From an optimization exercise on the open Yosys and OpenROAD flow, aimed at small area and a short achievable clock period; shortcuts taken in it are not production practice. Where RTL was checked, it was by simulation tests only, not by an equivalence proof against the original. Some runs may be left out. An edit can pass the tests and still lose a function that they never use. For runs 2 to 4, only the layout was checked, not whether the RTL still works. Power figures rest on the tool's default switching activity, not on a simulated workload.

Figure 1. Power grid (run 1).
(1.5 px per um) Pins as bars on the die edge.
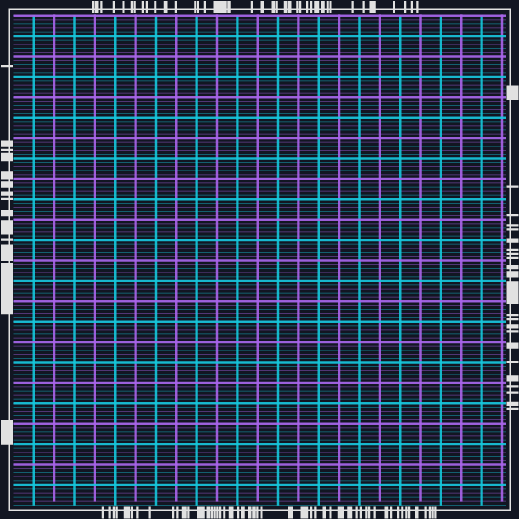
Figure 2. Placement by cell class (run 1).
(1.5 px per um)
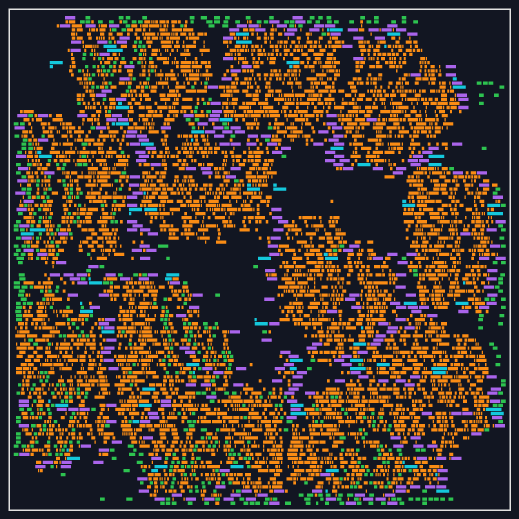
Figure 3. Clock wires, drivers and flops (run 1).
(1.5 px per um)
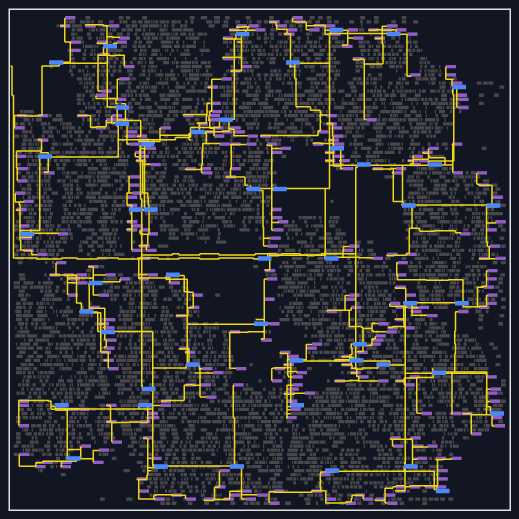
==> design/flow/design.v <==
module sysarray(clk,reset,a1,a2,a3,a4,b1,b2,b3,c1,c2,c3,c4,c5,c6,c7,c8,c9,c10,c11,c12);
 parameter data_size=8;
 input wire clk,reset;
 input wire [data_size-1:0] a1,a2,a3,a4,b1,b2,b3;
 output wire [2*data_size:0] c1,c2,c3,c4,c5,c6,c7,c8,c9,c10,c11,c12;
 wire [data_size-1:0] a12,a23,a45,a56,a78,a89,a90,a91,b14,b25,b36,b47,b58,b69,b70,b81,b92;
 pe pe1 (.clk(clk), .reset(reset), .in_a(a1), .in_b(b1), .out_a(a12), .out_b(b14), .out_c(c1));
 pe pe2 (.clk(clk), .reset(reset), .in_a(a12), .in_b(b2), .out_a(a23), .out_b(b25), .out_c(c2));
 pe pe3 (.clk(clk), .reset(reset), .in_a(a23), .in_b(b3), .out_a(), .out_b(b36), .out_c(c3));
 pe pe4 (.clk(clk), .reset(reset), .in_a(a2), .in_b(b14), .out_a(a45), .out_b(b47), .out_c(c4));
 pe pe5 (.clk(clk), .reset(reset), .in_a(a45), .in_b(b25), .out_a(a56), .out_b(b58), .out_c(c5));
 pe pe6 (.clk(clk), .reset(reset), .in_a(a56), .in_b(b36), .out_a(), .out_b(b69), .out_c(c6));
 pe pe7 (.clk(clk), .reset(reset), .in_a(a3), .in_b(b47), .out_a(a78), .out_b(b70), .out_c(c7));
 pe pe8 (.clk(clk), .reset(reset), .in_a(a78), .in_b(b58), .out_a(a89), .out_b(b81), .out_c(c8));
 pe pe9 (.clk(clk), .reset(reset), .in_a(a89), .in_b(b69), .out_a(), .out_b(b92), .out_c(c9));
 pe pe10 (.clk(clk), .reset(reset), .in_a(a4), .in_b(b70), .out_a(a90), .out_b(), .out_c(c10));
 pe pe11 (.clk(clk), .reset(reset), .in_a(a90), .in_b(b81), .out_a(a91), .out_b(), .out_c(c11));
 pe pe12 (.clk(clk), .reset(reset), .in_a(a91), .in_b(b92), .out_a(), .out_b(), .out_c(c12));
endmodule
module pe(clk,reset,in_a,in_b,out_a,out_b,out_c);
 parameter data_size=8;
 input wire reset,clk;
 input wire [data_size-1:0] in_a,in_b;
 output reg [2*data_size:0] out_c;
 output reg [data_size-1:0] out_a,out_b;
 always @(posedge clk)begin
    if(reset) begin
      out_a<=0;
      out_b<=0;
      out_c<=0;
    end
    else begin  
      out_c<=out_c+in_a*in_b;
      out_a<=in_a;
      out_b<=in_b;
    end
 end
endmodule
==> design/flow/run.sh <==
#!/bin/bash
# synth_recipe.tcl (not shown) runs the flow's synth.tcl, then flattens the netlist and writes it again
# the make line also repeats each setting of config.mk as NAME=value (left out here)
make -C /OpenROAD-flow-scripts/flow DESIGN_CONFIG=/design/flow/config.mk WORK_HOME=/design/flow/orfs CLKGATE_MAP_FILE= SYNTH_SCRIPT=/design/flow/synth_recipe.tcl finish
==> design/flow/config.mk <==
export PLATFORM = sky130hd
export DESIGN_NAME = sysarray
export DESIGN_NICKNAME = sysarray
export VERILOG_FILES = /design/flow/design.v
export SDC_FILE = /design/flow/constraint.sdc
export NUM_CORES = 4
export LEC_CHECK = 0
export CAP_MARGIN = 20
export CORE_MARGIN = 2
export CORE_UTILIZATION = 40
export SETUP_SLACK_MARGIN = 0.2
export SLEW_MARGIN = 20
==> design/flow/constraint.sdc <==
create_clock -name core_clock -period 6.5 [get_ports {clk}]
set_input_delay 1.3000 -clock core_clock [delete_from_list [all_inputs] [get_ports {clk}]]
set_output_delay 1.3000 -clock core_clock [all_outputs]
set_load 0.01 [all_outputs]
==> results.ini, run 1 <==
[timing]
max_freq_ghz = 0.164
finalSetupViolCount = 0
grt_setup_unrepaired = no
final_max_slew_viol_count = 0
max_slew_margin = 0.559
post-route-min-period_ns = 6.11
hold_viol = 0

[routing]
ant_nets = 0
dr.pass1.iters = 7
vias = 34600

[setup_path]
ff2ff_path_depth = 19
critPathKind = primary input to flip-flop
crit_path_end_kind = flip-flop
required_ns = 6.99
arrival_ns = 6.61
cpMostUsedCell = fa_1
r2r-end = pe6.out_c[15]
critical_path.max_stage_delay_ns = 0.54
slowest_stage = fa_1

[clock_network]
post_cts.repair.setup_buffers = 0
clk_pin_slew_ns = 0.05
htreeDepth = 2
clockBufferDepth = 3
cts_buffers = 49
cts_repair_resize_count = 4
holdBufCountCts = 0

[synthesis]
yosysMostFrequentCell = inv_1
synth_fp_nets = 6017
synth-async-reset-ratio = 0
synth-seq-area-share = 0.157
synth-edff-count = 0
ys_ff_latch = 340
syn_inst = 4879
netlist.area_leader.share = 0.205
synth_cell_type_count = 81

[layout]
drive_gt1_frac = 0.0961
multi_input_area_um2 = 33800
final_common_cell = inv_1
area_delta_synth_final_pct = 19.7
fillers = 10400

[worst_hold_path]
whs_endpoint = pe7.out_c[16]
hold_path.startpoint = pe7.out_c[16]
min_path_type = flip-flop to flip-flop

[power_and_ir_drop]
p_leak_uw = 0.0265
powerDensity_nw_per_um2 = 233

[place]
hpwl_um = 87000
place_congestion = 0.868

[global_routing]
grt.total_usage = 0.193
grt_pass1_wl_um = 178000
grt-ovfl-total = 0

[die]
io_pins = 262

[job]
drv_cap = 0

[status]
status = timing/DRC/antenna clean

-- Figure 1 (at the start) --
[VDD] purple
[VSS] cyan
rows: 120
met1 rails: 121
Core ar.: 107000 um^2
Die Width: 333 um
DIE HEIGHT: 333 um
worst vdd ir: 0.375 mV

-- Figure 2 (at the start) --
[clock drivers and dummy loads] cyan | cells: 89
[all other logic] orange | cells: 4467
[flops] purple | cells: 340
[other buffers and delay cells] green | cells: 590
Rows: 120
fin util: 0.483
post-route cell area: 51800 um^2
fraction of area in registers: 0.131

-- Figure 3 (at the start) --
[clock wires] yellow | length: 6960 um
[flip-flops] purple | count: 340
[cells driving clock nets] blue | count: 49
routed clock nets: 50
flops lie: widely spread
clock skew: 0.0149 ns
clock-net power: 2920 uW
clock share of power: 0.242
clock latency (worst-skew pair): 0.62 ns

run 1: critical path: cells and delay by family:
| family | cells | cell delay [ns] |
|---|---|---|
| buf+inv | 5 | 0.78 |
| xor+xnor | 1 | 0.13 |
| simple gates | 2 | 0.15 |
| compound gates | 9 | 1.65 |
| fa+ha+maj | 6 | 2.58 |
run 1: flip-flops by register name, indices dropped and copies added (netlist names), 17 cells and up:
register,flops
pe1.out_c,17
pe10.out_c,17
pe11.out_c,17
pe12.out_c,17
pe2.out_c,17
pe3.out_c,17
pe4.out_c,17
pe5.out_c,17
pe6.out_c,17
pe7.out_c,17
pe8.out_c,17
pe9.out_c,17
run 1: worst max path at each step:
stage / from / to / cells after the start
after floorplan: a4[5] / pe10.out_c[16] / 20
after global placement: a4[4] / pe10.out_c[16] / 22
after detailed placement: a4[3] / pe10.out_c[16] / 22
after CTS: a2[2] / pe4.out_c[16] / 20
after global routing: a3[3] / pe7.out_c[15] / 21
final: a3[3] / pe7.out_c[16] / 23
run 1: final cells by class:
class	instances	share of cell area
tap	1403	0.0339
timing repair buffer	590	0.100
inverter	679	0.0492
clock buffer	58	0.0251
clock inverter	31	0.00797
multi-input combinational	3788	0.652
sequential	340	0.131
run 1: routing by layer:
layer  wire length, um  GRT usage  share of wire  up-vias
met5                34          0        0.00032        -
met4              2530     0.0515          0.024        6
met3              4040     0.0284          0.038      123
met2             50900      0.334           0.48      445
met1             48700      0.251           0.46    16800
li1                  -          -              -    17200
run 1: cells by family (layout without fill, tap and decap cells):
kind of cell	Yosys count	after routing	share of synthesized area
and+or+nand+nor	1658	1658	0.208
adders and majority gates	1080	1080	0.389
AOI/OAI and AO/OA	759	759	0.119
buffers and inverters	751	1358	0.0661
DFF	340	340	0.157
xor gates and xnor gates	250	250	0.0506
muxes	41	41	0.0105
run 1: power breakdown:
| group | internal (uW) | total (uW) | switching [uW] |
|---|---|---|---|
| Clock | 1790 | 2920 | 1130 |
| Sequential | 2400 | 2720 | 327 |
| Combinational | 3240 | 6430 | 3180 |
| Total | 7430 | 12100 | 4640 |
run 1: through the flow:
stage               utilization  instances  setup WS (ns)
floorplan                     -       4879          0.213
global placement          0.464       6792         -0.456
detailed placement        0.464       6792         -0.557
CTS                       0.480       6881          0.210
global route              0.483       6889          0.196
finish                    0.483       6889          0.388
==> run 2: a larger rewrite; changed files in full <==
==> design/flow/design.v <==
module sysarray(clk,reset,a1,a2,a3,a4,b1,b2,b3,c1,c2,c3,c4,c5,c6,c7,c8,c9,c10,c11,c12);
  input wire clk, reset;
  input wire [7:0] a1, a2, a3, a4, b1, b2, b3;
  output wire [16:0] c1, c2, c3, c4, c5, c6, c7, c8, c9, c10, c11, c12;
  reg [2:0] z;
  always @(posedge clk) z <= {z[1:0], reset};
  reg [7:0] A11, B11;
  reg [16:0] C11;
  wire [16:0] S11;
  reg [7:0] A12, B12;
  reg [16:0] C12;
  wire [16:0] S12;
  reg [7:0] A13, B13;
  reg [16:0] C13;
  wire [16:0] S13;
  reg [7:0] A21, B21;
  reg [16:0] C21;
  wire [16:0] S21;
  reg [7:0] A22, B22;
  reg [16:0] C22;
  wire [16:0] S22;
  reg [7:0] A23, B23;
  reg [16:0] C23;
  wire [16:0] S23;
  reg [7:0] A31, B31;
  reg [16:0] C31;
  wire [16:0] S31;
  reg [7:0] A32, B32;
  reg [16:0] C32;
  wire [16:0] S32;
  reg [7:0] A33, B33;
  reg [16:0] C33;
  wire [16:0] S33;
  reg [7:0] A41, B41;
  reg [16:0] C41;
  wire [16:0] S41;
  reg [7:0] A42, B42;
  reg [16:0] C42;
  wire [16:0] S42;
  reg [7:0] A43, B43;
  reg [16:0] C43;
  wire [16:0] S43;
  mac_e u11 (.a(a1), .b(b1), .c(C11), .s(S11));
  always @(posedge clk) C11 <= (reset) ? 17'd0 : S11;
  always @(posedge clk) begin A11 <= a1; B11 <= b1; end
  assign c1 = C11;
  mac_e u12 (.a(A11), .b(b2), .c(C12), .s(S12));
  always @(posedge clk) C12 <= (reset | z[0]) ? 17'd0 : S12;
  always @(posedge clk) begin A12 <= A11; B12 <= b2; end
  assign c2 = C12;
  mac_e u13 (.a(A12), .b(b3), .c(C13), .s(S13));
  always @(posedge clk) C13 <= (reset | z[0] | z[1]) ? 17'd0 : S13;
  always @(posedge clk) begin A13 <= A12; B13 <= b3; end
  assign c3 = C13;
  mac_e u21 (.a(a2), .b(B11), .c(C21), .s(S21));
  always @(posedge clk) C21 <= (reset | z[0]) ? 17'd0 : S21;
  always @(posedge clk) begin A21 <= a2; B21 <= B11; end
  assign c4 = C21;
  mac_i u22 (.a(A21), .b(B12), .c(C22), .s(S22));
  always @(posedge clk) C22 <= (reset | z[0]) ? 17'd0 : S22;
  always @(posedge clk) begin A22 <= A21; B22 <= B12; end
  assign c5 = C22;
  mac_i u23 (.a(A22), .b(B13), .c(C23), .s(S23));
  always @(posedge clk) C23 <= (reset | z[0] | z[1]) ? 17'd0 : S23;
  always @(posedge clk) begin A23 <= A22; B23 <= B13; end
  assign c6 = C23;
  mac_e u31 (.a(a3), .b(B21), .c(C31), .s(S31));
  always @(posedge clk) C31 <= (reset | z[0] | z[1]) ? 17'd0 : S31;
  always @(posedge clk) begin A31 <= a3; B31 <= B21; end
  assign c7 = C31;
  mac_i u32 (.a(A31), .b(B22), .c(C32), .s(S32));
  always @(posedge clk) C32 <= (reset | z[0] | z[1]) ? 17'd0 : S32;
  always @(posedge clk) begin A32 <= A31; B32 <= B22; end
  assign c8 = C32;
  mac_i u33 (.a(A32), .b(B23), .c(C33), .s(S33));
  always @(posedge clk) C33 <= (reset | z[0] | z[1]) ? 17'd0 : S33;
  always @(posedge clk) begin A33 <= A32; B33 <= B23; end
  assign c9 = C33;
  mac_e u41 (.a(a4), .b(B31), .c(C41), .s(S41));
  always @(posedge clk) C41 <= (reset | z[0] | z[1] | z[2]) ? 17'd0 : S41;
  always @(posedge clk) begin A41 <= a4; B41 <= B31; end
  assign c10 = C41;
  mac_i u42 (.a(A41), .b(B32), .c(C42), .s(S42));
  always @(posedge clk) C42 <= (reset | z[0] | z[1] | z[2]) ? 17'd0 : S42;
  always @(posedge clk) begin A42 <= A41; B42 <= B32; end
  assign c11 = C42;
  mac_i u43 (.a(A42), .b(B33), .c(C43), .s(S43));
  always @(posedge clk) C43 <= (reset | z[0] | z[1] | z[2]) ? 17'd0 : S43;
  always @(posedge clk) begin A43 <= A42; B43 <= B33; end
  assign c12 = C43;
endmodule
module mac_e(input wire [7:0] a, input wire [7:0] b, input wire [16:0] c,
  output wire [16:0] s);
  wire p1 = a[0] & b[0];
  wire p2 = a[0] & b[1];
  wire p3 = a[0] & b[2];
  wire p4 = a[0] & b[3];
  wire p5 = a[0] & b[4];
  wire p6 = a[0] & b[5];
  wire p7 = a[0] & b[6];
  wire p8 = a[0] & b[7];
  wire p9 = a[1] & b[0];
  wire p10 = a[1] & b[1];
  wire p11 = a[1] & b[2];
  wire p12 = a[1] & b[3];
  wire p13 = a[1] & b[4];
  wire p14 = a[1] & b[5];
  wire p15 = a[1] & b[6];
  wire p16 = a[1] & b[7];
  wire p17 = a[2] & b[0];
  wire p18 = a[2] & b[1];
  wire p19 = a[2] & b[2];
  wire p20 = a[2] & b[3];
  wire p21 = a[2] & b[4];
  wire p22 = a[2] & b[5];
  wire p23 = a[2] & b[6];
  wire p24 = a[2] & b[7];
  wire p25 = a[3] & b[0];
  wire p26 = a[3] & b[1];
  wire p27 = a[3] & b[2];
  wire p28 = a[3] & b[3];
  wire p29 = a[3] & b[4];
  wire p30 = a[3] & b[5];
  wire p31 = a[3] & b[6];
  wire p32 = a[3] & b[7];
  wire p33 = a[4] & b[0];
  wire p34 = a[4] & b[1];
  wire p35 = a[4] & b[2];
  wire p36 = a[4] & b[3];
  wire p37 = a[4] & b[4];
  wire p38 = a[4] & b[5];
  wire p39 = a[4] & b[6];
  wire p40 = a[4] & b[7];
  wire p41 = a[5] & b[0];
  wire p42 = a[5] & b[1];
  wire p43 = a[5] & b[2];
  wire p44 = a[5] & b[3];
  wire p45 = a[5] & b[4];
  wire p46 = a[5] & b[5];
  wire p47 = a[5] & b[6];
  wire p48 = a[5] & b[7];
  wire p49 = a[6] & b[0];
  wire p50 = a[6] & b[1];
  wire p51 = a[6] & b[2];
  wire p52 = a[6] & b[3];
  wire p53 = a[6] & b[4];
  wire p54 = a[6] & b[5];
  wire p55 = a[6] & b[6];
  wire p56 = a[6] & b[7];
  wire p57 = a[7] & b[0];
  wire p58 = a[7] & b[1];
  wire p59 = a[7] & b[2];
  wire p60 = a[7] & b[3];
  wire p61 = a[7] & b[4];
  wire p62 = a[7] & b[5];
  wire p63 = a[7] & b[6];
  wire p64 = a[7] & b[7];
  wire h65 = c[1] ^ p2;
  wire j66 = c[1] & p2;
  wire s67, k68;
  fa fs67 (.a(c[2]), .b(p3), .c(p10), .s(s67), .co(k68));
  wire h69 = p17 ^ j66;
  wire j70 = p17 & j66;
  wire s71, k72;
  fa fs71 (.a(c[3]), .b(p4), .c(p11), .s(s71), .co(k72));
  wire s73, k74;
  fa fs73 (.a(p18), .b(p25), .c(k68), .s(s73), .co(k74));
  wire h75 = j70 ^ s71;
  wire j76 = j70 & s71;
  wire s77, k78;
  fa fs77 (.a(c[4]), .b(p5), .c(p12), .s(s77), .co(k78));
  wire s79, k80;
  fa fs79 (.a(p19), .b(p26), .c(p33), .s(s79), .co(k80));
  wire s81, k82;
  fa fs81 (.a(k72), .b(s77), .c(s79), .s(s81), .co(k82));
  wire h83 = j76 ^ k74;
  wire j84 = j76 & k74;
  wire s85, k86;
  fa fs85 (.a(c[5]), .b(p6), .c(p13), .s(s85), .co(k86));
  wire s87, k88;
  fa fs87 (.a(p20), .b(p27), .c(p34), .s(s87), .co(k88));
  wire s89, k90;
  fa fs89 (.a(p41), .b(k78), .c(k80), .s(s89), .co(k90));
  wire s91, k92;
  fa fs91 (.a(s85), .b(s87), .c(s89), .s(s91), .co(k92));
  wire h93 = k82 ^ j84;
  wire j94 = k82 & j84;
  wire s95, k96;
  fa fs95 (.a(c[6]), .b(p7), .c(p14), .s(s95), .co(k96));
  wire s97, k98;
  fa fs97 (.a(p21), .b(p28), .c(p35), .s(s97), .co(k98));
  wire s99, k100;
  fa fs99 (.a(p42), .b(p49), .c(k86), .s(s99), .co(k100));
  wire s101, k102;
  fa fs101 (.a(k88), .b(s95), .c(s97), .s(s101), .co(k102));
  wire s103, k104;
  fa fs103 (.a(k90), .b(s99), .c(s101), .s(s103), .co(k104));
  wire h105 = k92 ^ j94;
  wire j106 = k92 & j94;
  wire s107, k108;
  fa fs107 (.a(c[7]), .b(p8), .c(p15), .s(s107), .co(k108));
  wire s109, k110;
  fa fs109 (.a(p22), .b(p29), .c(p36), .s(s109), .co(k110));
  wire s111, k112;
  fa fs111 (.a(p43), .b(p50), .c(p57), .s(s111), .co(k112));
  wire s113, k114;
  fa fs113 (.a(k96), .b(k98), .c(s107), .s(s113), .co(k114));
  wire s115, k116;
  fa fs115 (.a(s109), .b(s111), .c(k100), .s(s115), .co(k116));
  wire s117, k118;
  fa fs117 (.a(k102), .b(s113), .c(s115), .s(s117), .co(k118));
  wire h119 = k104 ^ j106;
  wire j120 = k104 & j106;
  wire s121, k122;
  fa fs121 (.a(c[8]), .b(p16), .c(p23), .s(s121), .co(k122));
  wire s123, k124;
  fa fs123 (.a(p30), .b(p37), .c(p44), .s(s123), .co(k124));
  wire s125, k126;
  fa fs125 (.a(p51), .b(p58), .c(k108), .s(s125), .co(k126));
  wire s127, k128;
  fa fs127 (.a(k110), .b(k112), .c(s121), .s(s127), .co(k128));
  wire s129, k130;
  fa fs129 (.a(s123), .b(s125), .c(k114), .s(s129), .co(k130));
  wire s131, k132;
  fa fs131 (.a(s127), .b(k116), .c(s129), .s(s131), .co(k132));
  wire h133 = k118 ^ j120;
  wire j134 = k118 & j120;
  wire s135, k136;
  fa fs135 (.a(c[9]), .b(p24), .c(p31), .s(s135), .co(k136));
  wire s137, k138;
  fa fs137 (.a(p38), .b(p45), .c(p52), .s(s137), .co(k138));
  wire s139, k140;
  fa fs139 (.a(p59), .b(k122), .c(k124), .s(s139), .co(k140));
  wire s141, k142;
  fa fs141 (.a(s135), .b(s137), .c(k126), .s(s141), .co(k142));
  wire s143, k144;
  fa fs143 (.a(s139), .b(k128), .c(s141), .s(s143), .co(k144));
  wire s145, k146;
  fa fs145 (.a(k130), .b(s143), .c(k132), .s(s145), .co(k146));
  wire s147, k148;
  fa fs147 (.a(c[10]), .b(p32), .c(p39), .s(s147), .co(k148));
  wire s149, k150;
  fa fs149 (.a(p46), .b(p53), .c(p60), .s(s149), .co(k150));
  wire s151, k152;
  fa fs151 (.a(k136), .b(k138), .c(s147), .s(s151), .co(k152));
  wire s153, k154;
  fa fs153 (.a(s149), .b(k140), .c(s151), .s(s153), .co(k154));
  wire s155, k156;
  fa fs155 (.a(k142), .b(s153), .c(k144), .s(s155), .co(k156));
  wire s157, k158;
  fa fs157 (.a(c[11]), .b(p40), .c(p47), .s(s157), .co(k158));
  wire s159, k160;
  fa fs159 (.a(p54), .b(p61), .c(k148), .s(s159), .co(k160));
  wire s161, k162;
  fa fs161 (.a(k150), .b(s157), .c(s159), .s(s161), .co(k162));
  wire s163, k164;
  fa fs163 (.a(k152), .b(s161), .c(k154), .s(s163), .co(k164));
  wire s165, k166;
  fa fs165 (.a(c[12]), .b(p48), .c(p55), .s(s165), .co(k166));
  wire s167, k168;
  fa fs167 (.a(p62), .b(k158), .c(s165), .s(s167), .co(k168));
  wire s169, k170;
  fa fs169 (.a(k160), .b(s167), .c(k162), .s(s169), .co(k170));
  wire s171, k172;
  fa fs171 (.a(c[13]), .b(p56), .c(p63), .s(s171), .co(k172));
  wire s173, k174;
  fa fs173 (.a(k166), .b(s171), .c(k168), .s(s173), .co(k174));
  wire s175, k176;
  fa fs175 (.a(c[14]), .b(p64), .c(k172), .s(s175), .co(k176));
  wire pp177 = c[0] ^ p1;
  wire g178 = c[0] & p1;
  wire pp179 = p9 ^ h65;
  wire g180 = p9 & h65;
  wire pp181 = s67 ^ h69;
  wire g182 = s67 & h69;
  wire pp183 = h75 ^ s73;
  wire g184 = h75 & s73;
  wire pp185 = s81 ^ h83;
  wire g186 = s81 & h83;
  wire pp187 = s91 ^ h93;
  wire g188 = s91 & h93;
  wire pp189 = s103 ^ h105;
  wire g190 = s103 & h105;
  wire pp191 = s117 ^ h119;
  wire g192 = s117 & h119;
  wire pp193 = s131 ^ h133;
  wire g194 = s131 & h133;
  wire pp195 = j134 ^ s145;
  wire g196 = j134 & s145;
  wire pp197 = s155 ^ k146;
  wire g198 = s155 & k146;
  wire pp199 = s163 ^ k156;
  wire g200 = s163 & k156;
  wire pp201 = s169 ^ k164;
  wire g202 = s169 & k164;
  wire pp203 = s173 ^ k170;
  wire g204 = s173 & k170;
  wire pp205 = s175 ^ k174;
  wire g206 = s175 & k174;
  wire pp207 = c[15] ^ k176;
  wire g208 = c[15] & k176;
  wire c209 = g180 | (pp179 & g178);
  wire q210 = pp179 & pp177;
  wire c211 = g182 | (pp181 & c209);
  wire q212 = pp181 & q210;
  wire c213 = g184 | (pp183 & c211);
  wire q214 = pp183 & q212;
  wire c215 = g186 | (pp185 & c213);
  wire q216 = pp185 & q214;
  wire c217 = g188 | (pp187 & c215);
  wire q218 = pp187 & q216;
  wire c219 = g190 | (pp189 & c217);
  wire q220 = pp189 & q218;
  wire c221 = g192 | (pp191 & c219);
  wire q222 = pp191 & q220;
  wire c223 = g194 | (pp193 & c221);
  wire q224 = pp193 & q222;
  wire c225 = g196 | (pp195 & c223);
  wire q226 = pp195 & q224;
  wire c227 = g200 | (pp199 & g198);
  wire q228 = pp199 & pp197;
  wire c229 = g204 | (pp203 & g202);
  wire q230 = pp203 & pp201;
  wire c231 = g208 | (pp207 & g206);
  wire q232 = pp207 & pp205;
  wire c233 = g198 | (pp197 & c225);
  wire q234 = pp197 & q226;
  wire c235 = c227 | (q228 & c225);
  wire q236 = q228 & q226;
  wire c237 = g206 | (pp205 & c229);
  wire q238 = pp205 & q230;
  wire c239 = c231 | (q232 & c229);
  wire q240 = q232 & q230;
  wire c241 = g202 | (pp201 & c235);
  wire q242 = pp201 & q236;
  wire c243 = c229 | (q230 & c235);
  wire q244 = q230 & q236;
  wire c245 = c237 | (q238 & c235);
  wire q246 = q238 & q236;
  wire c247 = c239 | (q240 & c235);
  wire q248 = q240 & q236;
  wire o249 = pp179 ^ g178;
  wire o250 = pp181 ^ c209;
  wire o251 = pp183 ^ c211;
  wire o252 = pp185 ^ c213;
  wire o253 = pp187 ^ c215;
  wire o254 = pp189 ^ c217;
  wire o255 = pp191 ^ c219;
  wire o256 = pp193 ^ c221;
  wire o257 = pp195 ^ c223;
  wire o258 = pp197 ^ c225;
  wire o259 = pp199 ^ c233;
  wire o260 = pp201 ^ c235;
  wire o261 = pp203 ^ c241;
  wire o262 = pp205 ^ c243;
  wire o263 = pp207 ^ c245;
  wire o264 = c[16] ^ c247;
  assign s = {o264, o263, o262, o261, o260, o259, o258, o257, o256, o255, o254, o253, o252, o251, o250, o249, pp177};
endmodule
module mac_i(input wire [7:0] a, input wire [7:0] b, input wire [16:0] c,
  output wire [16:0] s);
  wire p1 = a[0] & b[0];
  wire p2 = a[0] & b[1];
  wire p3 = a[0] & b[2];
  wire p4 = a[0] & b[3];
  wire p5 = a[0] & b[4];
  wire p6 = a[0] & b[5];
  wire p7 = a[0] & b[6];
  wire p8 = a[0] & b[7];
  wire p9 = a[1] & b[0];
  wire p10 = a[1] & b[1];
  wire p11 = a[1] & b[2];
  wire p12 = a[1] & b[3];
  wire p13 = a[1] & b[4];
  wire p14 = a[1] & b[5];
  wire p15 = a[1] & b[6];
  wire p16 = a[1] & b[7];
  wire p17 = a[2] & b[0];
  wire p18 = a[2] & b[1];
  wire p19 = a[2] & b[2];
  wire p20 = a[2] & b[3];
  wire p21 = a[2] & b[4];
  wire p22 = a[2] & b[5];
  wire p23 = a[2] & b[6];
  wire p24 = a[2] & b[7];
  wire p25 = a[3] & b[0];
  wire p26 = a[3] & b[1];
  wire p27 = a[3] & b[2];
  wire p28 = a[3] & b[3];
  wire p29 = a[3] & b[4];
  wire p30 = a[3] & b[5];
  wire p31 = a[3] & b[6];
  wire p32 = a[3] & b[7];
  wire p33 = a[4] & b[0];
  wire p34 = a[4] & b[1];
  wire p35 = a[4] & b[2];
  wire p36 = a[4] & b[3];
  wire p37 = a[4] & b[4];
  wire p38 = a[4] & b[5];
  wire p39 = a[4] & b[6];
  wire p40 = a[4] & b[7];
  wire p41 = a[5] & b[0];
  wire p42 = a[5] & b[1];
  wire p43 = a[5] & b[2];
  wire p44 = a[5] & b[3];
  wire p45 = a[5] & b[4];
  wire p46 = a[5] & b[5];
  wire p47 = a[5] & b[6];
  wire p48 = a[5] & b[7];
  wire p49 = a[6] & b[0];
  wire p50 = a[6] & b[1];
  wire p51 = a[6] & b[2];
  wire p52 = a[6] & b[3];
  wire p53 = a[6] & b[4];
  wire p54 = a[6] & b[5];
  wire p55 = a[6] & b[6];
  wire p56 = a[6] & b[7];
  wire p57 = a[7] & b[0];
  wire p58 = a[7] & b[1];
  wire p59 = a[7] & b[2];
  wire p60 = a[7] & b[3];
  wire p61 = a[7] & b[4];
  wire p62 = a[7] & b[5];
  wire p63 = a[7] & b[6];
  wire p64 = a[7] & b[7];
  wire h65 = c[1] ^ p2;
  wire j66 = c[1] & p2;
  wire s67, k68;
  fa fs67 (.a(c[2]), .b(p3), .c(p10), .s(s67), .co(k68));
  wire h69 = p17 ^ j66;
  wire j70 = p17 & j66;
  wire s71, k72;
  fa fs71 (.a(c[3]), .b(p4), .c(p11), .s(s71), .co(k72));
  wire s73, k74;
  fa fs73 (.a(p18), .b(p25), .c(k68), .s(s73), .co(k74));
  wire h75 = j70 ^ s71;
  wire j76 = j70 & s71;
  wire s77, k78;
  fa fs77 (.a(c[4]), .b(p5), .c(p12), .s(s77), .co(k78));
  wire s79, k80;
  fa fs79 (.a(p19), .b(p26), .c(p33), .s(s79), .co(k80));
  wire s81, k82;
  fa fs81 (.a(k72), .b(s77), .c(s79), .s(s81), .co(k82));
  wire h83 = j76 ^ k74;
  wire j84 = j76 & k74;
  wire s85, k86;
  fa fs85 (.a(c[5]), .b(p6), .c(p13), .s(s85), .co(k86));
  wire s87, k88;
  fa fs87 (.a(p20), .b(p27), .c(p34), .s(s87), .co(k88));
  wire s89, k90;
  fa fs89 (.a(p41), .b(k78), .c(k80), .s(s89), .co(k90));
  wire s91, k92;
  fa fs91 (.a(s85), .b(s87), .c(k82), .s(s91), .co(k92));
  wire h93 = s89 ^ j84;
  wire j94 = s89 & j84;
  wire s95, k96;
  fa fs95 (.a(c[6]), .b(p7), .c(p14), .s(s95), .co(k96));
  wire s97, k98;
  fa fs97 (.a(p21), .b(p28), .c(p35), .s(s97), .co(k98));
  wire s99, k100;
  fa fs99 (.a(p42), .b(p49), .c(k86), .s(s99), .co(k100));
  wire s101, k102;
  fa fs101 (.a(k88), .b(s95), .c(s97), .s(s101), .co(k102));
  wire s103, k104;
  fa fs103 (.a(k90), .b(s99), .c(s101), .s(s103), .co(k104));
  wire h105 = k92 ^ j94;
  wire j106 = k92 & j94;
  wire s107, k108;
  fa fs107 (.a(c[7]), .b(p8), .c(p15), .s(s107), .co(k108));
  wire s109, k110;
  fa fs109 (.a(p22), .b(p29), .c(p36), .s(s109), .co(k110));
  wire s111, k112;
  fa fs111 (.a(p43), .b(p50), .c(p57), .s(s111), .co(k112));
  wire s113, k114;
  fa fs113 (.a(k96), .b(k98), .c(s107), .s(s113), .co(k114));
  wire s115, k116;
  fa fs115 (.a(s109), .b(s111), .c(k100), .s(s115), .co(k116));
  wire s117, k118;
  fa fs117 (.a(k102), .b(s113), .c(s115), .s(s117), .co(k118));
  wire h119 = k104 ^ j106;
  wire j120 = k104 & j106;
  wire s121, k122;
  fa fs121 (.a(c[8]), .b(p16), .c(p23), .s(s121), .co(k122));
  wire s123, k124;
  fa fs123 (.a(p30), .b(p37), .c(p44), .s(s123), .co(k124));
  wire s125, k126;
  fa fs125 (.a(p51), .b(p58), .c(k108), .s(s125), .co(k126));
  wire s127, k128;
  fa fs127 (.a(k110), .b(k112), .c(s121), .s(s127), .co(k128));
  wire s129, k130;
  fa fs129 (.a(s123), .b(k114), .c(s125), .s(s129), .co(k130));
  wire s131, k132;
  fa fs131 (.a(s127), .b(k116), .c(s129), .s(s131), .co(k132));
  wire h133 = k118 ^ j120;
  wire j134 = k118 & j120;
  wire s135, k136;
  fa fs135 (.a(c[9]), .b(p24), .c(p31), .s(s135), .co(k136));
  wire s137, k138;
  fa fs137 (.a(p38), .b(p45), .c(p52), .s(s137), .co(k138));
  wire s139, k140;
  fa fs139 (.a(p59), .b(k122), .c(k124), .s(s139), .co(k140));
  wire s141, k142;
  fa fs141 (.a(s135), .b(s137), .c(k126), .s(s141), .co(k142));
  wire s143, k144;
  fa fs143 (.a(k128), .b(s139), .c(k130), .s(s143), .co(k144));
  wire s145, k146;
  fa fs145 (.a(s141), .b(s143), .c(k132), .s(s145), .co(k146));
  wire s147, k148;
  fa fs147 (.a(c[10]), .b(p32), .c(p39), .s(s147), .co(k148));
  wire s149, k150;
  fa fs149 (.a(p46), .b(p53), .c(p60), .s(s149), .co(k150));
  wire s151, k152;
  fa fs151 (.a(k136), .b(k138), .c(s147), .s(s151), .co(k152));
  wire s153, k154;
  fa fs153 (.a(s149), .b(k140), .c(s151), .s(s153), .co(k154));
  wire s155, k156;
  fa fs155 (.a(k142), .b(s153), .c(k144), .s(s155), .co(k156));
  wire s157, k158;
  fa fs157 (.a(c[11]), .b(p40), .c(p47), .s(s157), .co(k158));
  wire s159, k160;
  fa fs159 (.a(p54), .b(p61), .c(k148), .s(s159), .co(k160));
  wire s161, k162;
  fa fs161 (.a(k150), .b(s157), .c(k152), .s(s161), .co(k162));
  wire s163, k164;
  fa fs163 (.a(s159), .b(k154), .c(s161), .s(s163), .co(k164));
  wire s165, k166;
  fa fs165 (.a(c[12]), .b(p48), .c(p55), .s(s165), .co(k166));
  wire s167, k168;
  fa fs167 (.a(p62), .b(k158), .c(s165), .s(s167), .co(k168));
  wire s169, k170;
  fa fs169 (.a(k160), .b(s167), .c(k162), .s(s169), .co(k170));
  wire s171, k172;
  fa fs171 (.a(c[13]), .b(p56), .c(p63), .s(s171), .co(k172));
  wire s173, k174;
  fa fs173 (.a(k166), .b(s171), .c(k168), .s(s173), .co(k174));
  wire s175, k176;
  fa fs175 (.a(c[14]), .b(p64), .c(k172), .s(s175), .co(k176));
  wire pp177 = c[0] ^ p1;
  wire g178 = c[0] & p1;
  wire pp179 = p9 ^ h65;
  wire g180 = p9 & h65;
  wire pp181 = s67 ^ h69;
  wire g182 = s67 & h69;
  wire pp183 = h75 ^ s73;
  wire g184 = h75 & s73;
  wire pp185 = s81 ^ h83;
  wire g186 = s81 & h83;
  wire pp187 = s91 ^ h93;
  wire g188 = s91 & h93;
  wire pp189 = s103 ^ h105;
  wire g190 = s103 & h105;
  wire pp191 = s117 ^ h119;
  wire g192 = s117 & h119;
  wire pp193 = s131 ^ h133;
  wire g194 = s131 & h133;
  wire pp195 = j134 ^ s145;
  wire g196 = j134 & s145;
  wire pp197 = s155 ^ k146;
  wire g198 = s155 & k146;
  wire pp199 = s163 ^ k156;
  wire g200 = s163 & k156;
  wire pp201 = s169 ^ k164;
  wire g202 = s169 & k164;
  wire pp203 = s173 ^ k170;
  wire g204 = s173 & k170;
  wire pp205 = s175 ^ k174;
  wire g206 = s175 & k174;
  wire pp207 = c[15] ^ k176;
  wire g208 = c[15] & k176;
  wire c209 = g180 | (pp179 & g178);
  wire q210 = pp179 & pp177;
  wire c211 = g182 | (pp181 & c209);
  wire q212 = pp181 & q210;
  wire c213 = g184 | (pp183 & c211);
  wire q214 = pp183 & q212;
  wire c215 = g186 | (pp185 & c213);
  wire q216 = pp185 & q214;
  wire c217 = g188 | (pp187 & c215);
  wire q218 = pp187 & q216;
  wire c219 = g190 | (pp189 & c217);
  wire q220 = pp189 & q218;
  wire c221 = g192 | (pp191 & c219);
  wire q222 = pp191 & q220;
  wire c223 = g194 | (pp193 & c221);
  wire q224 = pp193 & q222;
  wire c225 = g196 | (pp195 & c223);
  wire q226 = pp195 & q224;
  wire c227 = g200 | (pp199 & g198);
  wire q228 = pp199 & pp197;
  wire c229 = g204 | (pp203 & g202);
  wire q230 = pp203 & pp201;
  wire c231 = g208 | (pp207 & g206);
  wire q232 = pp207 & pp205;
  wire c233 = g198 | (pp197 & c225);
  wire q234 = pp197 & q226;
  wire c235 = c227 | (q228 & c225);
  wire q236 = q228 & q226;
  wire c237 = g206 | (pp205 & c229);
  wire q238 = pp205 & q230;
  wire c239 = c231 | (q232 & c229);
  wire q240 = q232 & q230;
  wire c241 = g202 | (pp201 & c235);
  wire q242 = pp201 & q236;
  wire c243 = c229 | (q230 & c235);
  wire q244 = q230 & q236;
  wire c245 = c237 | (q238 & c235);
  wire q246 = q238 & q236;
  wire c247 = c239 | (q240 & c235);
  wire q248 = q240 & q236;
  wire o249 = pp179 ^ g178;
  wire o250 = pp181 ^ c209;
  wire o251 = pp183 ^ c211;
  wire o252 = pp185 ^ c213;
  wire o253 = pp187 ^ c215;
  wire o254 = pp189 ^ c217;
  wire o255 = pp191 ^ c219;
  wire o256 = pp193 ^ c221;
  wire o257 = pp195 ^ c223;
  wire o258 = pp197 ^ c225;
  wire o259 = pp199 ^ c233;
  wire o260 = pp201 ^ c235;
  wire o261 = pp203 ^ c241;
  wire o262 = pp205 ^ c243;
  wire o263 = pp207 ^ c245;
  wire o264 = c[16] ^ c247;
  assign s = {o264, o263, o262, o261, o260, o259, o258, o257, o256, o255, o254, o253, o252, o251, o250, o249, pp177};
endmodule
module fa(input wire a, input wire b, input wire c, output wire s, output wire co);
  assign s = a ^ b ^ c;
  assign co = (a & b) | (a & c) | (b & c);
endmodule
==> design/flow/config.mk <==
export PLATFORM = sky130hd
export DESIGN_NAME = sysarray
export DESIGN_NICKNAME = sysarray
export VERILOG_FILES = /design/flow/design.v
export SDC_FILE = /design/flow/constraint.sdc
export NUM_CORES = 4
export LEC_CHECK = 0
export CAP_MARGIN = 20
export CORE_MARGIN = 2
export CORE_UTILIZATION = 60
export SETUP_SLACK_MARGIN = 0.2
export SLEW_MARGIN = 20
export SYNTH_HIERARCHICAL = 1
export SYNTH_MINIMUM_KEEP_SIZE = 0
==> run 2 against run 1 <==
Against the previous run: maximum frequency decreased by 0.27%; sequential share of layout area is 4.9 points higher; register-to-register slack better by 0.16 ns.
==> results.ini, run 2 <==
[status]
status = timing/DRC/antenna clean

[synthesis]
synth_xor_area_frac = 0.0155
synthAdderAreaFrac = 0.483
yosysMostFrequentCell = and2_1
synth_fp_nets = 3953
synth_top_family_by_area = adder cells

[clock_network]
cts_buffers = 45
post_cts.repair.setup_buffers = 0
clockBufferDepth = 3
holdBufCountCts = 0
clk_pin_slew_ns = 0.06
cts_repair_resize_count = 0

[place]
place_congestion = 0.871
dpl_worst_slack_ns = -0.396
dp.cells = 3869

[setup_path]
arrival_ns = 6.58
crit_buf_inv = 4
ff2ff_path_depth = 17
required_ns = 6.96
crit_path_end_kind = flip-flop
critical_path.max_stage_delay_ns = 0.53
r2r-end = C43[12]

[timing]
hold_viol = 0
fin_ws_ns = 0.372
max_freq_ghz = 0.163
post-route-min-period_ns = 6.13
finalSetupViolCount = 0

[worst_hold_path]
hold_path.startpoint = z[1]
min_path_type = flip-flop to flip-flop

[die]
die_x_um = 242
fp.dieH_um = 242
core-area_um2 = 56200
io_pins = 262

[global_routing]
grt_pass1_wl_um = 123000

[layout]
fin_cells = 3953
utilization = 0.679
final_common_cell = and2_1
area_delta_synth_final_pct = 12.1
final_cell_area_um2 = 38100
drive_gt1_frac = 0.0766

[power_and_ir_drop]
p_leak_uw = 0.0179
peakVddDrop_mv = 0.404

[job]
drv_cap = 0

==> run 2: cell type report <==
class | count | area [um^2]
tap | 756 | 946
timing repair buffer | 332 | 3170
fill | 4366 | 18000
multi-input combinational | 2055 | 24100
inverter | 384 | 1440
sequential | 343 | 6870
clock inverter | 25 | 305
clock buffer | 58 | 1290
==> run 2: routing by layer <==
layer	GRT usage	vias to the layer above	wire length [um]
li1	-	9132	-
met1	0.344	10400	30000
met2	0.463	395	37800
met3	0.0323	130	2600
met4	0.0908	0	2500
met5	0	-	0
==> run 2: how the worst max path moves through the flow <==
stage / cells after the start / startpoint / to / slack [ns]
finish: 18 / a1[0] / C11[12] / 0.37
global route: 19 / a3[0] / C31[15] / 0.20
CTS: 18 / a1[0] / C11[12] / 0.24
detailed placement: 18 / a1[0] / C11[12] / -0.40
global placement: 18 / a4[0] / C41[12] / -0.31
floorplan: 18 / a4[0] / C41[13] / 0.27
==> run 2: logic make-up (layout without fill, tap and decap cells) <==
| kind of cell | after synthesis | in the layout |
|---|---|---|
| compound gates | 84 | 84 |
| xor+xnor | 60 | 60 |
| buf+inv | 609 | 799 |
| simple gates | 1023 | 1023 |
| fa+ha+maj | 888 | 888 |
| flops | 343 | 343 |
==> run 2: worst register-to-register path, cell delays in order, from the launching register on <==
cell and delay [ns]:
dfxtp_1 0.40, and2_1 0.22, fa_1 0.50, inv_1 0.06
fa_1 0.44, fa_1 0.44, fa_1 0.44, fa_1 0.45
fa_1 0.44, fa_1 0.45, fa_1 0.43, fa_1 0.45
inv_1 0.07, a21o_1 0.14, a21oi_1 0.10, fa_1 0.49
inv_1 0.04, and2_2 0.15
==> run 2: report_power, final <==
part | internal [uW] | total, uW | switching [uW]
sequential | 2420 | 2810 | 387
clock | 1640 | 2670 | 1030
combinational | 4080 | 8210 | 4130
==> run 2: metrics by stage <==
stage          power (uW)  setup TNS [ns]
5_1_grt             15300               0
3_3_place_gp        10800           -4.18
4_1_cts             13900               0
6_report            13700               0
3_5_place_dp        11100           -8.94
2_1_floorplan       11400               0
==> run 2: Yosys stat by module (local to each module, per instance) <==
module / copies in the design / flip-flops and latches / cell area [um^2] / cells inside
fa: 576 / 0 / 20.0 / 1
mac_e: 6 / 0 / 1170 / 155
sysarray: 1 / 343 / 8360 / 571
mac_i: 6 / 0 / 1180 / 155
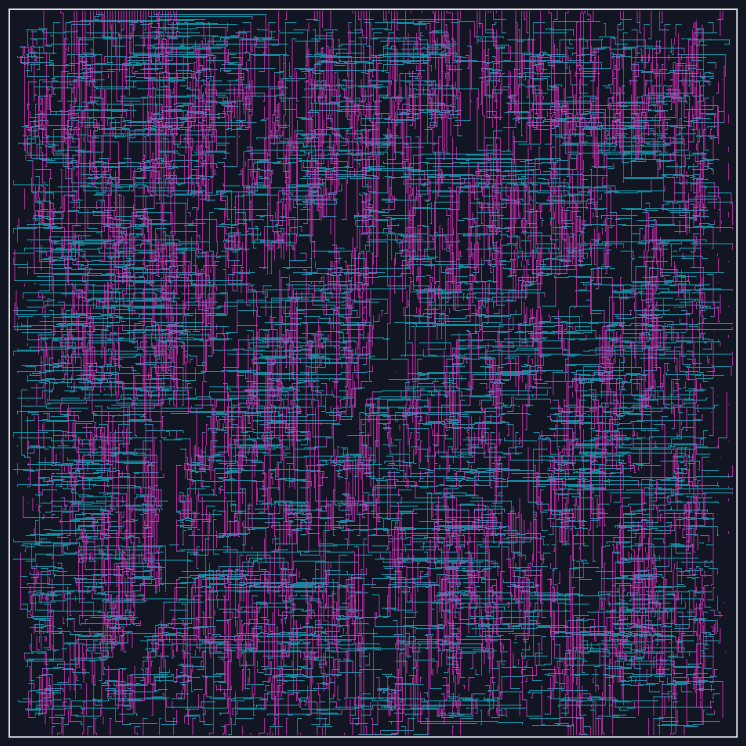
Figure 4: run 2, routed metal, one color a layer.
(3 px per um) Only two layers are drawn.
[met2] magenta | wire length: 37.8 mm
[met1] cyan | wire length: 30.0 mm
wire length per cell: 18.4 um
Post-Route WL: 72900 um
total track usage: 0.265
DR vias: 20100

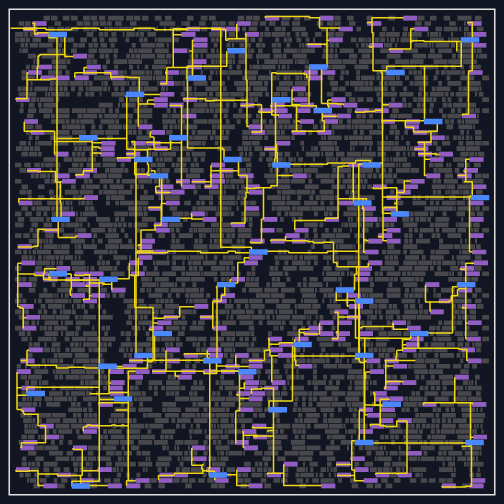
Figure 5: run 2, clock wires, drivers and flops.
(2 px per um)
[clock wires] yellow | length: 5660 um
[cells driving clock nets] blue | count: 45
[flip-flops] purple | count: 343
flops lie: widely spread
routed clock nets: 46
clock latency (worst-skew pair): 0.59 ns
clock skew: 0.0213 ns

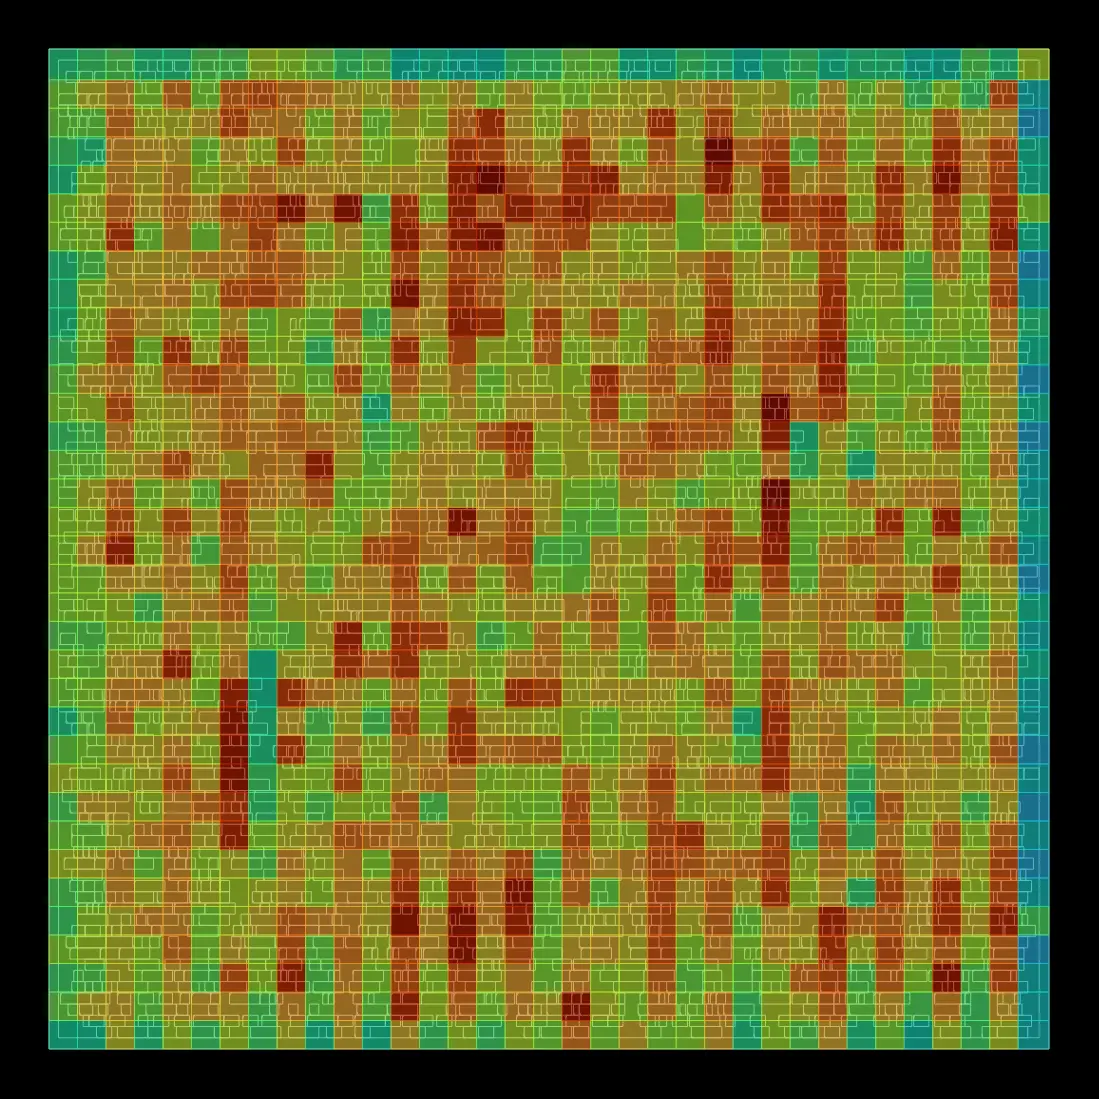
Figure 6: run 2, congestion heat map.
routing usage on met2: 0.463
met1 GRT Util: 0.344

## Run 3: files that changed since run 2, shown whole
==> design/flow/design.v <==
module sysarray(clk,reset,a1,a2,a3,a4,b1,b2,b3,c1,c2,c3,c4,c5,c6,c7,c8,c9,c10,c11,c12);
  input wire clk, reset;
  input wire [7:0] a1, a2, a3, a4, b1, b2, b3;
  output wire [16:0] c1, c2, c3, c4, c5, c6, c7, c8, c9, c10, c11, c12;
  reg [2:0] z;
  always @(posedge clk) z <= {z[1:0], reset};
  reg [7:0] A11, B11;
  reg [16:0] C11;
  wire [16:0] S11;
  reg [7:0] A12, B12;
  reg [16:0] C12;
  wire [16:0] S12;
  reg [7:0] A13, B13;
  reg [16:0] C13;
  wire [16:0] S13;
  reg [7:0] A21, B21;
  reg [16:0] C21;
  wire [16:0] S21;
  reg [7:0] A22, B22;
  reg [16:0] C22;
  wire [16:0] S22;
  reg [7:0] A23, B23;
  reg [16:0] C23;
  wire [16:0] S23;
  reg [7:0] A31, B31;
  reg [16:0] C31;
  wire [16:0] S31;
  reg [7:0] A32, B32;
  reg [16:0] C32;
  wire [16:0] S32;
  reg [7:0] A33, B33;
  reg [16:0] C33;
  wire [16:0] S33;
  reg [7:0] A41, B41;
  reg [16:0] C41;
  wire [16:0] S41;
  reg [7:0] A42, B42;
  reg [16:0] C42;
  wire [16:0] S42;
  reg [7:0] A43, B43;
  reg [16:0] C43;
  wire [16:0] S43;
  mac_e u11 (.a(a1), .b(b1), .c(C11), .s(S11));
  always @(posedge clk) C11 <= (reset) ? 17'd0 : S11;
  always @(posedge clk) begin A11 <= a1; B11 <= b1; end
  assign c1 = C11;
  mac_e u12 (.a(A11), .b(b2), .c(C12), .s(S12));
  always @(posedge clk) C12 <= (reset | z[0]) ? 17'd0 : S12;
  always @(posedge clk) begin A12 <= A11; B12 <= b2; end
  assign c2 = C12;
  mac_e u13 (.a(A12), .b(b3), .c(C13), .s(S13));
  always @(posedge clk) C13 <= (reset | z[0] | z[1]) ? 17'd0 : S13;
  always @(posedge clk) begin A13 <= A12; B13 <= b3; end
  assign c3 = C13;
  mac_e u21 (.a(a2), .b(B11), .c(C21), .s(S21));
  always @(posedge clk) C21 <= (reset | z[0]) ? 17'd0 : S21;
  always @(posedge clk) begin A21 <= a2; B21 <= B11; end
  assign c4 = C21;
  mac_i u22 (.a(A21), .b(B12), .c(C22), .s(S22));
  always @(posedge clk) C22 <= (reset | z[0]) ? 17'd0 : S22;
  always @(posedge clk) begin A22 <= A21; B22 <= B12; end
  assign c5 = C22;
  mac_i u23 (.a(A22), .b(B13), .c(C23), .s(S23));
  always @(posedge clk) C23 <= (reset | z[0] | z[1]) ? 17'd0 : S23;
  always @(posedge clk) begin A23 <= A22; B23 <= B13; end
  assign c6 = C23;
  mac_e u31 (.a(a3), .b(B21), .c(C31), .s(S31));
  always @(posedge clk) C31 <= (reset | z[0] | z[1]) ? 17'd0 : S31;
  always @(posedge clk) begin A31 <= a3; B31 <= B21; end
  assign c7 = C31;
  mac_i u32 (.a(A31), .b(B22), .c(C32), .s(S32));
  always @(posedge clk) C32 <= (reset | z[0] | z[1]) ? 17'd0 : S32;
  always @(posedge clk) begin A32 <= A31; B32 <= B22; end
  assign c8 = C32;
  mac_i u33 (.a(A32), .b(B23), .c(C33), .s(S33));
  always @(posedge clk) C33 <= (reset | z[0] | z[1]) ? 17'd0 : S33;
  always @(posedge clk) begin A33 <= A32; B33 <= B23; end
  assign c9 = C33;
  mac_e u41 (.a(a4), .b(B31), .c(C41), .s(S41));
  always @(posedge clk) C41 <= (reset | z[0] | z[1] | z[2]) ? 17'd0 : S41;
  always @(posedge clk) begin A41 <= a4; B41 <= B31; end
  assign c10 = C41;
  mac_i u42 (.a(A41), .b(B32), .c(C42), .s(S42));
  always @(posedge clk) C42 <= (reset | z[0] | z[1] | z[2]) ? 17'd0 : S42;
  always @(posedge clk) begin A42 <= A41; B42 <= B32; end
  assign c11 = C42;
  mac_i u43 (.a(A42), .b(B33), .c(C43), .s(S43));
  always @(posedge clk) C43 <= (reset | z[0] | z[1] | z[2]) ? 17'd0 : S43;
  always @(posedge clk) begin A43 <= A42; B43 <= B33; end
  assign c12 = C43;
endmodule
module mac_e(input wire [7:0] a, input wire [7:0] b, input wire [16:0] c,
  output wire [16:0] s);
  wire p1 = a[0] & b[0];
  wire p2 = a[0] & b[1];
  wire p3 = a[0] & b[2];
  wire p4 = a[0] & b[3];
  wire p5 = a[0] & b[4];
  wire p6 = a[0] & b[5];
  wire p7 = a[0] & b[6];
  wire p8 = a[0] & b[7];
  wire p9 = a[1] & b[0];
  wire p10 = a[1] & b[1];
  wire p11 = a[1] & b[2];
  wire p12 = a[1] & b[3];
  wire p13 = a[1] & b[4];
  wire p14 = a[1] & b[5];
  wire p15 = a[1] & b[6];
  wire p16 = a[1] & b[7];
  wire p17 = a[2] & b[0];
  wire p18 = a[2] & b[1];
  wire p19 = a[2] & b[2];
  wire p20 = a[2] & b[3];
  wire p21 = a[2] & b[4];
  wire p22 = a[2] & b[5];
  wire p23 = a[2] & b[6];
  wire p24 = a[2] & b[7];
  wire p25 = a[3] & b[0];
  wire p26 = a[3] & b[1];
  wire p27 = a[3] & b[2];
  wire p28 = a[3] & b[3];
  wire p29 = a[3] & b[4];
  wire p30 = a[3] & b[5];
  wire p31 = a[3] & b[6];
  wire p32 = a[3] & b[7];
  wire p33 = a[4] & b[0];
  wire p34 = a[4] & b[1];
  wire p35 = a[4] & b[2];
  wire p36 = a[4] & b[3];
  wire p37 = a[4] & b[4];
  wire p38 = a[4] & b[5];
  wire p39 = a[4] & b[6];
  wire p40 = a[4] & b[7];
  wire p41 = a[5] & b[0];
  wire p42 = a[5] & b[1];
  wire p43 = a[5] & b[2];
  wire p44 = a[5] & b[3];
  wire p45 = a[5] & b[4];
  wire p46 = a[5] & b[5];
  wire p47 = a[5] & b[6];
  wire p48 = a[5] & b[7];
  wire p49 = a[6] & b[0];
  wire p50 = a[6] & b[1];
  wire p51 = a[6] & b[2];
  wire p52 = a[6] & b[3];
  wire p53 = a[6] & b[4];
  wire p54 = a[6] & b[5];
  wire p55 = a[6] & b[6];
  wire p56 = a[6] & b[7];
  wire p57 = a[7] & b[0];
  wire p58 = a[7] & b[1];
  wire p59 = a[7] & b[2];
  wire p60 = a[7] & b[3];
  wire p61 = a[7] & b[4];
  wire p62 = a[7] & b[5];
  wire p63 = a[7] & b[6];
  wire p64 = a[7] & b[7];
  wire s65, k66;
  fa fs65 (.a(c[1]), .b(p2), .c(p9), .s(s65), .co(k66));
  wire s67, k68;
  fa fs67 (.a(c[2]), .b(p3), .c(p10), .s(s67), .co(k68));
  wire s69, k70;
  fa fs69 (.a(p17), .b(k66), .c(s67), .s(s69), .co(k70));
  wire s71, k72;
  fa fs71 (.a(c[3]), .b(p4), .c(p11), .s(s71), .co(k72));
  wire s73, k74;
  fa fs73 (.a(p18), .b(p25), .c(k68), .s(s73), .co(k74));
  wire s75, k76;
  fa fs75 (.a(s71), .b(k70), .c(s73), .s(s75), .co(k76));
  wire s77, k78;
  fa fs77 (.a(c[4]), .b(p5), .c(p12), .s(s77), .co(k78));
  wire s79, k80;
  fa fs79 (.a(p19), .b(p26), .c(p33), .s(s79), .co(k80));
  wire s81, k82;
  fa fs81 (.a(k72), .b(s77), .c(s79), .s(s81), .co(k82));
  wire s83, k84;
  fa fs83 (.a(k74), .b(s81), .c(k76), .s(s83), .co(k84));
  wire s85, k86;
  fa fs85 (.a(c[5]), .b(p6), .c(p13), .s(s85), .co(k86));
  wire s87, k88;
  fa fs87 (.a(p20), .b(p27), .c(p34), .s(s87), .co(k88));
  wire s89, k90;
  fa fs89 (.a(p41), .b(k78), .c(k80), .s(s89), .co(k90));
  wire s91, k92;
  fa fs91 (.a(s85), .b(s87), .c(k82), .s(s91), .co(k92));
  wire s93, k94;
  fa fs93 (.a(s89), .b(s91), .c(k84), .s(s93), .co(k94));
  wire s95, k96;
  fa fs95 (.a(c[6]), .b(p7), .c(p14), .s(s95), .co(k96));
  wire s97, k98;
  fa fs97 (.a(p21), .b(p28), .c(p35), .s(s97), .co(k98));
  wire s99, k100;
  fa fs99 (.a(p42), .b(p49), .c(k86), .s(s99), .co(k100));
  wire s101, k102;
  fa fs101 (.a(k88), .b(s95), .c(s97), .s(s101), .co(k102));
  wire s103, k104;
  fa fs103 (.a(k90), .b(s99), .c(s101), .s(s103), .co(k104));
  wire s105, k106;
  fa fs105 (.a(k92), .b(s103), .c(k94), .s(s105), .co(k106));
  wire s107, k108;
  fa fs107 (.a(c[7]), .b(p8), .c(p15), .s(s107), .co(k108));
  wire s109, k110;
  fa fs109 (.a(p22), .b(p29), .c(p36), .s(s109), .co(k110));
  wire s111, k112;
  fa fs111 (.a(p43), .b(p50), .c(p57), .s(s111), .co(k112));
  wire s113, k114;
  fa fs113 (.a(k96), .b(k98), .c(s107), .s(s113), .co(k114));
  wire s115, k116;
  fa fs115 (.a(s109), .b(s111), .c(k100), .s(s115), .co(k116));
  wire s117, k118;
  fa fs117 (.a(k102), .b(s113), .c(s115), .s(s117), .co(k118));
  wire s119, k120;
  fa fs119 (.a(k104), .b(s117), .c(k106), .s(s119), .co(k120));
  wire s121, k122;
  fa fs121 (.a(c[8]), .b(p16), .c(p23), .s(s121), .co(k122));
  wire s123, k124;
  fa fs123 (.a(p30), .b(p37), .c(p44), .s(s123), .co(k124));
  wire s125, k126;
  fa fs125 (.a(p51), .b(p58), .c(k108), .s(s125), .co(k126));
  wire s127, k128;
  fa fs127 (.a(k110), .b(k112), .c(s121), .s(s127), .co(k128));
  wire s129, k130;
  fa fs129 (.a(s123), .b(k114), .c(s125), .s(s129), .co(k130));
  wire s131, k132;
  fa fs131 (.a(s127), .b(k116), .c(s129), .s(s131), .co(k132));
  wire s133, k134;
  fa fs133 (.a(k118), .b(s131), .c(k120), .s(s133), .co(k134));
  wire s135, k136;
  fa fs135 (.a(c[9]), .b(p24), .c(p31), .s(s135), .co(k136));
  wire s137, k138;
  fa fs137 (.a(p38), .b(p45), .c(p52), .s(s137), .co(k138));
  wire s139, k140;
  fa fs139 (.a(p59), .b(k122), .c(k124), .s(s139), .co(k140));
  wire s141, k142;
  fa fs141 (.a(s135), .b(s137), .c(k126), .s(s141), .co(k142));
  wire s143, k144;
  fa fs143 (.a(k128), .b(s139), .c(k130), .s(s143), .co(k144));
  wire s145, k146;
  fa fs145 (.a(s141), .b(s143), .c(k132), .s(s145), .co(k146));
  wire s147, k148;
  fa fs147 (.a(c[10]), .b(p32), .c(p39), .s(s147), .co(k148));
  wire s149, k150;
  fa fs149 (.a(p46), .b(p53), .c(p60), .s(s149), .co(k150));
  wire s151, k152;
  fa fs151 (.a(k136), .b(k138), .c(s147), .s(s151), .co(k152));
  wire s153, k154;
  fa fs153 (.a(s149), .b(k140), .c(s151), .s(s153), .co(k154));
  wire s155, k156;
  fa fs155 (.a(k142), .b(s153), .c(k144), .s(s155), .co(k156));
  wire s157, k158;
  fa fs157 (.a(c[11]), .b(p40), .c(p47), .s(s157), .co(k158));
  wire s159, k160;
  fa fs159 (.a(p54), .b(p61), .c(k148), .s(s159), .co(k160));
  wire s161, k162;
  fa fs161 (.a(k150), .b(s157), .c(k152), .s(s161), .co(k162));
  wire s163, k164;
  fa fs163 (.a(s159), .b(k154), .c(s161), .s(s163), .co(k164));
  wire s165, k166;
  fa fs165 (.a(c[12]), .b(p48), .c(p55), .s(s165), .co(k166));
  wire s167, k168;
  fa fs167 (.a(p62), .b(k158), .c(s165), .s(s167), .co(k168));
  wire s169, k170;
  fa fs169 (.a(k160), .b(s167), .c(k162), .s(s169), .co(k170));
  wire s171, k172;
  fa fs171 (.a(c[13]), .b(p56), .c(p63), .s(s171), .co(k172));
  wire s173, k174;
  fa fs173 (.a(k166), .b(s171), .c(k168), .s(s173), .co(k174));
  wire s175, k176;
  fa fs175 (.a(c[14]), .b(p64), .c(k172), .s(s175), .co(k176));
  wire pp177 = p1 ^ c[0];
  wire g178 = p1 & c[0];
  wire pp179 = k134 ^ s145;
  wire g180 = k134 & s145;
  wire pp181 = k146 ^ s155;
  wire g182 = k146 & s155;
  wire pp183 = k156 ^ s163;
  wire g184 = k156 & s163;
  wire pp185 = k164 ^ s169;
  wire g186 = k164 & s169;
  wire pp187 = k170 ^ s173;
  wire g188 = k170 & s173;
  wire pp189 = k174 ^ s175;
  wire g190 = k174 & s175;
  wire pp191 = c[15] ^ k176;
  wire g192 = c[15] & k176;
  wire c193 = 1'b0 | (s65 & g178);
  wire q194 = s65 & pp177;
  wire c195 = 1'b0 | (s75 & 1'b0);
  wire q196 = s75 & s69;
  wire c197 = 1'b0 | (s93 & 1'b0);
  wire q198 = s93 & s83;
  wire c199 = 1'b0 | (s119 & 1'b0);
  wire q200 = s119 & s105;
  wire c201 = g180 | (pp179 & 1'b0);
  wire q202 = pp179 & s133;
  wire c203 = g184 | (pp183 & g182);
  wire q204 = pp183 & pp181;
  wire c205 = g188 | (pp187 & g186);
  wire q206 = pp187 & pp185;
  wire c207 = g192 | (pp191 & g190);
  wire q208 = pp191 & pp189;
  wire c209 = 1'b0 | (s69 & c193);
  wire q210 = s69 & q194;
  wire c211 = c195 | (q196 & c193);
  wire q212 = q196 & q194;
  wire c213 = 1'b0 | (s105 & c197);
  wire q214 = s105 & q198;
  wire c215 = c199 | (q200 & c197);
  wire q216 = q200 & q198;
  wire c217 = g182 | (pp181 & c201);
  wire q218 = pp181 & q202;
  wire c219 = c203 | (q204 & c201);
  wire q220 = q204 & q202;
  wire c221 = g190 | (pp189 & c205);
  wire q222 = pp189 & q206;
  wire c223 = c207 | (q208 & c205);
  wire q224 = q208 & q206;
  wire c225 = 1'b0 | (s83 & c211);
  wire q226 = s83 & q212;
  wire c227 = c197 | (q198 & c211);
  wire q228 = q198 & q212;
  wire c229 = c213 | (q214 & c211);
  wire q230 = q214 & q212;
  wire c231 = c215 | (q216 & c211);
  wire q232 = q216 & q212;
  wire c233 = g186 | (pp185 & c219);
  wire q234 = pp185 & q220;
  wire c235 = c205 | (q206 & c219);
  wire q236 = q206 & q220;
  wire c237 = c221 | (q222 & c219);
  wire q238 = q222 & q220;
  wire c239 = c223 | (q224 & c219);
  wire q240 = q224 & q220;
  wire c241 = 1'b0 | (s133 & c231);
  wire q242 = s133 & q232;
  wire c243 = c201 | (q202 & c231);
  wire q244 = q202 & q232;
  wire c245 = c217 | (q218 & c231);
  wire q246 = q218 & q232;
  wire c247 = c219 | (q220 & c231);
  wire q248 = q220 & q232;
  wire c249 = c233 | (q234 & c231);
  wire q250 = q234 & q232;
  wire c251 = c235 | (q236 & c231);
  wire q252 = q236 & q232;
  wire c253 = c237 | (q238 & c231);
  wire q254 = q238 & q232;
  wire c255 = c239 | (q240 & c231);
  wire q256 = q240 & q232;
  wire o257 = s65 ^ g178;
  wire o258 = s69 ^ c193;
  wire o259 = s75 ^ c209;
  wire o260 = s83 ^ c211;
  wire o261 = s93 ^ c225;
  wire o262 = s105 ^ c227;
  wire o263 = s119 ^ c229;
  wire o264 = s133 ^ c231;
  wire o265 = pp179 ^ c241;
  wire o266 = pp181 ^ c243;
  wire o267 = pp183 ^ c245;
  wire o268 = pp185 ^ c247;
  wire o269 = pp187 ^ c249;
  wire o270 = pp189 ^ c251;
  wire o271 = pp191 ^ c253;
  wire o272 = c[16] ^ c255;
  assign s = {o272, o271, o270, o269, o268, o267, o266, o265, o264, o263, o262, o261, o260, o259, o258, o257, pp177};
endmodule
module mac_i(input wire [7:0] a, input wire [7:0] b, input wire [16:0] c,
  output wire [16:0] s);
  wire p1 = a[0] & b[0];
  wire p2 = a[0] & b[1];
  wire p3 = a[0] & b[2];
  wire p4 = a[0] & b[3];
  wire p5 = a[0] & b[4];
  wire p6 = a[0] & b[5];
  wire p7 = a[0] & b[6];
  wire p8 = a[0] & b[7];
  wire p9 = a[1] & b[0];
  wire p10 = a[1] & b[1];
  wire p11 = a[1] & b[2];
  wire p12 = a[1] & b[3];
  wire p13 = a[1] & b[4];
  wire p14 = a[1] & b[5];
  wire p15 = a[1] & b[6];
  wire p16 = a[1] & b[7];
  wire p17 = a[2] & b[0];
  wire p18 = a[2] & b[1];
  wire p19 = a[2] & b[2];
  wire p20 = a[2] & b[3];
  wire p21 = a[2] & b[4];
  wire p22 = a[2] & b[5];
  wire p23 = a[2] & b[6];
  wire p24 = a[2] & b[7];
  wire p25 = a[3] & b[0];
  wire p26 = a[3] & b[1];
  wire p27 = a[3] & b[2];
  wire p28 = a[3] & b[3];
  wire p29 = a[3] & b[4];
  wire p30 = a[3] & b[5];
  wire p31 = a[3] & b[6];
  wire p32 = a[3] & b[7];
  wire p33 = a[4] & b[0];
  wire p34 = a[4] & b[1];
  wire p35 = a[4] & b[2];
  wire p36 = a[4] & b[3];
  wire p37 = a[4] & b[4];
  wire p38 = a[4] & b[5];
  wire p39 = a[4] & b[6];
  wire p40 = a[4] & b[7];
  wire p41 = a[5] & b[0];
  wire p42 = a[5] & b[1];
  wire p43 = a[5] & b[2];
  wire p44 = a[5] & b[3];
  wire p45 = a[5] & b[4];
  wire p46 = a[5] & b[5];
  wire p47 = a[5] & b[6];
  wire p48 = a[5] & b[7];
  wire p49 = a[6] & b[0];
  wire p50 = a[6] & b[1];
  wire p51 = a[6] & b[2];
  wire p52 = a[6] & b[3];
  wire p53 = a[6] & b[4];
  wire p54 = a[6] & b[5];
  wire p55 = a[6] & b[6];
  wire p56 = a[6] & b[7];
  wire p57 = a[7] & b[0];
  wire p58 = a[7] & b[1];
  wire p59 = a[7] & b[2];
  wire p60 = a[7] & b[3];
  wire p61 = a[7] & b[4];
  wire p62 = a[7] & b[5];
  wire p63 = a[7] & b[6];
  wire p64 = a[7] & b[7];
  wire s65, k66;
  fa fs65 (.a(p2), .b(p9), .c(c[1]), .s(s65), .co(k66));
  wire s67, k68;
  fa fs67 (.a(p3), .b(p10), .c(p17), .s(s67), .co(k68));
  wire s69, k70;
  fa fs69 (.a(c[2]), .b(k66), .c(s67), .s(s69), .co(k70));
  wire s71, k72;
  fa fs71 (.a(p4), .b(p11), .c(p18), .s(s71), .co(k72));
  wire s73, k74;
  fa fs73 (.a(p25), .b(c[3]), .c(k68), .s(s73), .co(k74));
  wire s75, k76;
  fa fs75 (.a(s71), .b(k70), .c(s73), .s(s75), .co(k76));
  wire s77, k78;
  fa fs77 (.a(p5), .b(p12), .c(p19), .s(s77), .co(k78));
  wire s79, k80;
  fa fs79 (.a(p26), .b(p33), .c(c[4]), .s(s79), .co(k80));
  wire s81, k82;
  fa fs81 (.a(k72), .b(s77), .c(s79), .s(s81), .co(k82));
  wire s83, k84;
  fa fs83 (.a(k74), .b(s81), .c(k76), .s(s83), .co(k84));
  wire s85, k86;
  fa fs85 (.a(p6), .b(p13), .c(p20), .s(s85), .co(k86));
  wire s87, k88;
  fa fs87 (.a(p27), .b(p34), .c(p41), .s(s87), .co(k88));
  wire s89, k90;
  fa fs89 (.a(c[5]), .b(k78), .c(k80), .s(s89), .co(k90));
  wire s91, k92;
  fa fs91 (.a(s85), .b(s87), .c(k82), .s(s91), .co(k92));
  wire s93, k94;
  fa fs93 (.a(s89), .b(s91), .c(k84), .s(s93), .co(k94));
  wire s95, k96;
  fa fs95 (.a(p7), .b(p14), .c(p21), .s(s95), .co(k96));
  wire s97, k98;
  fa fs97 (.a(p28), .b(p35), .c(p42), .s(s97), .co(k98));
  wire s99, k100;
  fa fs99 (.a(p49), .b(c[6]), .c(k86), .s(s99), .co(k100));
  wire s101, k102;
  fa fs101 (.a(k88), .b(s95), .c(s97), .s(s101), .co(k102));
  wire s103, k104;
  fa fs103 (.a(k90), .b(s99), .c(s101), .s(s103), .co(k104));
  wire s105, k106;
  fa fs105 (.a(k92), .b(s103), .c(k94), .s(s105), .co(k106));
  wire s107, k108;
  fa fs107 (.a(p8), .b(p15), .c(p22), .s(s107), .co(k108));
  wire s109, k110;
  fa fs109 (.a(p29), .b(p36), .c(p43), .s(s109), .co(k110));
  wire s111, k112;
  fa fs111 (.a(p50), .b(p57), .c(c[7]), .s(s111), .co(k112));
  wire s113, k114;
  fa fs113 (.a(k96), .b(k98), .c(s107), .s(s113), .co(k114));
  wire s115, k116;
  fa fs115 (.a(s109), .b(s111), .c(k100), .s(s115), .co(k116));
  wire s117, k118;
  fa fs117 (.a(k102), .b(s113), .c(s115), .s(s117), .co(k118));
  wire s119, k120;
  fa fs119 (.a(k104), .b(s117), .c(k106), .s(s119), .co(k120));
  wire s121, k122;
  fa fs121 (.a(p16), .b(p23), .c(p30), .s(s121), .co(k122));
  wire s123, k124;
  fa fs123 (.a(p37), .b(p44), .c(p51), .s(s123), .co(k124));
  wire s125, k126;
  fa fs125 (.a(p58), .b(c[8]), .c(k108), .s(s125), .co(k126));
  wire s127, k128;
  fa fs127 (.a(k110), .b(k112), .c(s121), .s(s127), .co(k128));
  wire s129, k130;
  fa fs129 (.a(s123), .b(k114), .c(s125), .s(s129), .co(k130));
  wire s131, k132;
  fa fs131 (.a(s127), .b(k116), .c(s129), .s(s131), .co(k132));
  wire s133, k134;
  fa fs133 (.a(k118), .b(s131), .c(k120), .s(s133), .co(k134));
  wire s135, k136;
  fa fs135 (.a(p24), .b(p31), .c(p38), .s(s135), .co(k136));
  wire s137, k138;
  fa fs137 (.a(p45), .b(p52), .c(p59), .s(s137), .co(k138));
  wire s139, k140;
  fa fs139 (.a(c[9]), .b(k122), .c(k124), .s(s139), .co(k140));
  wire s141, k142;
  fa fs141 (.a(s135), .b(s137), .c(k126), .s(s141), .co(k142));
  wire s143, k144;
  fa fs143 (.a(k128), .b(s139), .c(k130), .s(s143), .co(k144));
  wire s145, k146;
  fa fs145 (.a(s141), .b(k132), .c(s143), .s(s145), .co(k146));
  wire s147, k148;
  fa fs147 (.a(p32), .b(p39), .c(p46), .s(s147), .co(k148));
  wire s149, k150;
  fa fs149 (.a(p53), .b(p60), .c(c[10]), .s(s149), .co(k150));
  wire s151, k152;
  fa fs151 (.a(k136), .b(k138), .c(s147), .s(s151), .co(k152));
  wire s153, k154;
  fa fs153 (.a(s149), .b(k140), .c(s151), .s(s153), .co(k154));
  wire s155, k156;
  fa fs155 (.a(k142), .b(s153), .c(k144), .s(s155), .co(k156));
  wire s157, k158;
  fa fs157 (.a(p40), .b(p47), .c(p54), .s(s157), .co(k158));
  wire s159, k160;
  fa fs159 (.a(p61), .b(c[11]), .c(k148), .s(s159), .co(k160));
  wire s161, k162;
  fa fs161 (.a(k150), .b(s157), .c(k152), .s(s161), .co(k162));
  wire s163, k164;
  fa fs163 (.a(s159), .b(k154), .c(s161), .s(s163), .co(k164));
  wire s165, k166;
  fa fs165 (.a(p48), .b(p55), .c(p62), .s(s165), .co(k166));
  wire s167, k168;
  fa fs167 (.a(c[12]), .b(k158), .c(s165), .s(s167), .co(k168));
  wire s169, k170;
  fa fs169 (.a(k160), .b(s167), .c(k162), .s(s169), .co(k170));
  wire s171, k172;
  fa fs171 (.a(p56), .b(p63), .c(c[13]), .s(s171), .co(k172));
  wire s173, k174;
  fa fs173 (.a(k166), .b(s171), .c(k168), .s(s173), .co(k174));
  wire s175, k176;
  fa fs175 (.a(p64), .b(c[14]), .c(k172), .s(s175), .co(k176));
  wire pp177 = p1 ^ c[0];
  wire g178 = p1 & c[0];
  wire pp179 = k134 ^ s145;
  wire g180 = k134 & s145;
  wire pp181 = k146 ^ s155;
  wire g182 = k146 & s155;
  wire pp183 = k156 ^ s163;
  wire g184 = k156 & s163;
  wire pp185 = k164 ^ s169;
  wire g186 = k164 & s169;
  wire pp187 = k170 ^ s173;
  wire g188 = k170 & s173;
  wire pp189 = k174 ^ s175;
  wire g190 = k174 & s175;
  wire pp191 = c[15] ^ k176;
  wire g192 = c[15] & k176;
  wire c193 = 1'b0 | (s65 & g178);
  wire q194 = s65 & pp177;
  wire c195 = 1'b0 | (s75 & 1'b0);
  wire q196 = s75 & s69;
  wire c197 = 1'b0 | (s93 & 1'b0);
  wire q198 = s93 & s83;
  wire c199 = 1'b0 | (s119 & 1'b0);
  wire q200 = s119 & s105;
  wire c201 = g180 | (pp179 & 1'b0);
  wire q202 = pp179 & s133;
  wire c203 = g184 | (pp183 & g182);
  wire q204 = pp183 & pp181;
  wire c205 = g188 | (pp187 & g186);
  wire q206 = pp187 & pp185;
  wire c207 = g192 | (pp191 & g190);
  wire q208 = pp191 & pp189;
  wire c209 = 1'b0 | (s69 & c193);
  wire q210 = s69 & q194;
  wire c211 = c195 | (q196 & c193);
  wire q212 = q196 & q194;
  wire c213 = 1'b0 | (s105 & c197);
  wire q214 = s105 & q198;
  wire c215 = c199 | (q200 & c197);
  wire q216 = q200 & q198;
  wire c217 = g182 | (pp181 & c201);
  wire q218 = pp181 & q202;
  wire c219 = c203 | (q204 & c201);
  wire q220 = q204 & q202;
  wire c221 = g190 | (pp189 & c205);
  wire q222 = pp189 & q206;
  wire c223 = c207 | (q208 & c205);
  wire q224 = q208 & q206;
  wire c225 = 1'b0 | (s83 & c211);
  wire q226 = s83 & q212;
  wire c227 = c197 | (q198 & c211);
  wire q228 = q198 & q212;
  wire c229 = c213 | (q214 & c211);
  wire q230 = q214 & q212;
  wire c231 = c215 | (q216 & c211);
  wire q232 = q216 & q212;
  wire c233 = g186 | (pp185 & c219);
  wire q234 = pp185 & q220;
  wire c235 = c205 | (q206 & c219);
  wire q236 = q206 & q220;
  wire c237 = c221 | (q222 & c219);
  wire q238 = q222 & q220;
  wire c239 = c223 | (q224 & c219);
  wire q240 = q224 & q220;
  wire c241 = 1'b0 | (s133 & c231);
  wire q242 = s133 & q232;
  wire c243 = c201 | (q202 & c231);
  wire q244 = q202 & q232;
  wire c245 = c217 | (q218 & c231);
  wire q246 = q218 & q232;
  wire c247 = c219 | (q220 & c231);
  wire q248 = q220 & q232;
  wire c249 = c233 | (q234 & c231);
  wire q250 = q234 & q232;
  wire c251 = c235 | (q236 & c231);
  wire q252 = q236 & q232;
  wire c253 = c237 | (q238 & c231);
  wire q254 = q238 & q232;
  wire c255 = c239 | (q240 & c231);
  wire q256 = q240 & q232;
  wire o257 = s65 ^ g178;
  wire o258 = s69 ^ c193;
  wire o259 = s75 ^ c209;
  wire o260 = s83 ^ c211;
  wire o261 = s93 ^ c225;
  wire o262 = s105 ^ c227;
  wire o263 = s119 ^ c229;
  wire o264 = s133 ^ c231;
  wire o265 = pp179 ^ c241;
  wire o266 = pp181 ^ c243;
  wire o267 = pp183 ^ c245;
  wire o268 = pp185 ^ c247;
  wire o269 = pp187 ^ c249;
  wire o270 = pp189 ^ c251;
  wire o271 = pp191 ^ c253;
  wire o272 = c[16] ^ c255;
  assign s = {o272, o271, o270, o269, o268, o267, o266, o265, o264, o263, o262, o261, o260, o259, o258, o257, pp177};
endmodule
module fa(input wire a, input wire b, input wire c, output wire s, output wire co);
  assign s = a ^ b ^ c;
  assign co = (a & b) | (a & c) | (b & c);
endmodule
==> design/flow/config.mk <==
export PLATFORM = sky130hd
export DESIGN_NAME = sysarray
export DESIGN_NICKNAME = sysarray
export VERILOG_FILES = /design/flow/design.v
export SDC_FILE = /design/flow/constraint.sdc
export NUM_CORES = 4
export LEC_CHECK = 0
export CAP_MARGIN = 20
export CORE_MARGIN = 2
export CORE_UTILIZATION = 40
export SETUP_SLACK_MARGIN = 2.0
export SLEW_MARGIN = 20
export SYNTH_HIERARCHICAL = 1
export SYNTH_MINIMUM_KEEP_SIZE = 0
==> run 3 against run 2 <==
Against the previous run: non-clock buffer count increased by 81; setup slack gained 0.81 ns; sequential power grew 1%; sequential cell count is the same; via count grew 7.4%.
==> results.ini, run 3 <==
[status]
status = timing/DRC/antenna clean

[global_routing]
antenna_found_initial = 3
grt_pass1_wl_um = 139000
grt-ovfl-total = 0
grt_max_degree = 69
grt_pass1_vias = 25000

[setup_path]
critPathKind = primary input to flip-flop
crit_path_end_kind = flip-flop
slowest_stage = or4_1
cp_cell_sequence = buf_8 -> buf_6 -> and2_4 -> fa_2 -> fa_2 -> fa_2 -> fa_2 -> fa_2 -> fa_2 -> fa_2 -> fa_2 -> ha_4 -> nand4_1 -> nor3_4 -> or4_1 -> o311ai_2 -> nor2b_1
arrival_ns = 5.84
crit_family = adder cells
startpoint_type = primary input
cpMostUsedCell = fa_2
cp_max_fo = 6
critical_path.max_stage_delay_ns = 0.56
crit_buf_inv = 2
required_ns = 7.02

[layout]
antenna_cells = 0
fillers = 7452
area_delta_synth_final_pct = 21.1
num-nets-final = 4064
multi_input_area_um2 = 26700
final_common_cell = and2_1
drive_gt1_frac = 0.221
seqCellArea_um2 = 7020
layout_common_cells = and2_1 (852), fa_1 (552), dfxtp_1 (291)

[synthesis]
synth_fp_nets = 3827
yosysWarnings = 7
ys_ff_latch = 343
yosys.area.top_type = fa_1
synth_cell_type_count = 36
synth.avg_cell_area_um2 = 11.4
ys_top_cells_by_area = fa_1 (40%), dfxtp_1 (20%), and2_1 (17%), ha_1 (5.3%), buf_4 (4.6%)
syn_inst = 2953
synth-edff-count = 0
synth_area_um2 = 33800
synth-seq-area-share = 0.203
netlist.area_leader.share = 0.398
yosys_most_used_dff = dfxtp_1
yosysMostFrequentCell = and2_1
ys_top_cells_by_count = and2_1 (904), fa_1 (672), dfxtp_1 (343)
synth-async-reset-ratio = 0

[timing]
finalSetupViolCount = 0
final_max_slew_viol_count = 0
tightest_slew_ns = 0.703
hold_viol = 0
grt_setup_unrepaired = yes
max_freq_ghz = 0.188
fin_crit_sh = 0.818
finalClockSkew_ns = 0.0280
setup_tns_ns = 0
max_slew_margin = 0.531
post-route-min-period_ns = 5.32

[clock_network]
post_cts.repair.setup_buffers = 78
clockBufferDepth = 3
cts_buffers = 47
ctsRootBufferMaster = clkbuf_16
clock_latency_ns = 0.60
clk_pin_slew_ns = 0.06
clkSinkCount = 343
holdBufCountCts = 0
htreeDepth = 2
cts_repair_resize_count = 270
cts_tree = done

[die]
io_pins = 262
start_util = 0.404
dieArea_um2 = 86800
num_rows = 106

[routing]
drc = 0
dr.first_iter.drc_count = 796
ant_nets = 0
dr.pass1.iters = 5
viasPerCell = 4.95

[place]
portBuffers = 261
hpwl_um = 67800
place_congestion = 0.859

[power_and_ir_drop]
power.share.switching = 0.415
power.switching_uw = 7870
p_seq_frac = 0.150
p_comb_frac = 0.698
powerDensity_nw_per_um2 = 464
p_leak_uw = 0.0180
pwr-share-clk = 0.152
internal-power_uw = 11100

[worst_hold_path]
min_path_type = flip-flop to flip-flop

[job]
drv_cap = 0

run 3: changes by cell type in the layout (fill, tap and decap cells not counted), moves of 34 or more:
cell	change
inv_1	-336
fa_1	-147
fa_2	+111
and2_4	+75
xor2_1	+60
ha_1	-54
and2_1	-52
dfxtp_1	-52
buf_6	+50
clkdlybuf4s50_1	-43
buf_4	+37
nand3_1	+36
dfxtp_4	+35
nand2_1	+34
run 3: cell type report:
type	instances	area share
clock inverters	24	0.00966
clock buffers	59	0.0323
well taps	1134	0.0347
flip-flops and latches	343	0.171
repair buffers	413	0.0956
inverters	48	0.00440
multi-input cells	2337	0.652
run 3: final timing paths:
| path | start | end | slack [ns] | cells after the start |
|---|---|---|---|---|
| setup reg to reg | A11[1] | C12[13] | 1.32 | 14 |
| hold / removal | B12[2] | B22[2] | 0.41 | 0 |
| hold reg to reg | B12[2] | B22[2] | 0.41 | 0 |
| setup / recovery | a1[1] | C11[13] | 1.18 | 17 |
run 3: power groups by stage:
stage               clock network [uW]  registers (uW)  logic (uW)
floorplan                            0            2840       10900
finish                            2880            2850       13300
detailed placement                   0            2920       10700
CTS                               2970            2860       11900
global route                      3040            2900       14600
global placement                     0            2920       10400
run 3: metrics by stage:
step	hold WS [ns]	std cells	total power (uW)	cell area [um^2]	setup slack, ns
6_report	0.414	4358	19000	40900	1.18
3_3_place_gp	0.417	4155	13400	37300	0.240
5_1_grt	0.420	4358	20600	40900	1.12
3_5_place_dp	0.423	4155	13600	37300	0.0548
2_1_floorplan	0.369	2953	13800	34700	0.897
4_1_cts	0.415	4316	17800	40200	1.11
run 3: per-layer routing:
layer  share of wire  vias to the layer above  track usage
li1                -                     9742            -
met1            0.42                    11300        0.255
met2            0.51                      364        0.360
met3           0.043                      118       0.0376
met4           0.024                        6       0.0536
met5         0.00038                        -            0
run 3: per-module statistics from Yosys, one instance, submodules excluded:
module	cell area, um^2	copies in the design	cells inside	flip-flops and latches
mac_e	1000	6	143	0
sysarray	8360	1	571	343
mac_i	997	6	142	0
fa	20.0	672	1	0
run 3: kinds of logic after synthesis:
| kind of cell | count (synthesis) | share of synthesized area |
|---|---|---|
| buffers and inverters | 273 | 0.0537 |
| DFF | 343 | 0.203 |
| adders and majority gates | 816 | 0.451 |
| AOI/OAI and AO/OA | 150 | 0.0324 |
| and+or+nand+nor | 1245 | 0.226 |
| xor gates and xnor gates | 120 | 0.0311 |
| muxes | 6 | 0.00178 |
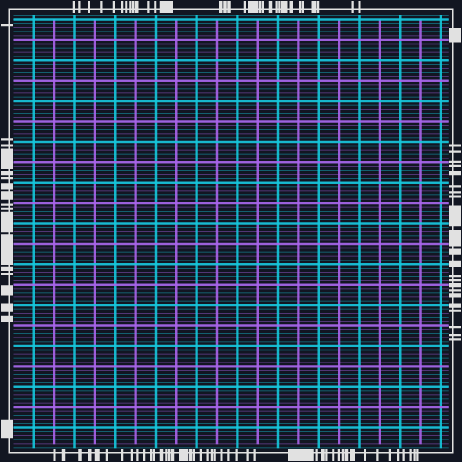
Figure 7: run 3, power grid.
(1.5 px per um) Pins as bars on the die edge.
[VDD] purple
[VSS] cyan
signal pins: 262
rows: 106
met5 straps: 21
Core ar.: 83700 um^2
Die Width: 295 um
worst vdd ir: 0.571 mV

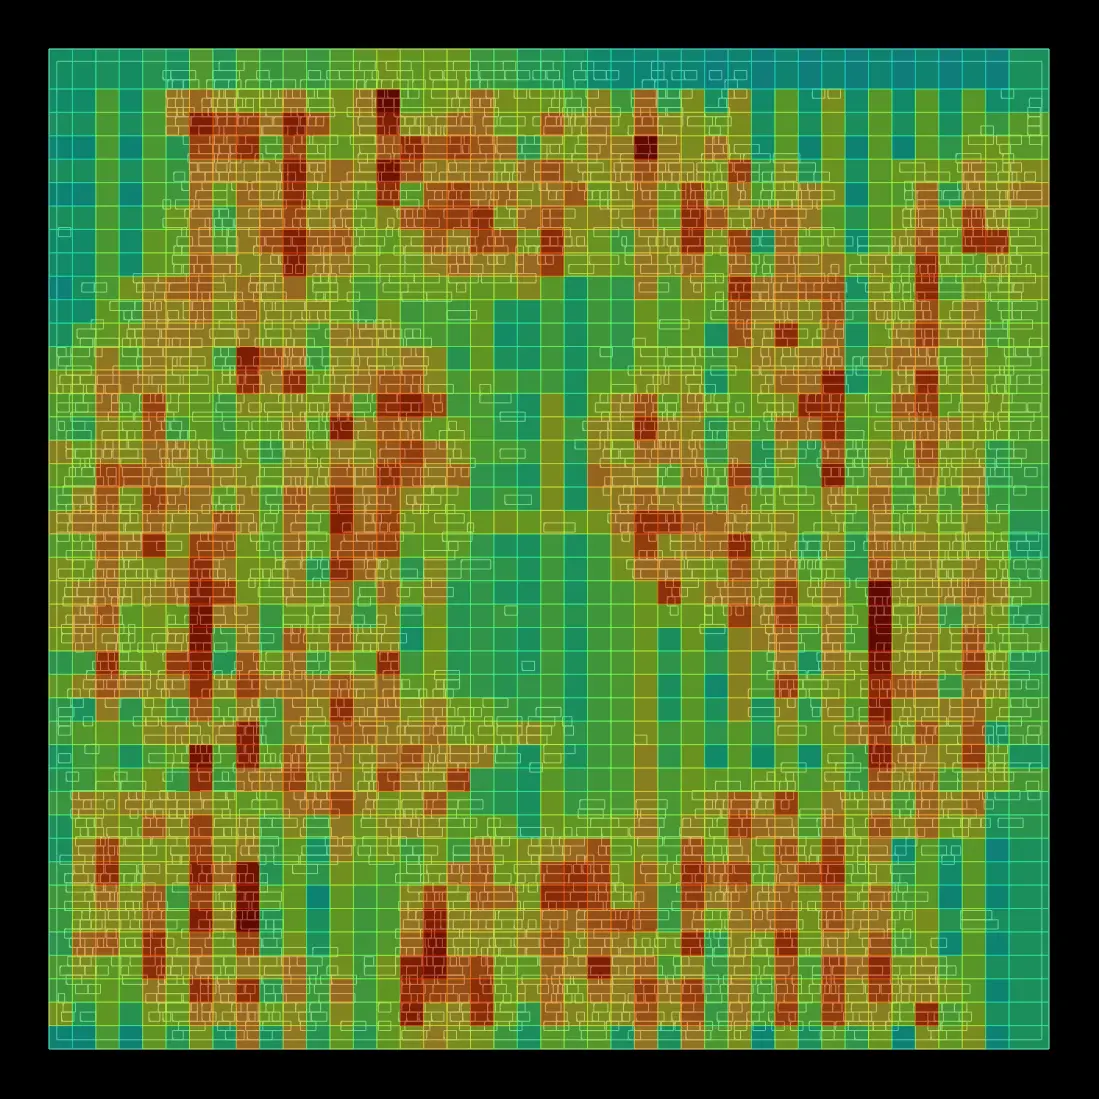
Figure 8: run 3, congestion heat map.
met1 GRT Util: 0.255
fin util: 0.489
GR Util met3: 0.0376
total track usage: 0.204
grt peak-use layer: met2

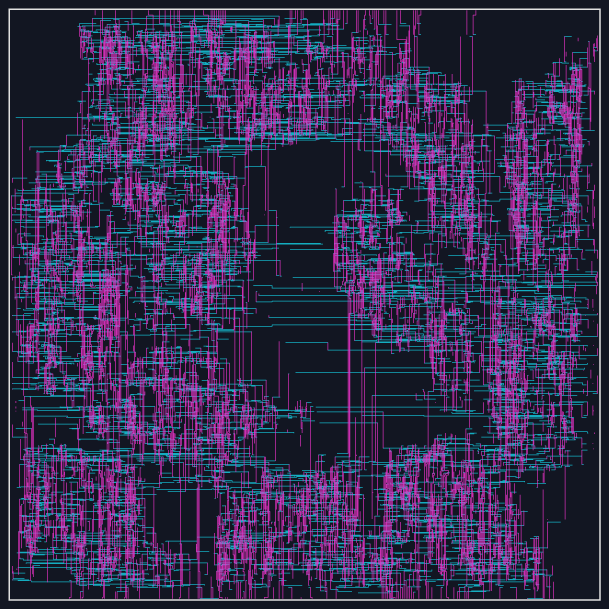
Figure 9: run 3, routed metal, one color a layer.
(2 px per um) Only two layers are drawn.
[met1] cyan | wire length: 36.0 mm
[met2] magenta | wire length: 44.0 mm
wire length per cell: 19.7 um
Post-Route WL: 85800 um
DR vias: 21600

==> run 3 -> run 4 <==
--- a/design/flow/config.mk
+++ b/design/flow/config.mk
@@ -8,7 +8,7 @@
 export CAP_MARGIN = 20
 export CORE_MARGIN = 2
 export CORE_UTILIZATION = 40
-export SETUP_SLACK_MARGIN = 2.0
+export SETUP_SLACK_MARGIN = 0.2
 export SLEW_MARGIN = 20
 export SYNTH_HIERARCHICAL = 1
 export SYNTH_MINIMUM_KEEP_SIZE = 0
==> run 4 against run 3 <==
Against the previous run: first-iteration DRC count increased by 6.3%; final cell count decreased by 1.8%; die area unchanged; clock skew decreased by 0.014 ns; final area decreased by 6.3%; register-to-register slack got worse by 0.39 ns; core utilization decreased by 3.1 points; combinational power decreased by 27%; largest power group unchanged.
==> results.ini, run 4 <==
[power_and_ir_drop]
p_leak_uw = 0.0170
powerDensity_nw_per_um2 = 399
finalPower_uw = 15300

[timing]
tightest_slew_ns = 0.837
setup_tns_ns = 0
max_slew_margin = 0.442
final_max_slew_viol_count = 0
post-route-min-period_ns = 6.01
fin_crit_sh = 0.925
fin_ws_ns = 0.488
finalSetupViolCount = 0
grt_setup_unrepaired = no
hold_viol = 0
max_freq_ghz = 0.166

[routing]
dr.pass1.iters = 5
ant_nets = 0
dr.first_iter.drc_count = 846
avgRoutedWirePerCell_um = 19.1
viasPerCell = 4.88
drc = 0

[synthesis]
synthAdderAreaFrac = 0.451
synth-async-reset-ratio = 0
ys_ff_latch = 343
yosys.area.top_type = fa_1
yosysWarnings = 7
netlist.area_leader.share = 0.398
yosys_most_used_dff = dfxtp_1
syn_inst = 2953
synth-seq-area-share = 0.203
yosysMostFrequentCell = and2_1
synth_area_um2 = 33800
synth_xor_area_frac = 0.0311
synth_top_family_by_area = adder cells
synth_fp_nets = 3827
synthMuxAreaShare = 0.00178
synth-edff-count = 0
synth_compound_area_frac = 0.0324
synth.avg_cell_area_um2 = 11.4
synth-simple-area-share = 0.226
synth_cell_type_count = 36
ys_top_cells_by_count = and2_1 (904), fa_1 (672), dfxtp_1 (343)

[place]
portBuffers = 261
hpwl_um = 66900
dpl_worst_slack_ns = -0.157
place_congestion = 0.869

[global_routing]
grt_pass1_vias = 24500
grt-ovfl-total = 0
antenna_found_initial = 3
grt_pass1_wl_um = 135000
grt_max_degree = 86

[job]
drv_cap = 0

[die]
num_rows = 106
dieArea_um2 = 86800
core-area_um2 = 83700
die_x_um = 295
start_util = 0.404
io_pins = 262

[clock_network]
cts_repair_resize_count = 0
clk_pin_slew_ns = 0.06
htreeDepth = 2
clock_latency_ns = 0.59
post_cts.repair.setup_buffers = 0
ctsRootBufferMaster = clkbuf_16
clockBufferDepth = 3
clkSinkCount = 343
holdBufCountCts = 0
cts_buffers = 46
cts_tree = done

[setup_path]
arrival_ns = 6.54
cp_max_fo = 4
ff2ff_path_depth = 15
endpoint = C11[13]
r2r-end = C22[16]
reg2reg_from = A21[1]
startpoint_type = primary input
crit_path_start = a1[0]
crit_path_end_kind = flip-flop
required_ns = 7.03
rrSetupSlack_ns = 0.93
critPathKind = primary input to flip-flop

[layout]
final_common_cell = and2_1
drive_gt1_frac = 0.0792
layout_common_cells = and2_1 (904), fa_1 (672), dfxtp_1 (343)
num-nets-final = 3981
area_delta_synth_final_pct = 13.5

[status]
status = timing/DRC/antenna clean

[worst_hold_path]
hold_path.startpoint = z[1]

## run 4: cell count changes in the layout (fill, tap and decap cells not counted), sizes merged, moves of 2 or more
cell / delta
clkbuf: -8
dlygate4sd2: -4
buf: -100
diode: +2
clkdlybuf4s50: +46
clkdlybuf4s15: -5
clkinvlp: +2
dlymetal6s2s: -7
bufinv: -4
## run 4: area by class of cell
class                           instances  area (um^2)
Clock inverter                         21          278
Antenna cell                            2         5.00
Sequential cell                       343         6870
Clock buffer                           63         1340
Timing Repair Buffer                  331         3150
Inverter                               48          180
Tap cell                             1134         1420
Multi-Input combinational cell       2337        25100
Fill cell                            7620        45300
## run 4: cell families after synthesis
group                      after synthesis
and+or+nand+nor                       1245
adders and majority gates              816
DFF                                    343
buffers and inverters                  273
AOI/OAI and AO/OA                      150
xor gates and xnor gates               120
muxes                                    6
## run 4: worst min-delay path by stage
stage	depth (start not counted)	to
global route	0	z[2]
CTS	0	z[2]
finish	0	z[2]
floorplan	0	A12[0]
detailed placement	0	z[2]
global placement	0	z[2]
## run 4: per-module statistics from Yosys (local to each module, per instance)
module | times used | flops+latches
sysarray | 1 | 343
fa | 672 | 0
mac_e | 6 | 0
mac_i | 6 | 0
## run 4: power breakdown
part	internal (uW)	total (uW)	switching [uW]
registers	2430	2850	423
clock network	1680	2730	1050
logic	4820	9740	4920
total	8930	15300	6400
## run 4: metal layers
layer	global-route usage	up-vias	share of wire
met4	0.0622	4	0.030
met5	0	-	0.00033
met1	0.250	10800	0.42
li1	-	9596	-
met2	0.340	383	0.49
met3	0.0412	141	0.052
## run 4: stage by stage
stage	cell area [um^2]	util	cells
6_report	38400	0.458	4279
5_1_grt	38400	0.458	4278
4_1_cts	38300	0.458	4276
3_5_place_dp	36700	0.439	4192
3_3_place_gp	36700	0.439	4192
2_1_floorplan	33800	-	2953
## run 4: critical path: stages
cell             delay (ns)
clkdlybuf4s50_1        0.51
and2_1                 0.16
fa_1                   0.44
fa_1                   0.41
fa_1                   0.42
fa_1                   0.39
fa_1                   0.39
fa_1                   0.40
fa_1                   0.39
fa_1                   0.39
ha_1                   0.31
nand4_1                0.12
buf_4                  0.16
nor3_2                 0.15
nor2_1                 0.09
o311ai_0               0.34
nor2b_1                0.17
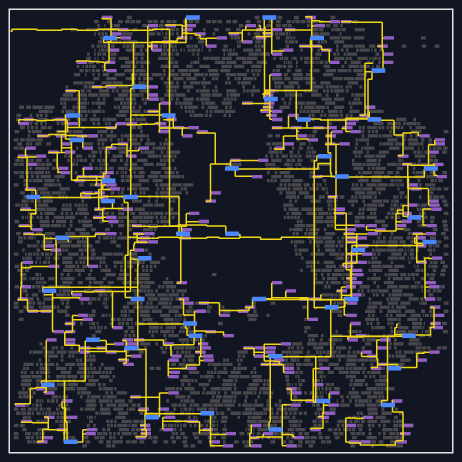
Figure 10: run 4, clock wires, drivers and flops.
(1.5 px per um)
[flip-flops] purple | count: 343
[cells driving clock nets] blue | count: 46
[clock wires] yellow | length: 6280 um
routed clock nets: 47
clock-net power: 2730 uW
clock skew: 0.0136 ns
clock share of power: 0.178

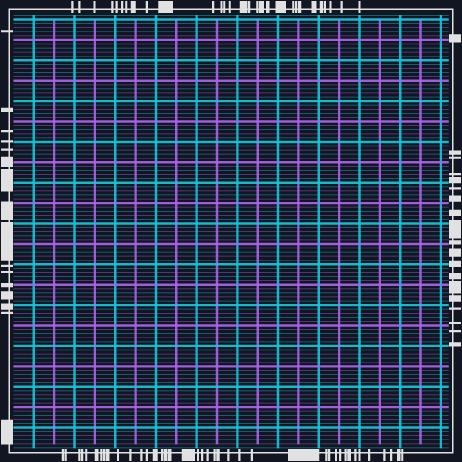
Figure 11: run 4, power grid.
(1.5 px per um) Pins as bars on the die edge.
[VDD] purple
[VSS] cyan
met4 straps: 21
signal pins: 262
met1 rails: 107
DIE HEIGHT: 295 um
worst vdd ir: 0.400 mV

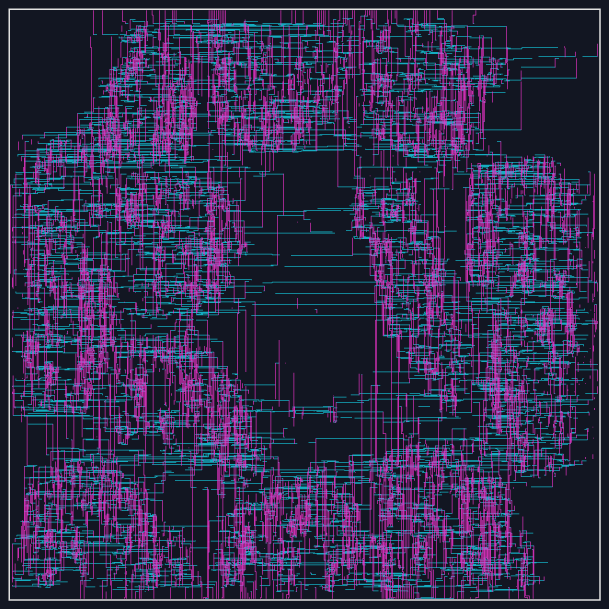
Figure 12: run 4, routed metal, one color a layer.
(2 px per um) Only two layers are drawn.
[met1] cyan | wire length: 34.6 mm
[met2] magenta | wire length: 40.5 mm
Post-Route WL: 81800 um
total track usage: 0.198
DR vias: 20900

--- run 5: outline of the changes from run 4 ---
design/flow/design.v: 647 -> 643 lines; modules unchanged: 1
  mac_e: edited, 276 -> 276 lines
  mac_i: edited, 276 -> 276 lines
  removed: fa
--- a/design/flow/config.mk
+++ b/design/flow/config.mk
@@ -11,4 +11,2 @@
 export SETUP_SLACK_MARGIN = 0.2
 export SLEW_MARGIN = 20
-export SYNTH_HIERARCHICAL = 1
-export SYNTH_MINIMUM_KEEP_SIZE = 0
==> run 5 against run 4 <==
Against the previous run: critical path depth fell by 3; area after synthesis decreased by 0.82%; sequential share of layout area fell by 0.64 points; sequential power shrank 2%; synthesized cell count up 16%; wire length is 2.4% higher; final area is 3.7% higher; critical endpoint is now C11[16]; largest cell class unchanged.
==> results.ini, run 5 <==
[setup_path]
cp_cell_sequence = clkdlybuf4s50_1 -> and2_1 -> fa_1 -> inv_1 -> fa_1 -> fa_1 -> fa_1 -> fa_1 -> fa_1 -> or4b_4 -> or4_4 -> a21oi_2 -> o21ai_2 -> mux2_4
required_ns = 7.00
ff2ff_path_depth = 15
rrSetupSlack_ns = 0.93
cpMostUsedCell = fa_1
crit_path_end_kind = flip-flop
reg2reg_from = B22[0]
slowest_stage = or4b_4
startpoint_type = primary input
critPathKind = primary input to flip-flop
endpoint = C11[16]

[synthesis]
ys_top_cells_by_area = fa_1 (40%), dfxtp_1 (20%), and2_1 (11%), inv_1 (9.2%), ha_1 (5.4%)
yosysWarnings = 1
synth_compound_area_frac = 0.0374
synth.avg_cell_area_um2 = 9.80
netlist.area_leader.share = 0.401
ys_top_cells_by_count = inv_1 (819), fa_1 (672), and2_1 (563)
synth-simple-area-share = 0.190
synth_cell_type_count = 57
synth_xor_area_frac = 0.0172
yosys_most_used_dff = dfxtp_1
yosys.area.top_type = fa_1
synth-seq-area-share = 0.205
yosysMostFrequentCell = inv_1

[worst_hold_path]
min_path_type = flip-flop to flip-flop

[layout]
fin_cells = 4922
final_common_cell = inv_1
drive_gt1_frac = 0.0531
layout_common_cells = inv_1 (819), fa_1 (671), and2_1 (563)
fillers = 7906

[job]
drv_cap = 0

[die]
dieArea_um2 = 86100
start_util = 0.402
die_x_um = 293
io_pins = 262
fp.dieH_um = 293

[timing]
tightest_slew_ns = 0.946
final_max_slew_viol_count = 0
max_freq_ghz = 0.162
max_slew_margin = 0.369
finalSetupViolCount = 0
finalClockSkew_ns = 0.0324
fin_crit_sh = 0.949
setup_tns_ns = 0

[place]
place_congestion = 0.857
dp.cells = 4833
portBuffers = 261
dpl_worst_slack_ns = -0.395

[routing]
dr.first_iter.drc_count = 815
drc = 0
ant_nets = 0
dr.pass1.iters = 5
viasPerCell = 4.71

[global_routing]
grt_max_degree = 46
grt-ovfl-total = 0
antenna_found_initial = 3
grt_pass1_vias = 25700
grt_pass1_wl_um = 140000

[power_and_ir_drop]
p_leak_uw = 0.0184
peakVddDrop_mv = 0.527

[clock_network]
clkSinkCount = 343
clk_pin_slew_ns = 0.06
ctsRootBufferMaster = clkbuf_16
cts_tree = done
clock_latency_ns = 0.62
htreeDepth = 2
holdBufCountCts = 0
post_cts.repair.setup_buffers = 0
cts_buffers = 49

[status]
status = timing/DRC/antenna clean

-- run 5: cell count changes in the layout (fill, tap and decap cells not counted), sizes merged, moves of 31 or more --
| cell | before | now |
|---|---|---|
| xor2 | 60 | 29 |
| nand2 | 48 | 292 |
| nor2 | 55 | 93 |
| inv | 49 | 822 |
| and2 | 955 | 563 |
| nor3 | 31 | 100 |
-- run 5: final cells by class --
| class | instances | area [um^2] | share of cell area |
|---|---|---|---|
| repair buffers | 355 | 3320 | 0.0836 |
| clock inverters | 26 | 298 | 0.00749 |
| multi-input cells | 2236 | 23500 | 0.591 |
| clock buffers | 61 | 1330 | 0.0335 |
| flip-flops and latches | 343 | 6870 | 0.173 |
| inverters | 819 | 3070 | 0.0773 |
| diodes | 2 | 5.00 | 0.000126 |
| well taps | 1080 | 1350 | 0.0340 |
-- run 5: stage by stage --
| stage | utilization | instance area [um^2] |
|---|---|---|
| 2_1_floorplan | - | 33500 |
| 3_3_place_gp | 0.458 | 38100 |
| 3_5_place_dp | 0.458 | 38100 |
| 4_1_cts | 0.477 | 39700 |
| 5_1_grt | 0.477 | 39800 |
| 6_report | 0.477 | 39800 |
-- run 5: cell families after synthesis --
group | count (synthesis)
AOI/OAI and AO/OA | 173
xor gates and xnor gates | 66
adders and majority gates | 816
buffers and inverters | 841
DFF | 343
muxes | 2
and+or+nand+nor | 1179
-- run 5: per-layer routing --
metal  global-route usage  part of all wire
met1                0.262              0.43
met5                    0           0.00016
met2                0.361              0.50
met4               0.0530             0.024
met3               0.0385             0.048
-- run 5: critical path: cells and delay by family --
kind	cells	cell delay, ns
multiplexers	1	0.29
AO/OA/AOI/OAI	2	0.30
AND/OR/NAND/NOR	3	1.34
adder cells (fa/ha/maj)	6	2.88
buffers and inverters	2	0.56
-- run 5: power by group --
part           internal, uW  switching [uW]
clock network          1650            1100
logic                  4610            5030
registers              2420             370
total                  8680            6500
-- run 5: worst min-delay path by stage --
stage | from | to | slack (ns) | depth (start not counted)
after detailed placement | z[0] | z[1] | 0.38 | 0
final | z[0] | z[1] | 0.39 | 0
after floorplan | z[1] | z[2] | 0.34 | 0
after global routing | z[0] | z[1] | 0.40 | 0
after global placement | z[0] | z[1] | 0.38 | 0
after CTS | z[0] | z[1] | 0.39 | 0
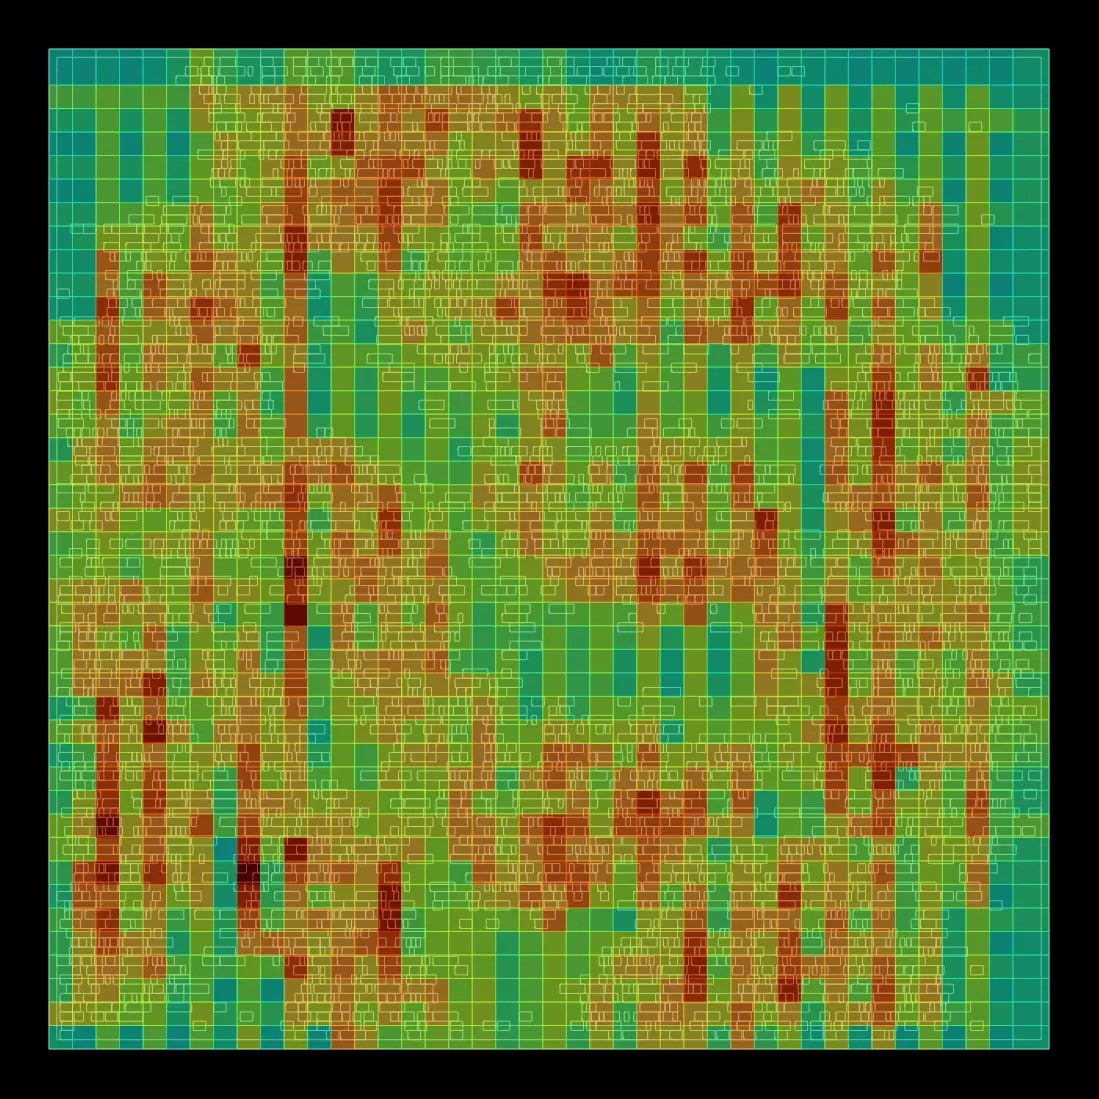
Figure 13: run 5, congestion heat map.
GR Util met3: 0.0385
wire length per cell: 17.0 um
fin util: 0.477
routing usage on met2: 0.361

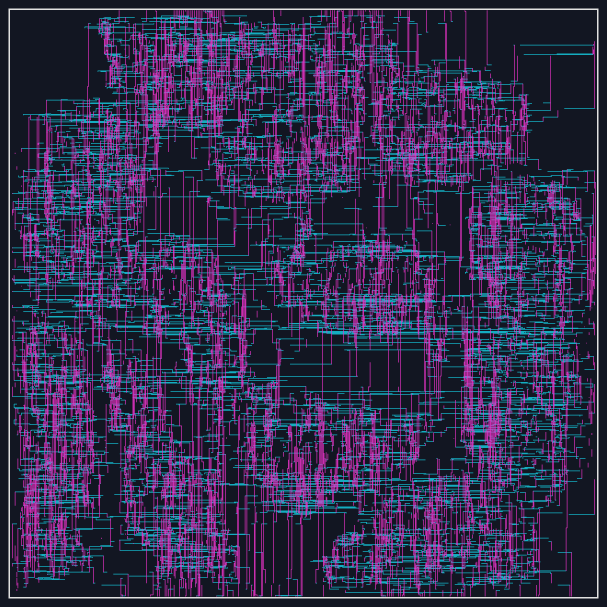
Figure 14: run 5, routed metal, one color a layer.
(2 px per um) Only two layers are drawn.
[met1] cyan | wire length: 36.1 mm
[met2] magenta | wire length: 41.7 mm
Post-Route WL: 83800 um
total track usage: 0.206

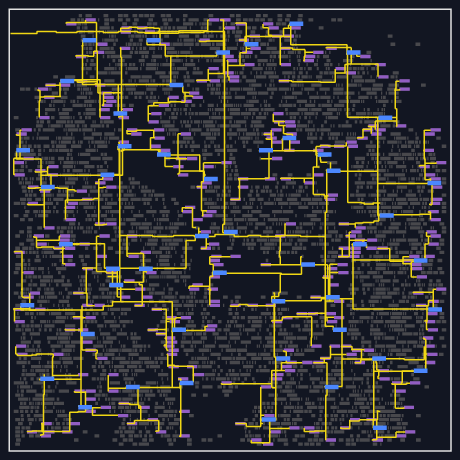
Figure 15: run 5, clock wires, drivers and flops.
(1.5 px per um)
[flip-flops] purple | count: 343
[cells driving clock nets] blue | count: 49
[clock wires] yellow | length: 6460 um
flops lie: widely spread
clock-net power: 2750 uW
clock share of power: 0.181


==> screenshots <==
Placement by cell class.
shot_01.png
(2 px per um)
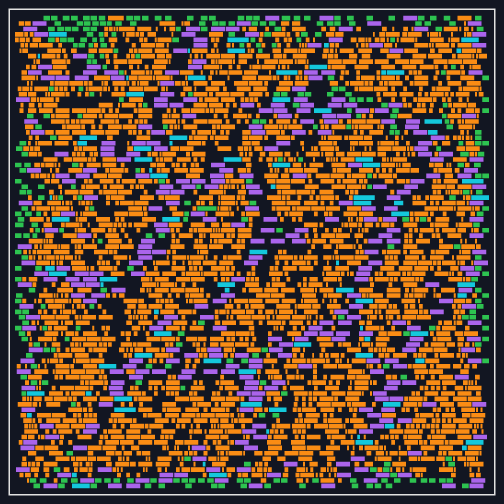
shot_02.png
(1.5 px per um)
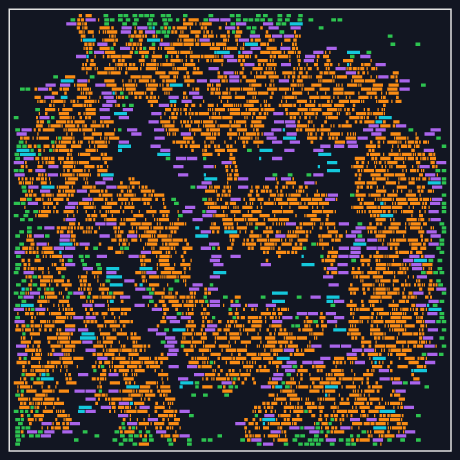
shot_03.png
(1.5 px per um)
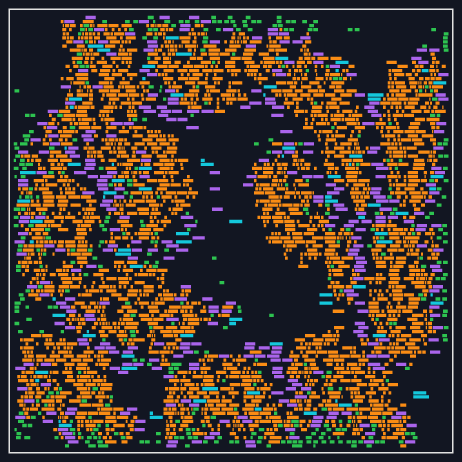
- shot_02.png = run 5
- shot_01.png = run 2
- shot_03.png = run 3

Key to shot_02.png:
[other buffers and delay cells] green | cells: 355
[clock drivers and dummy loads] cyan | cells: 87
[all other logic] orange | cells: 3055
[flops] purple | cells: 343

==> separate check: timing with driven ports <==
How much do the figures lean on ideal ports? The routed layouts below were timed once more, with nothing changed but the port constraints. Step 1 (the two cells are an assumption about what drives the block):
set clk [get_ports {clk}]
set_driving_cell -lib_cell sky130_fd_sc_hd__clkbuf_16 $clk
set_driving_cell -lib_cell sky130_fd_sc_hd__buf_2 [delete_from_list [all_inputs] $clk]
Step 2, shift: input delay + t, output delay - t, t = (earliest + latest rising clock arrival at the registers) / 2. This alone moves slack from input paths to output paths. Three values: no drivers, after step 1, after step 2; two values: the first two.
run	t (ns)	slack for setup (ns)	hold WS [ns]
run 1	0.677	0.388 / 0.396 / -0.281	0.496 / 0.496 / 0.496
run 2	0.640	0.372 / 0.392 / -0.248	0.430 / 0.430 / 0.430
run 3	0.643	1.183 / 1.212 / 0.569	0.414 / 0.414 / 0.414
run 4	0.651	0.488 / 0.492 / -0.159	0.436 / 0.436 / 0.436
run 5	0.679	0.329 / 0.376 / -0.303	0.389 / 0.389 / 0.389
Met with ideal ports but missed after step 2: setup timing in run 1, run 2, run 4 and run 5. For run 1, which loses most, drivers alone change the setup slack by +0.008 ns; drivers and shift together by -0.669 ns.
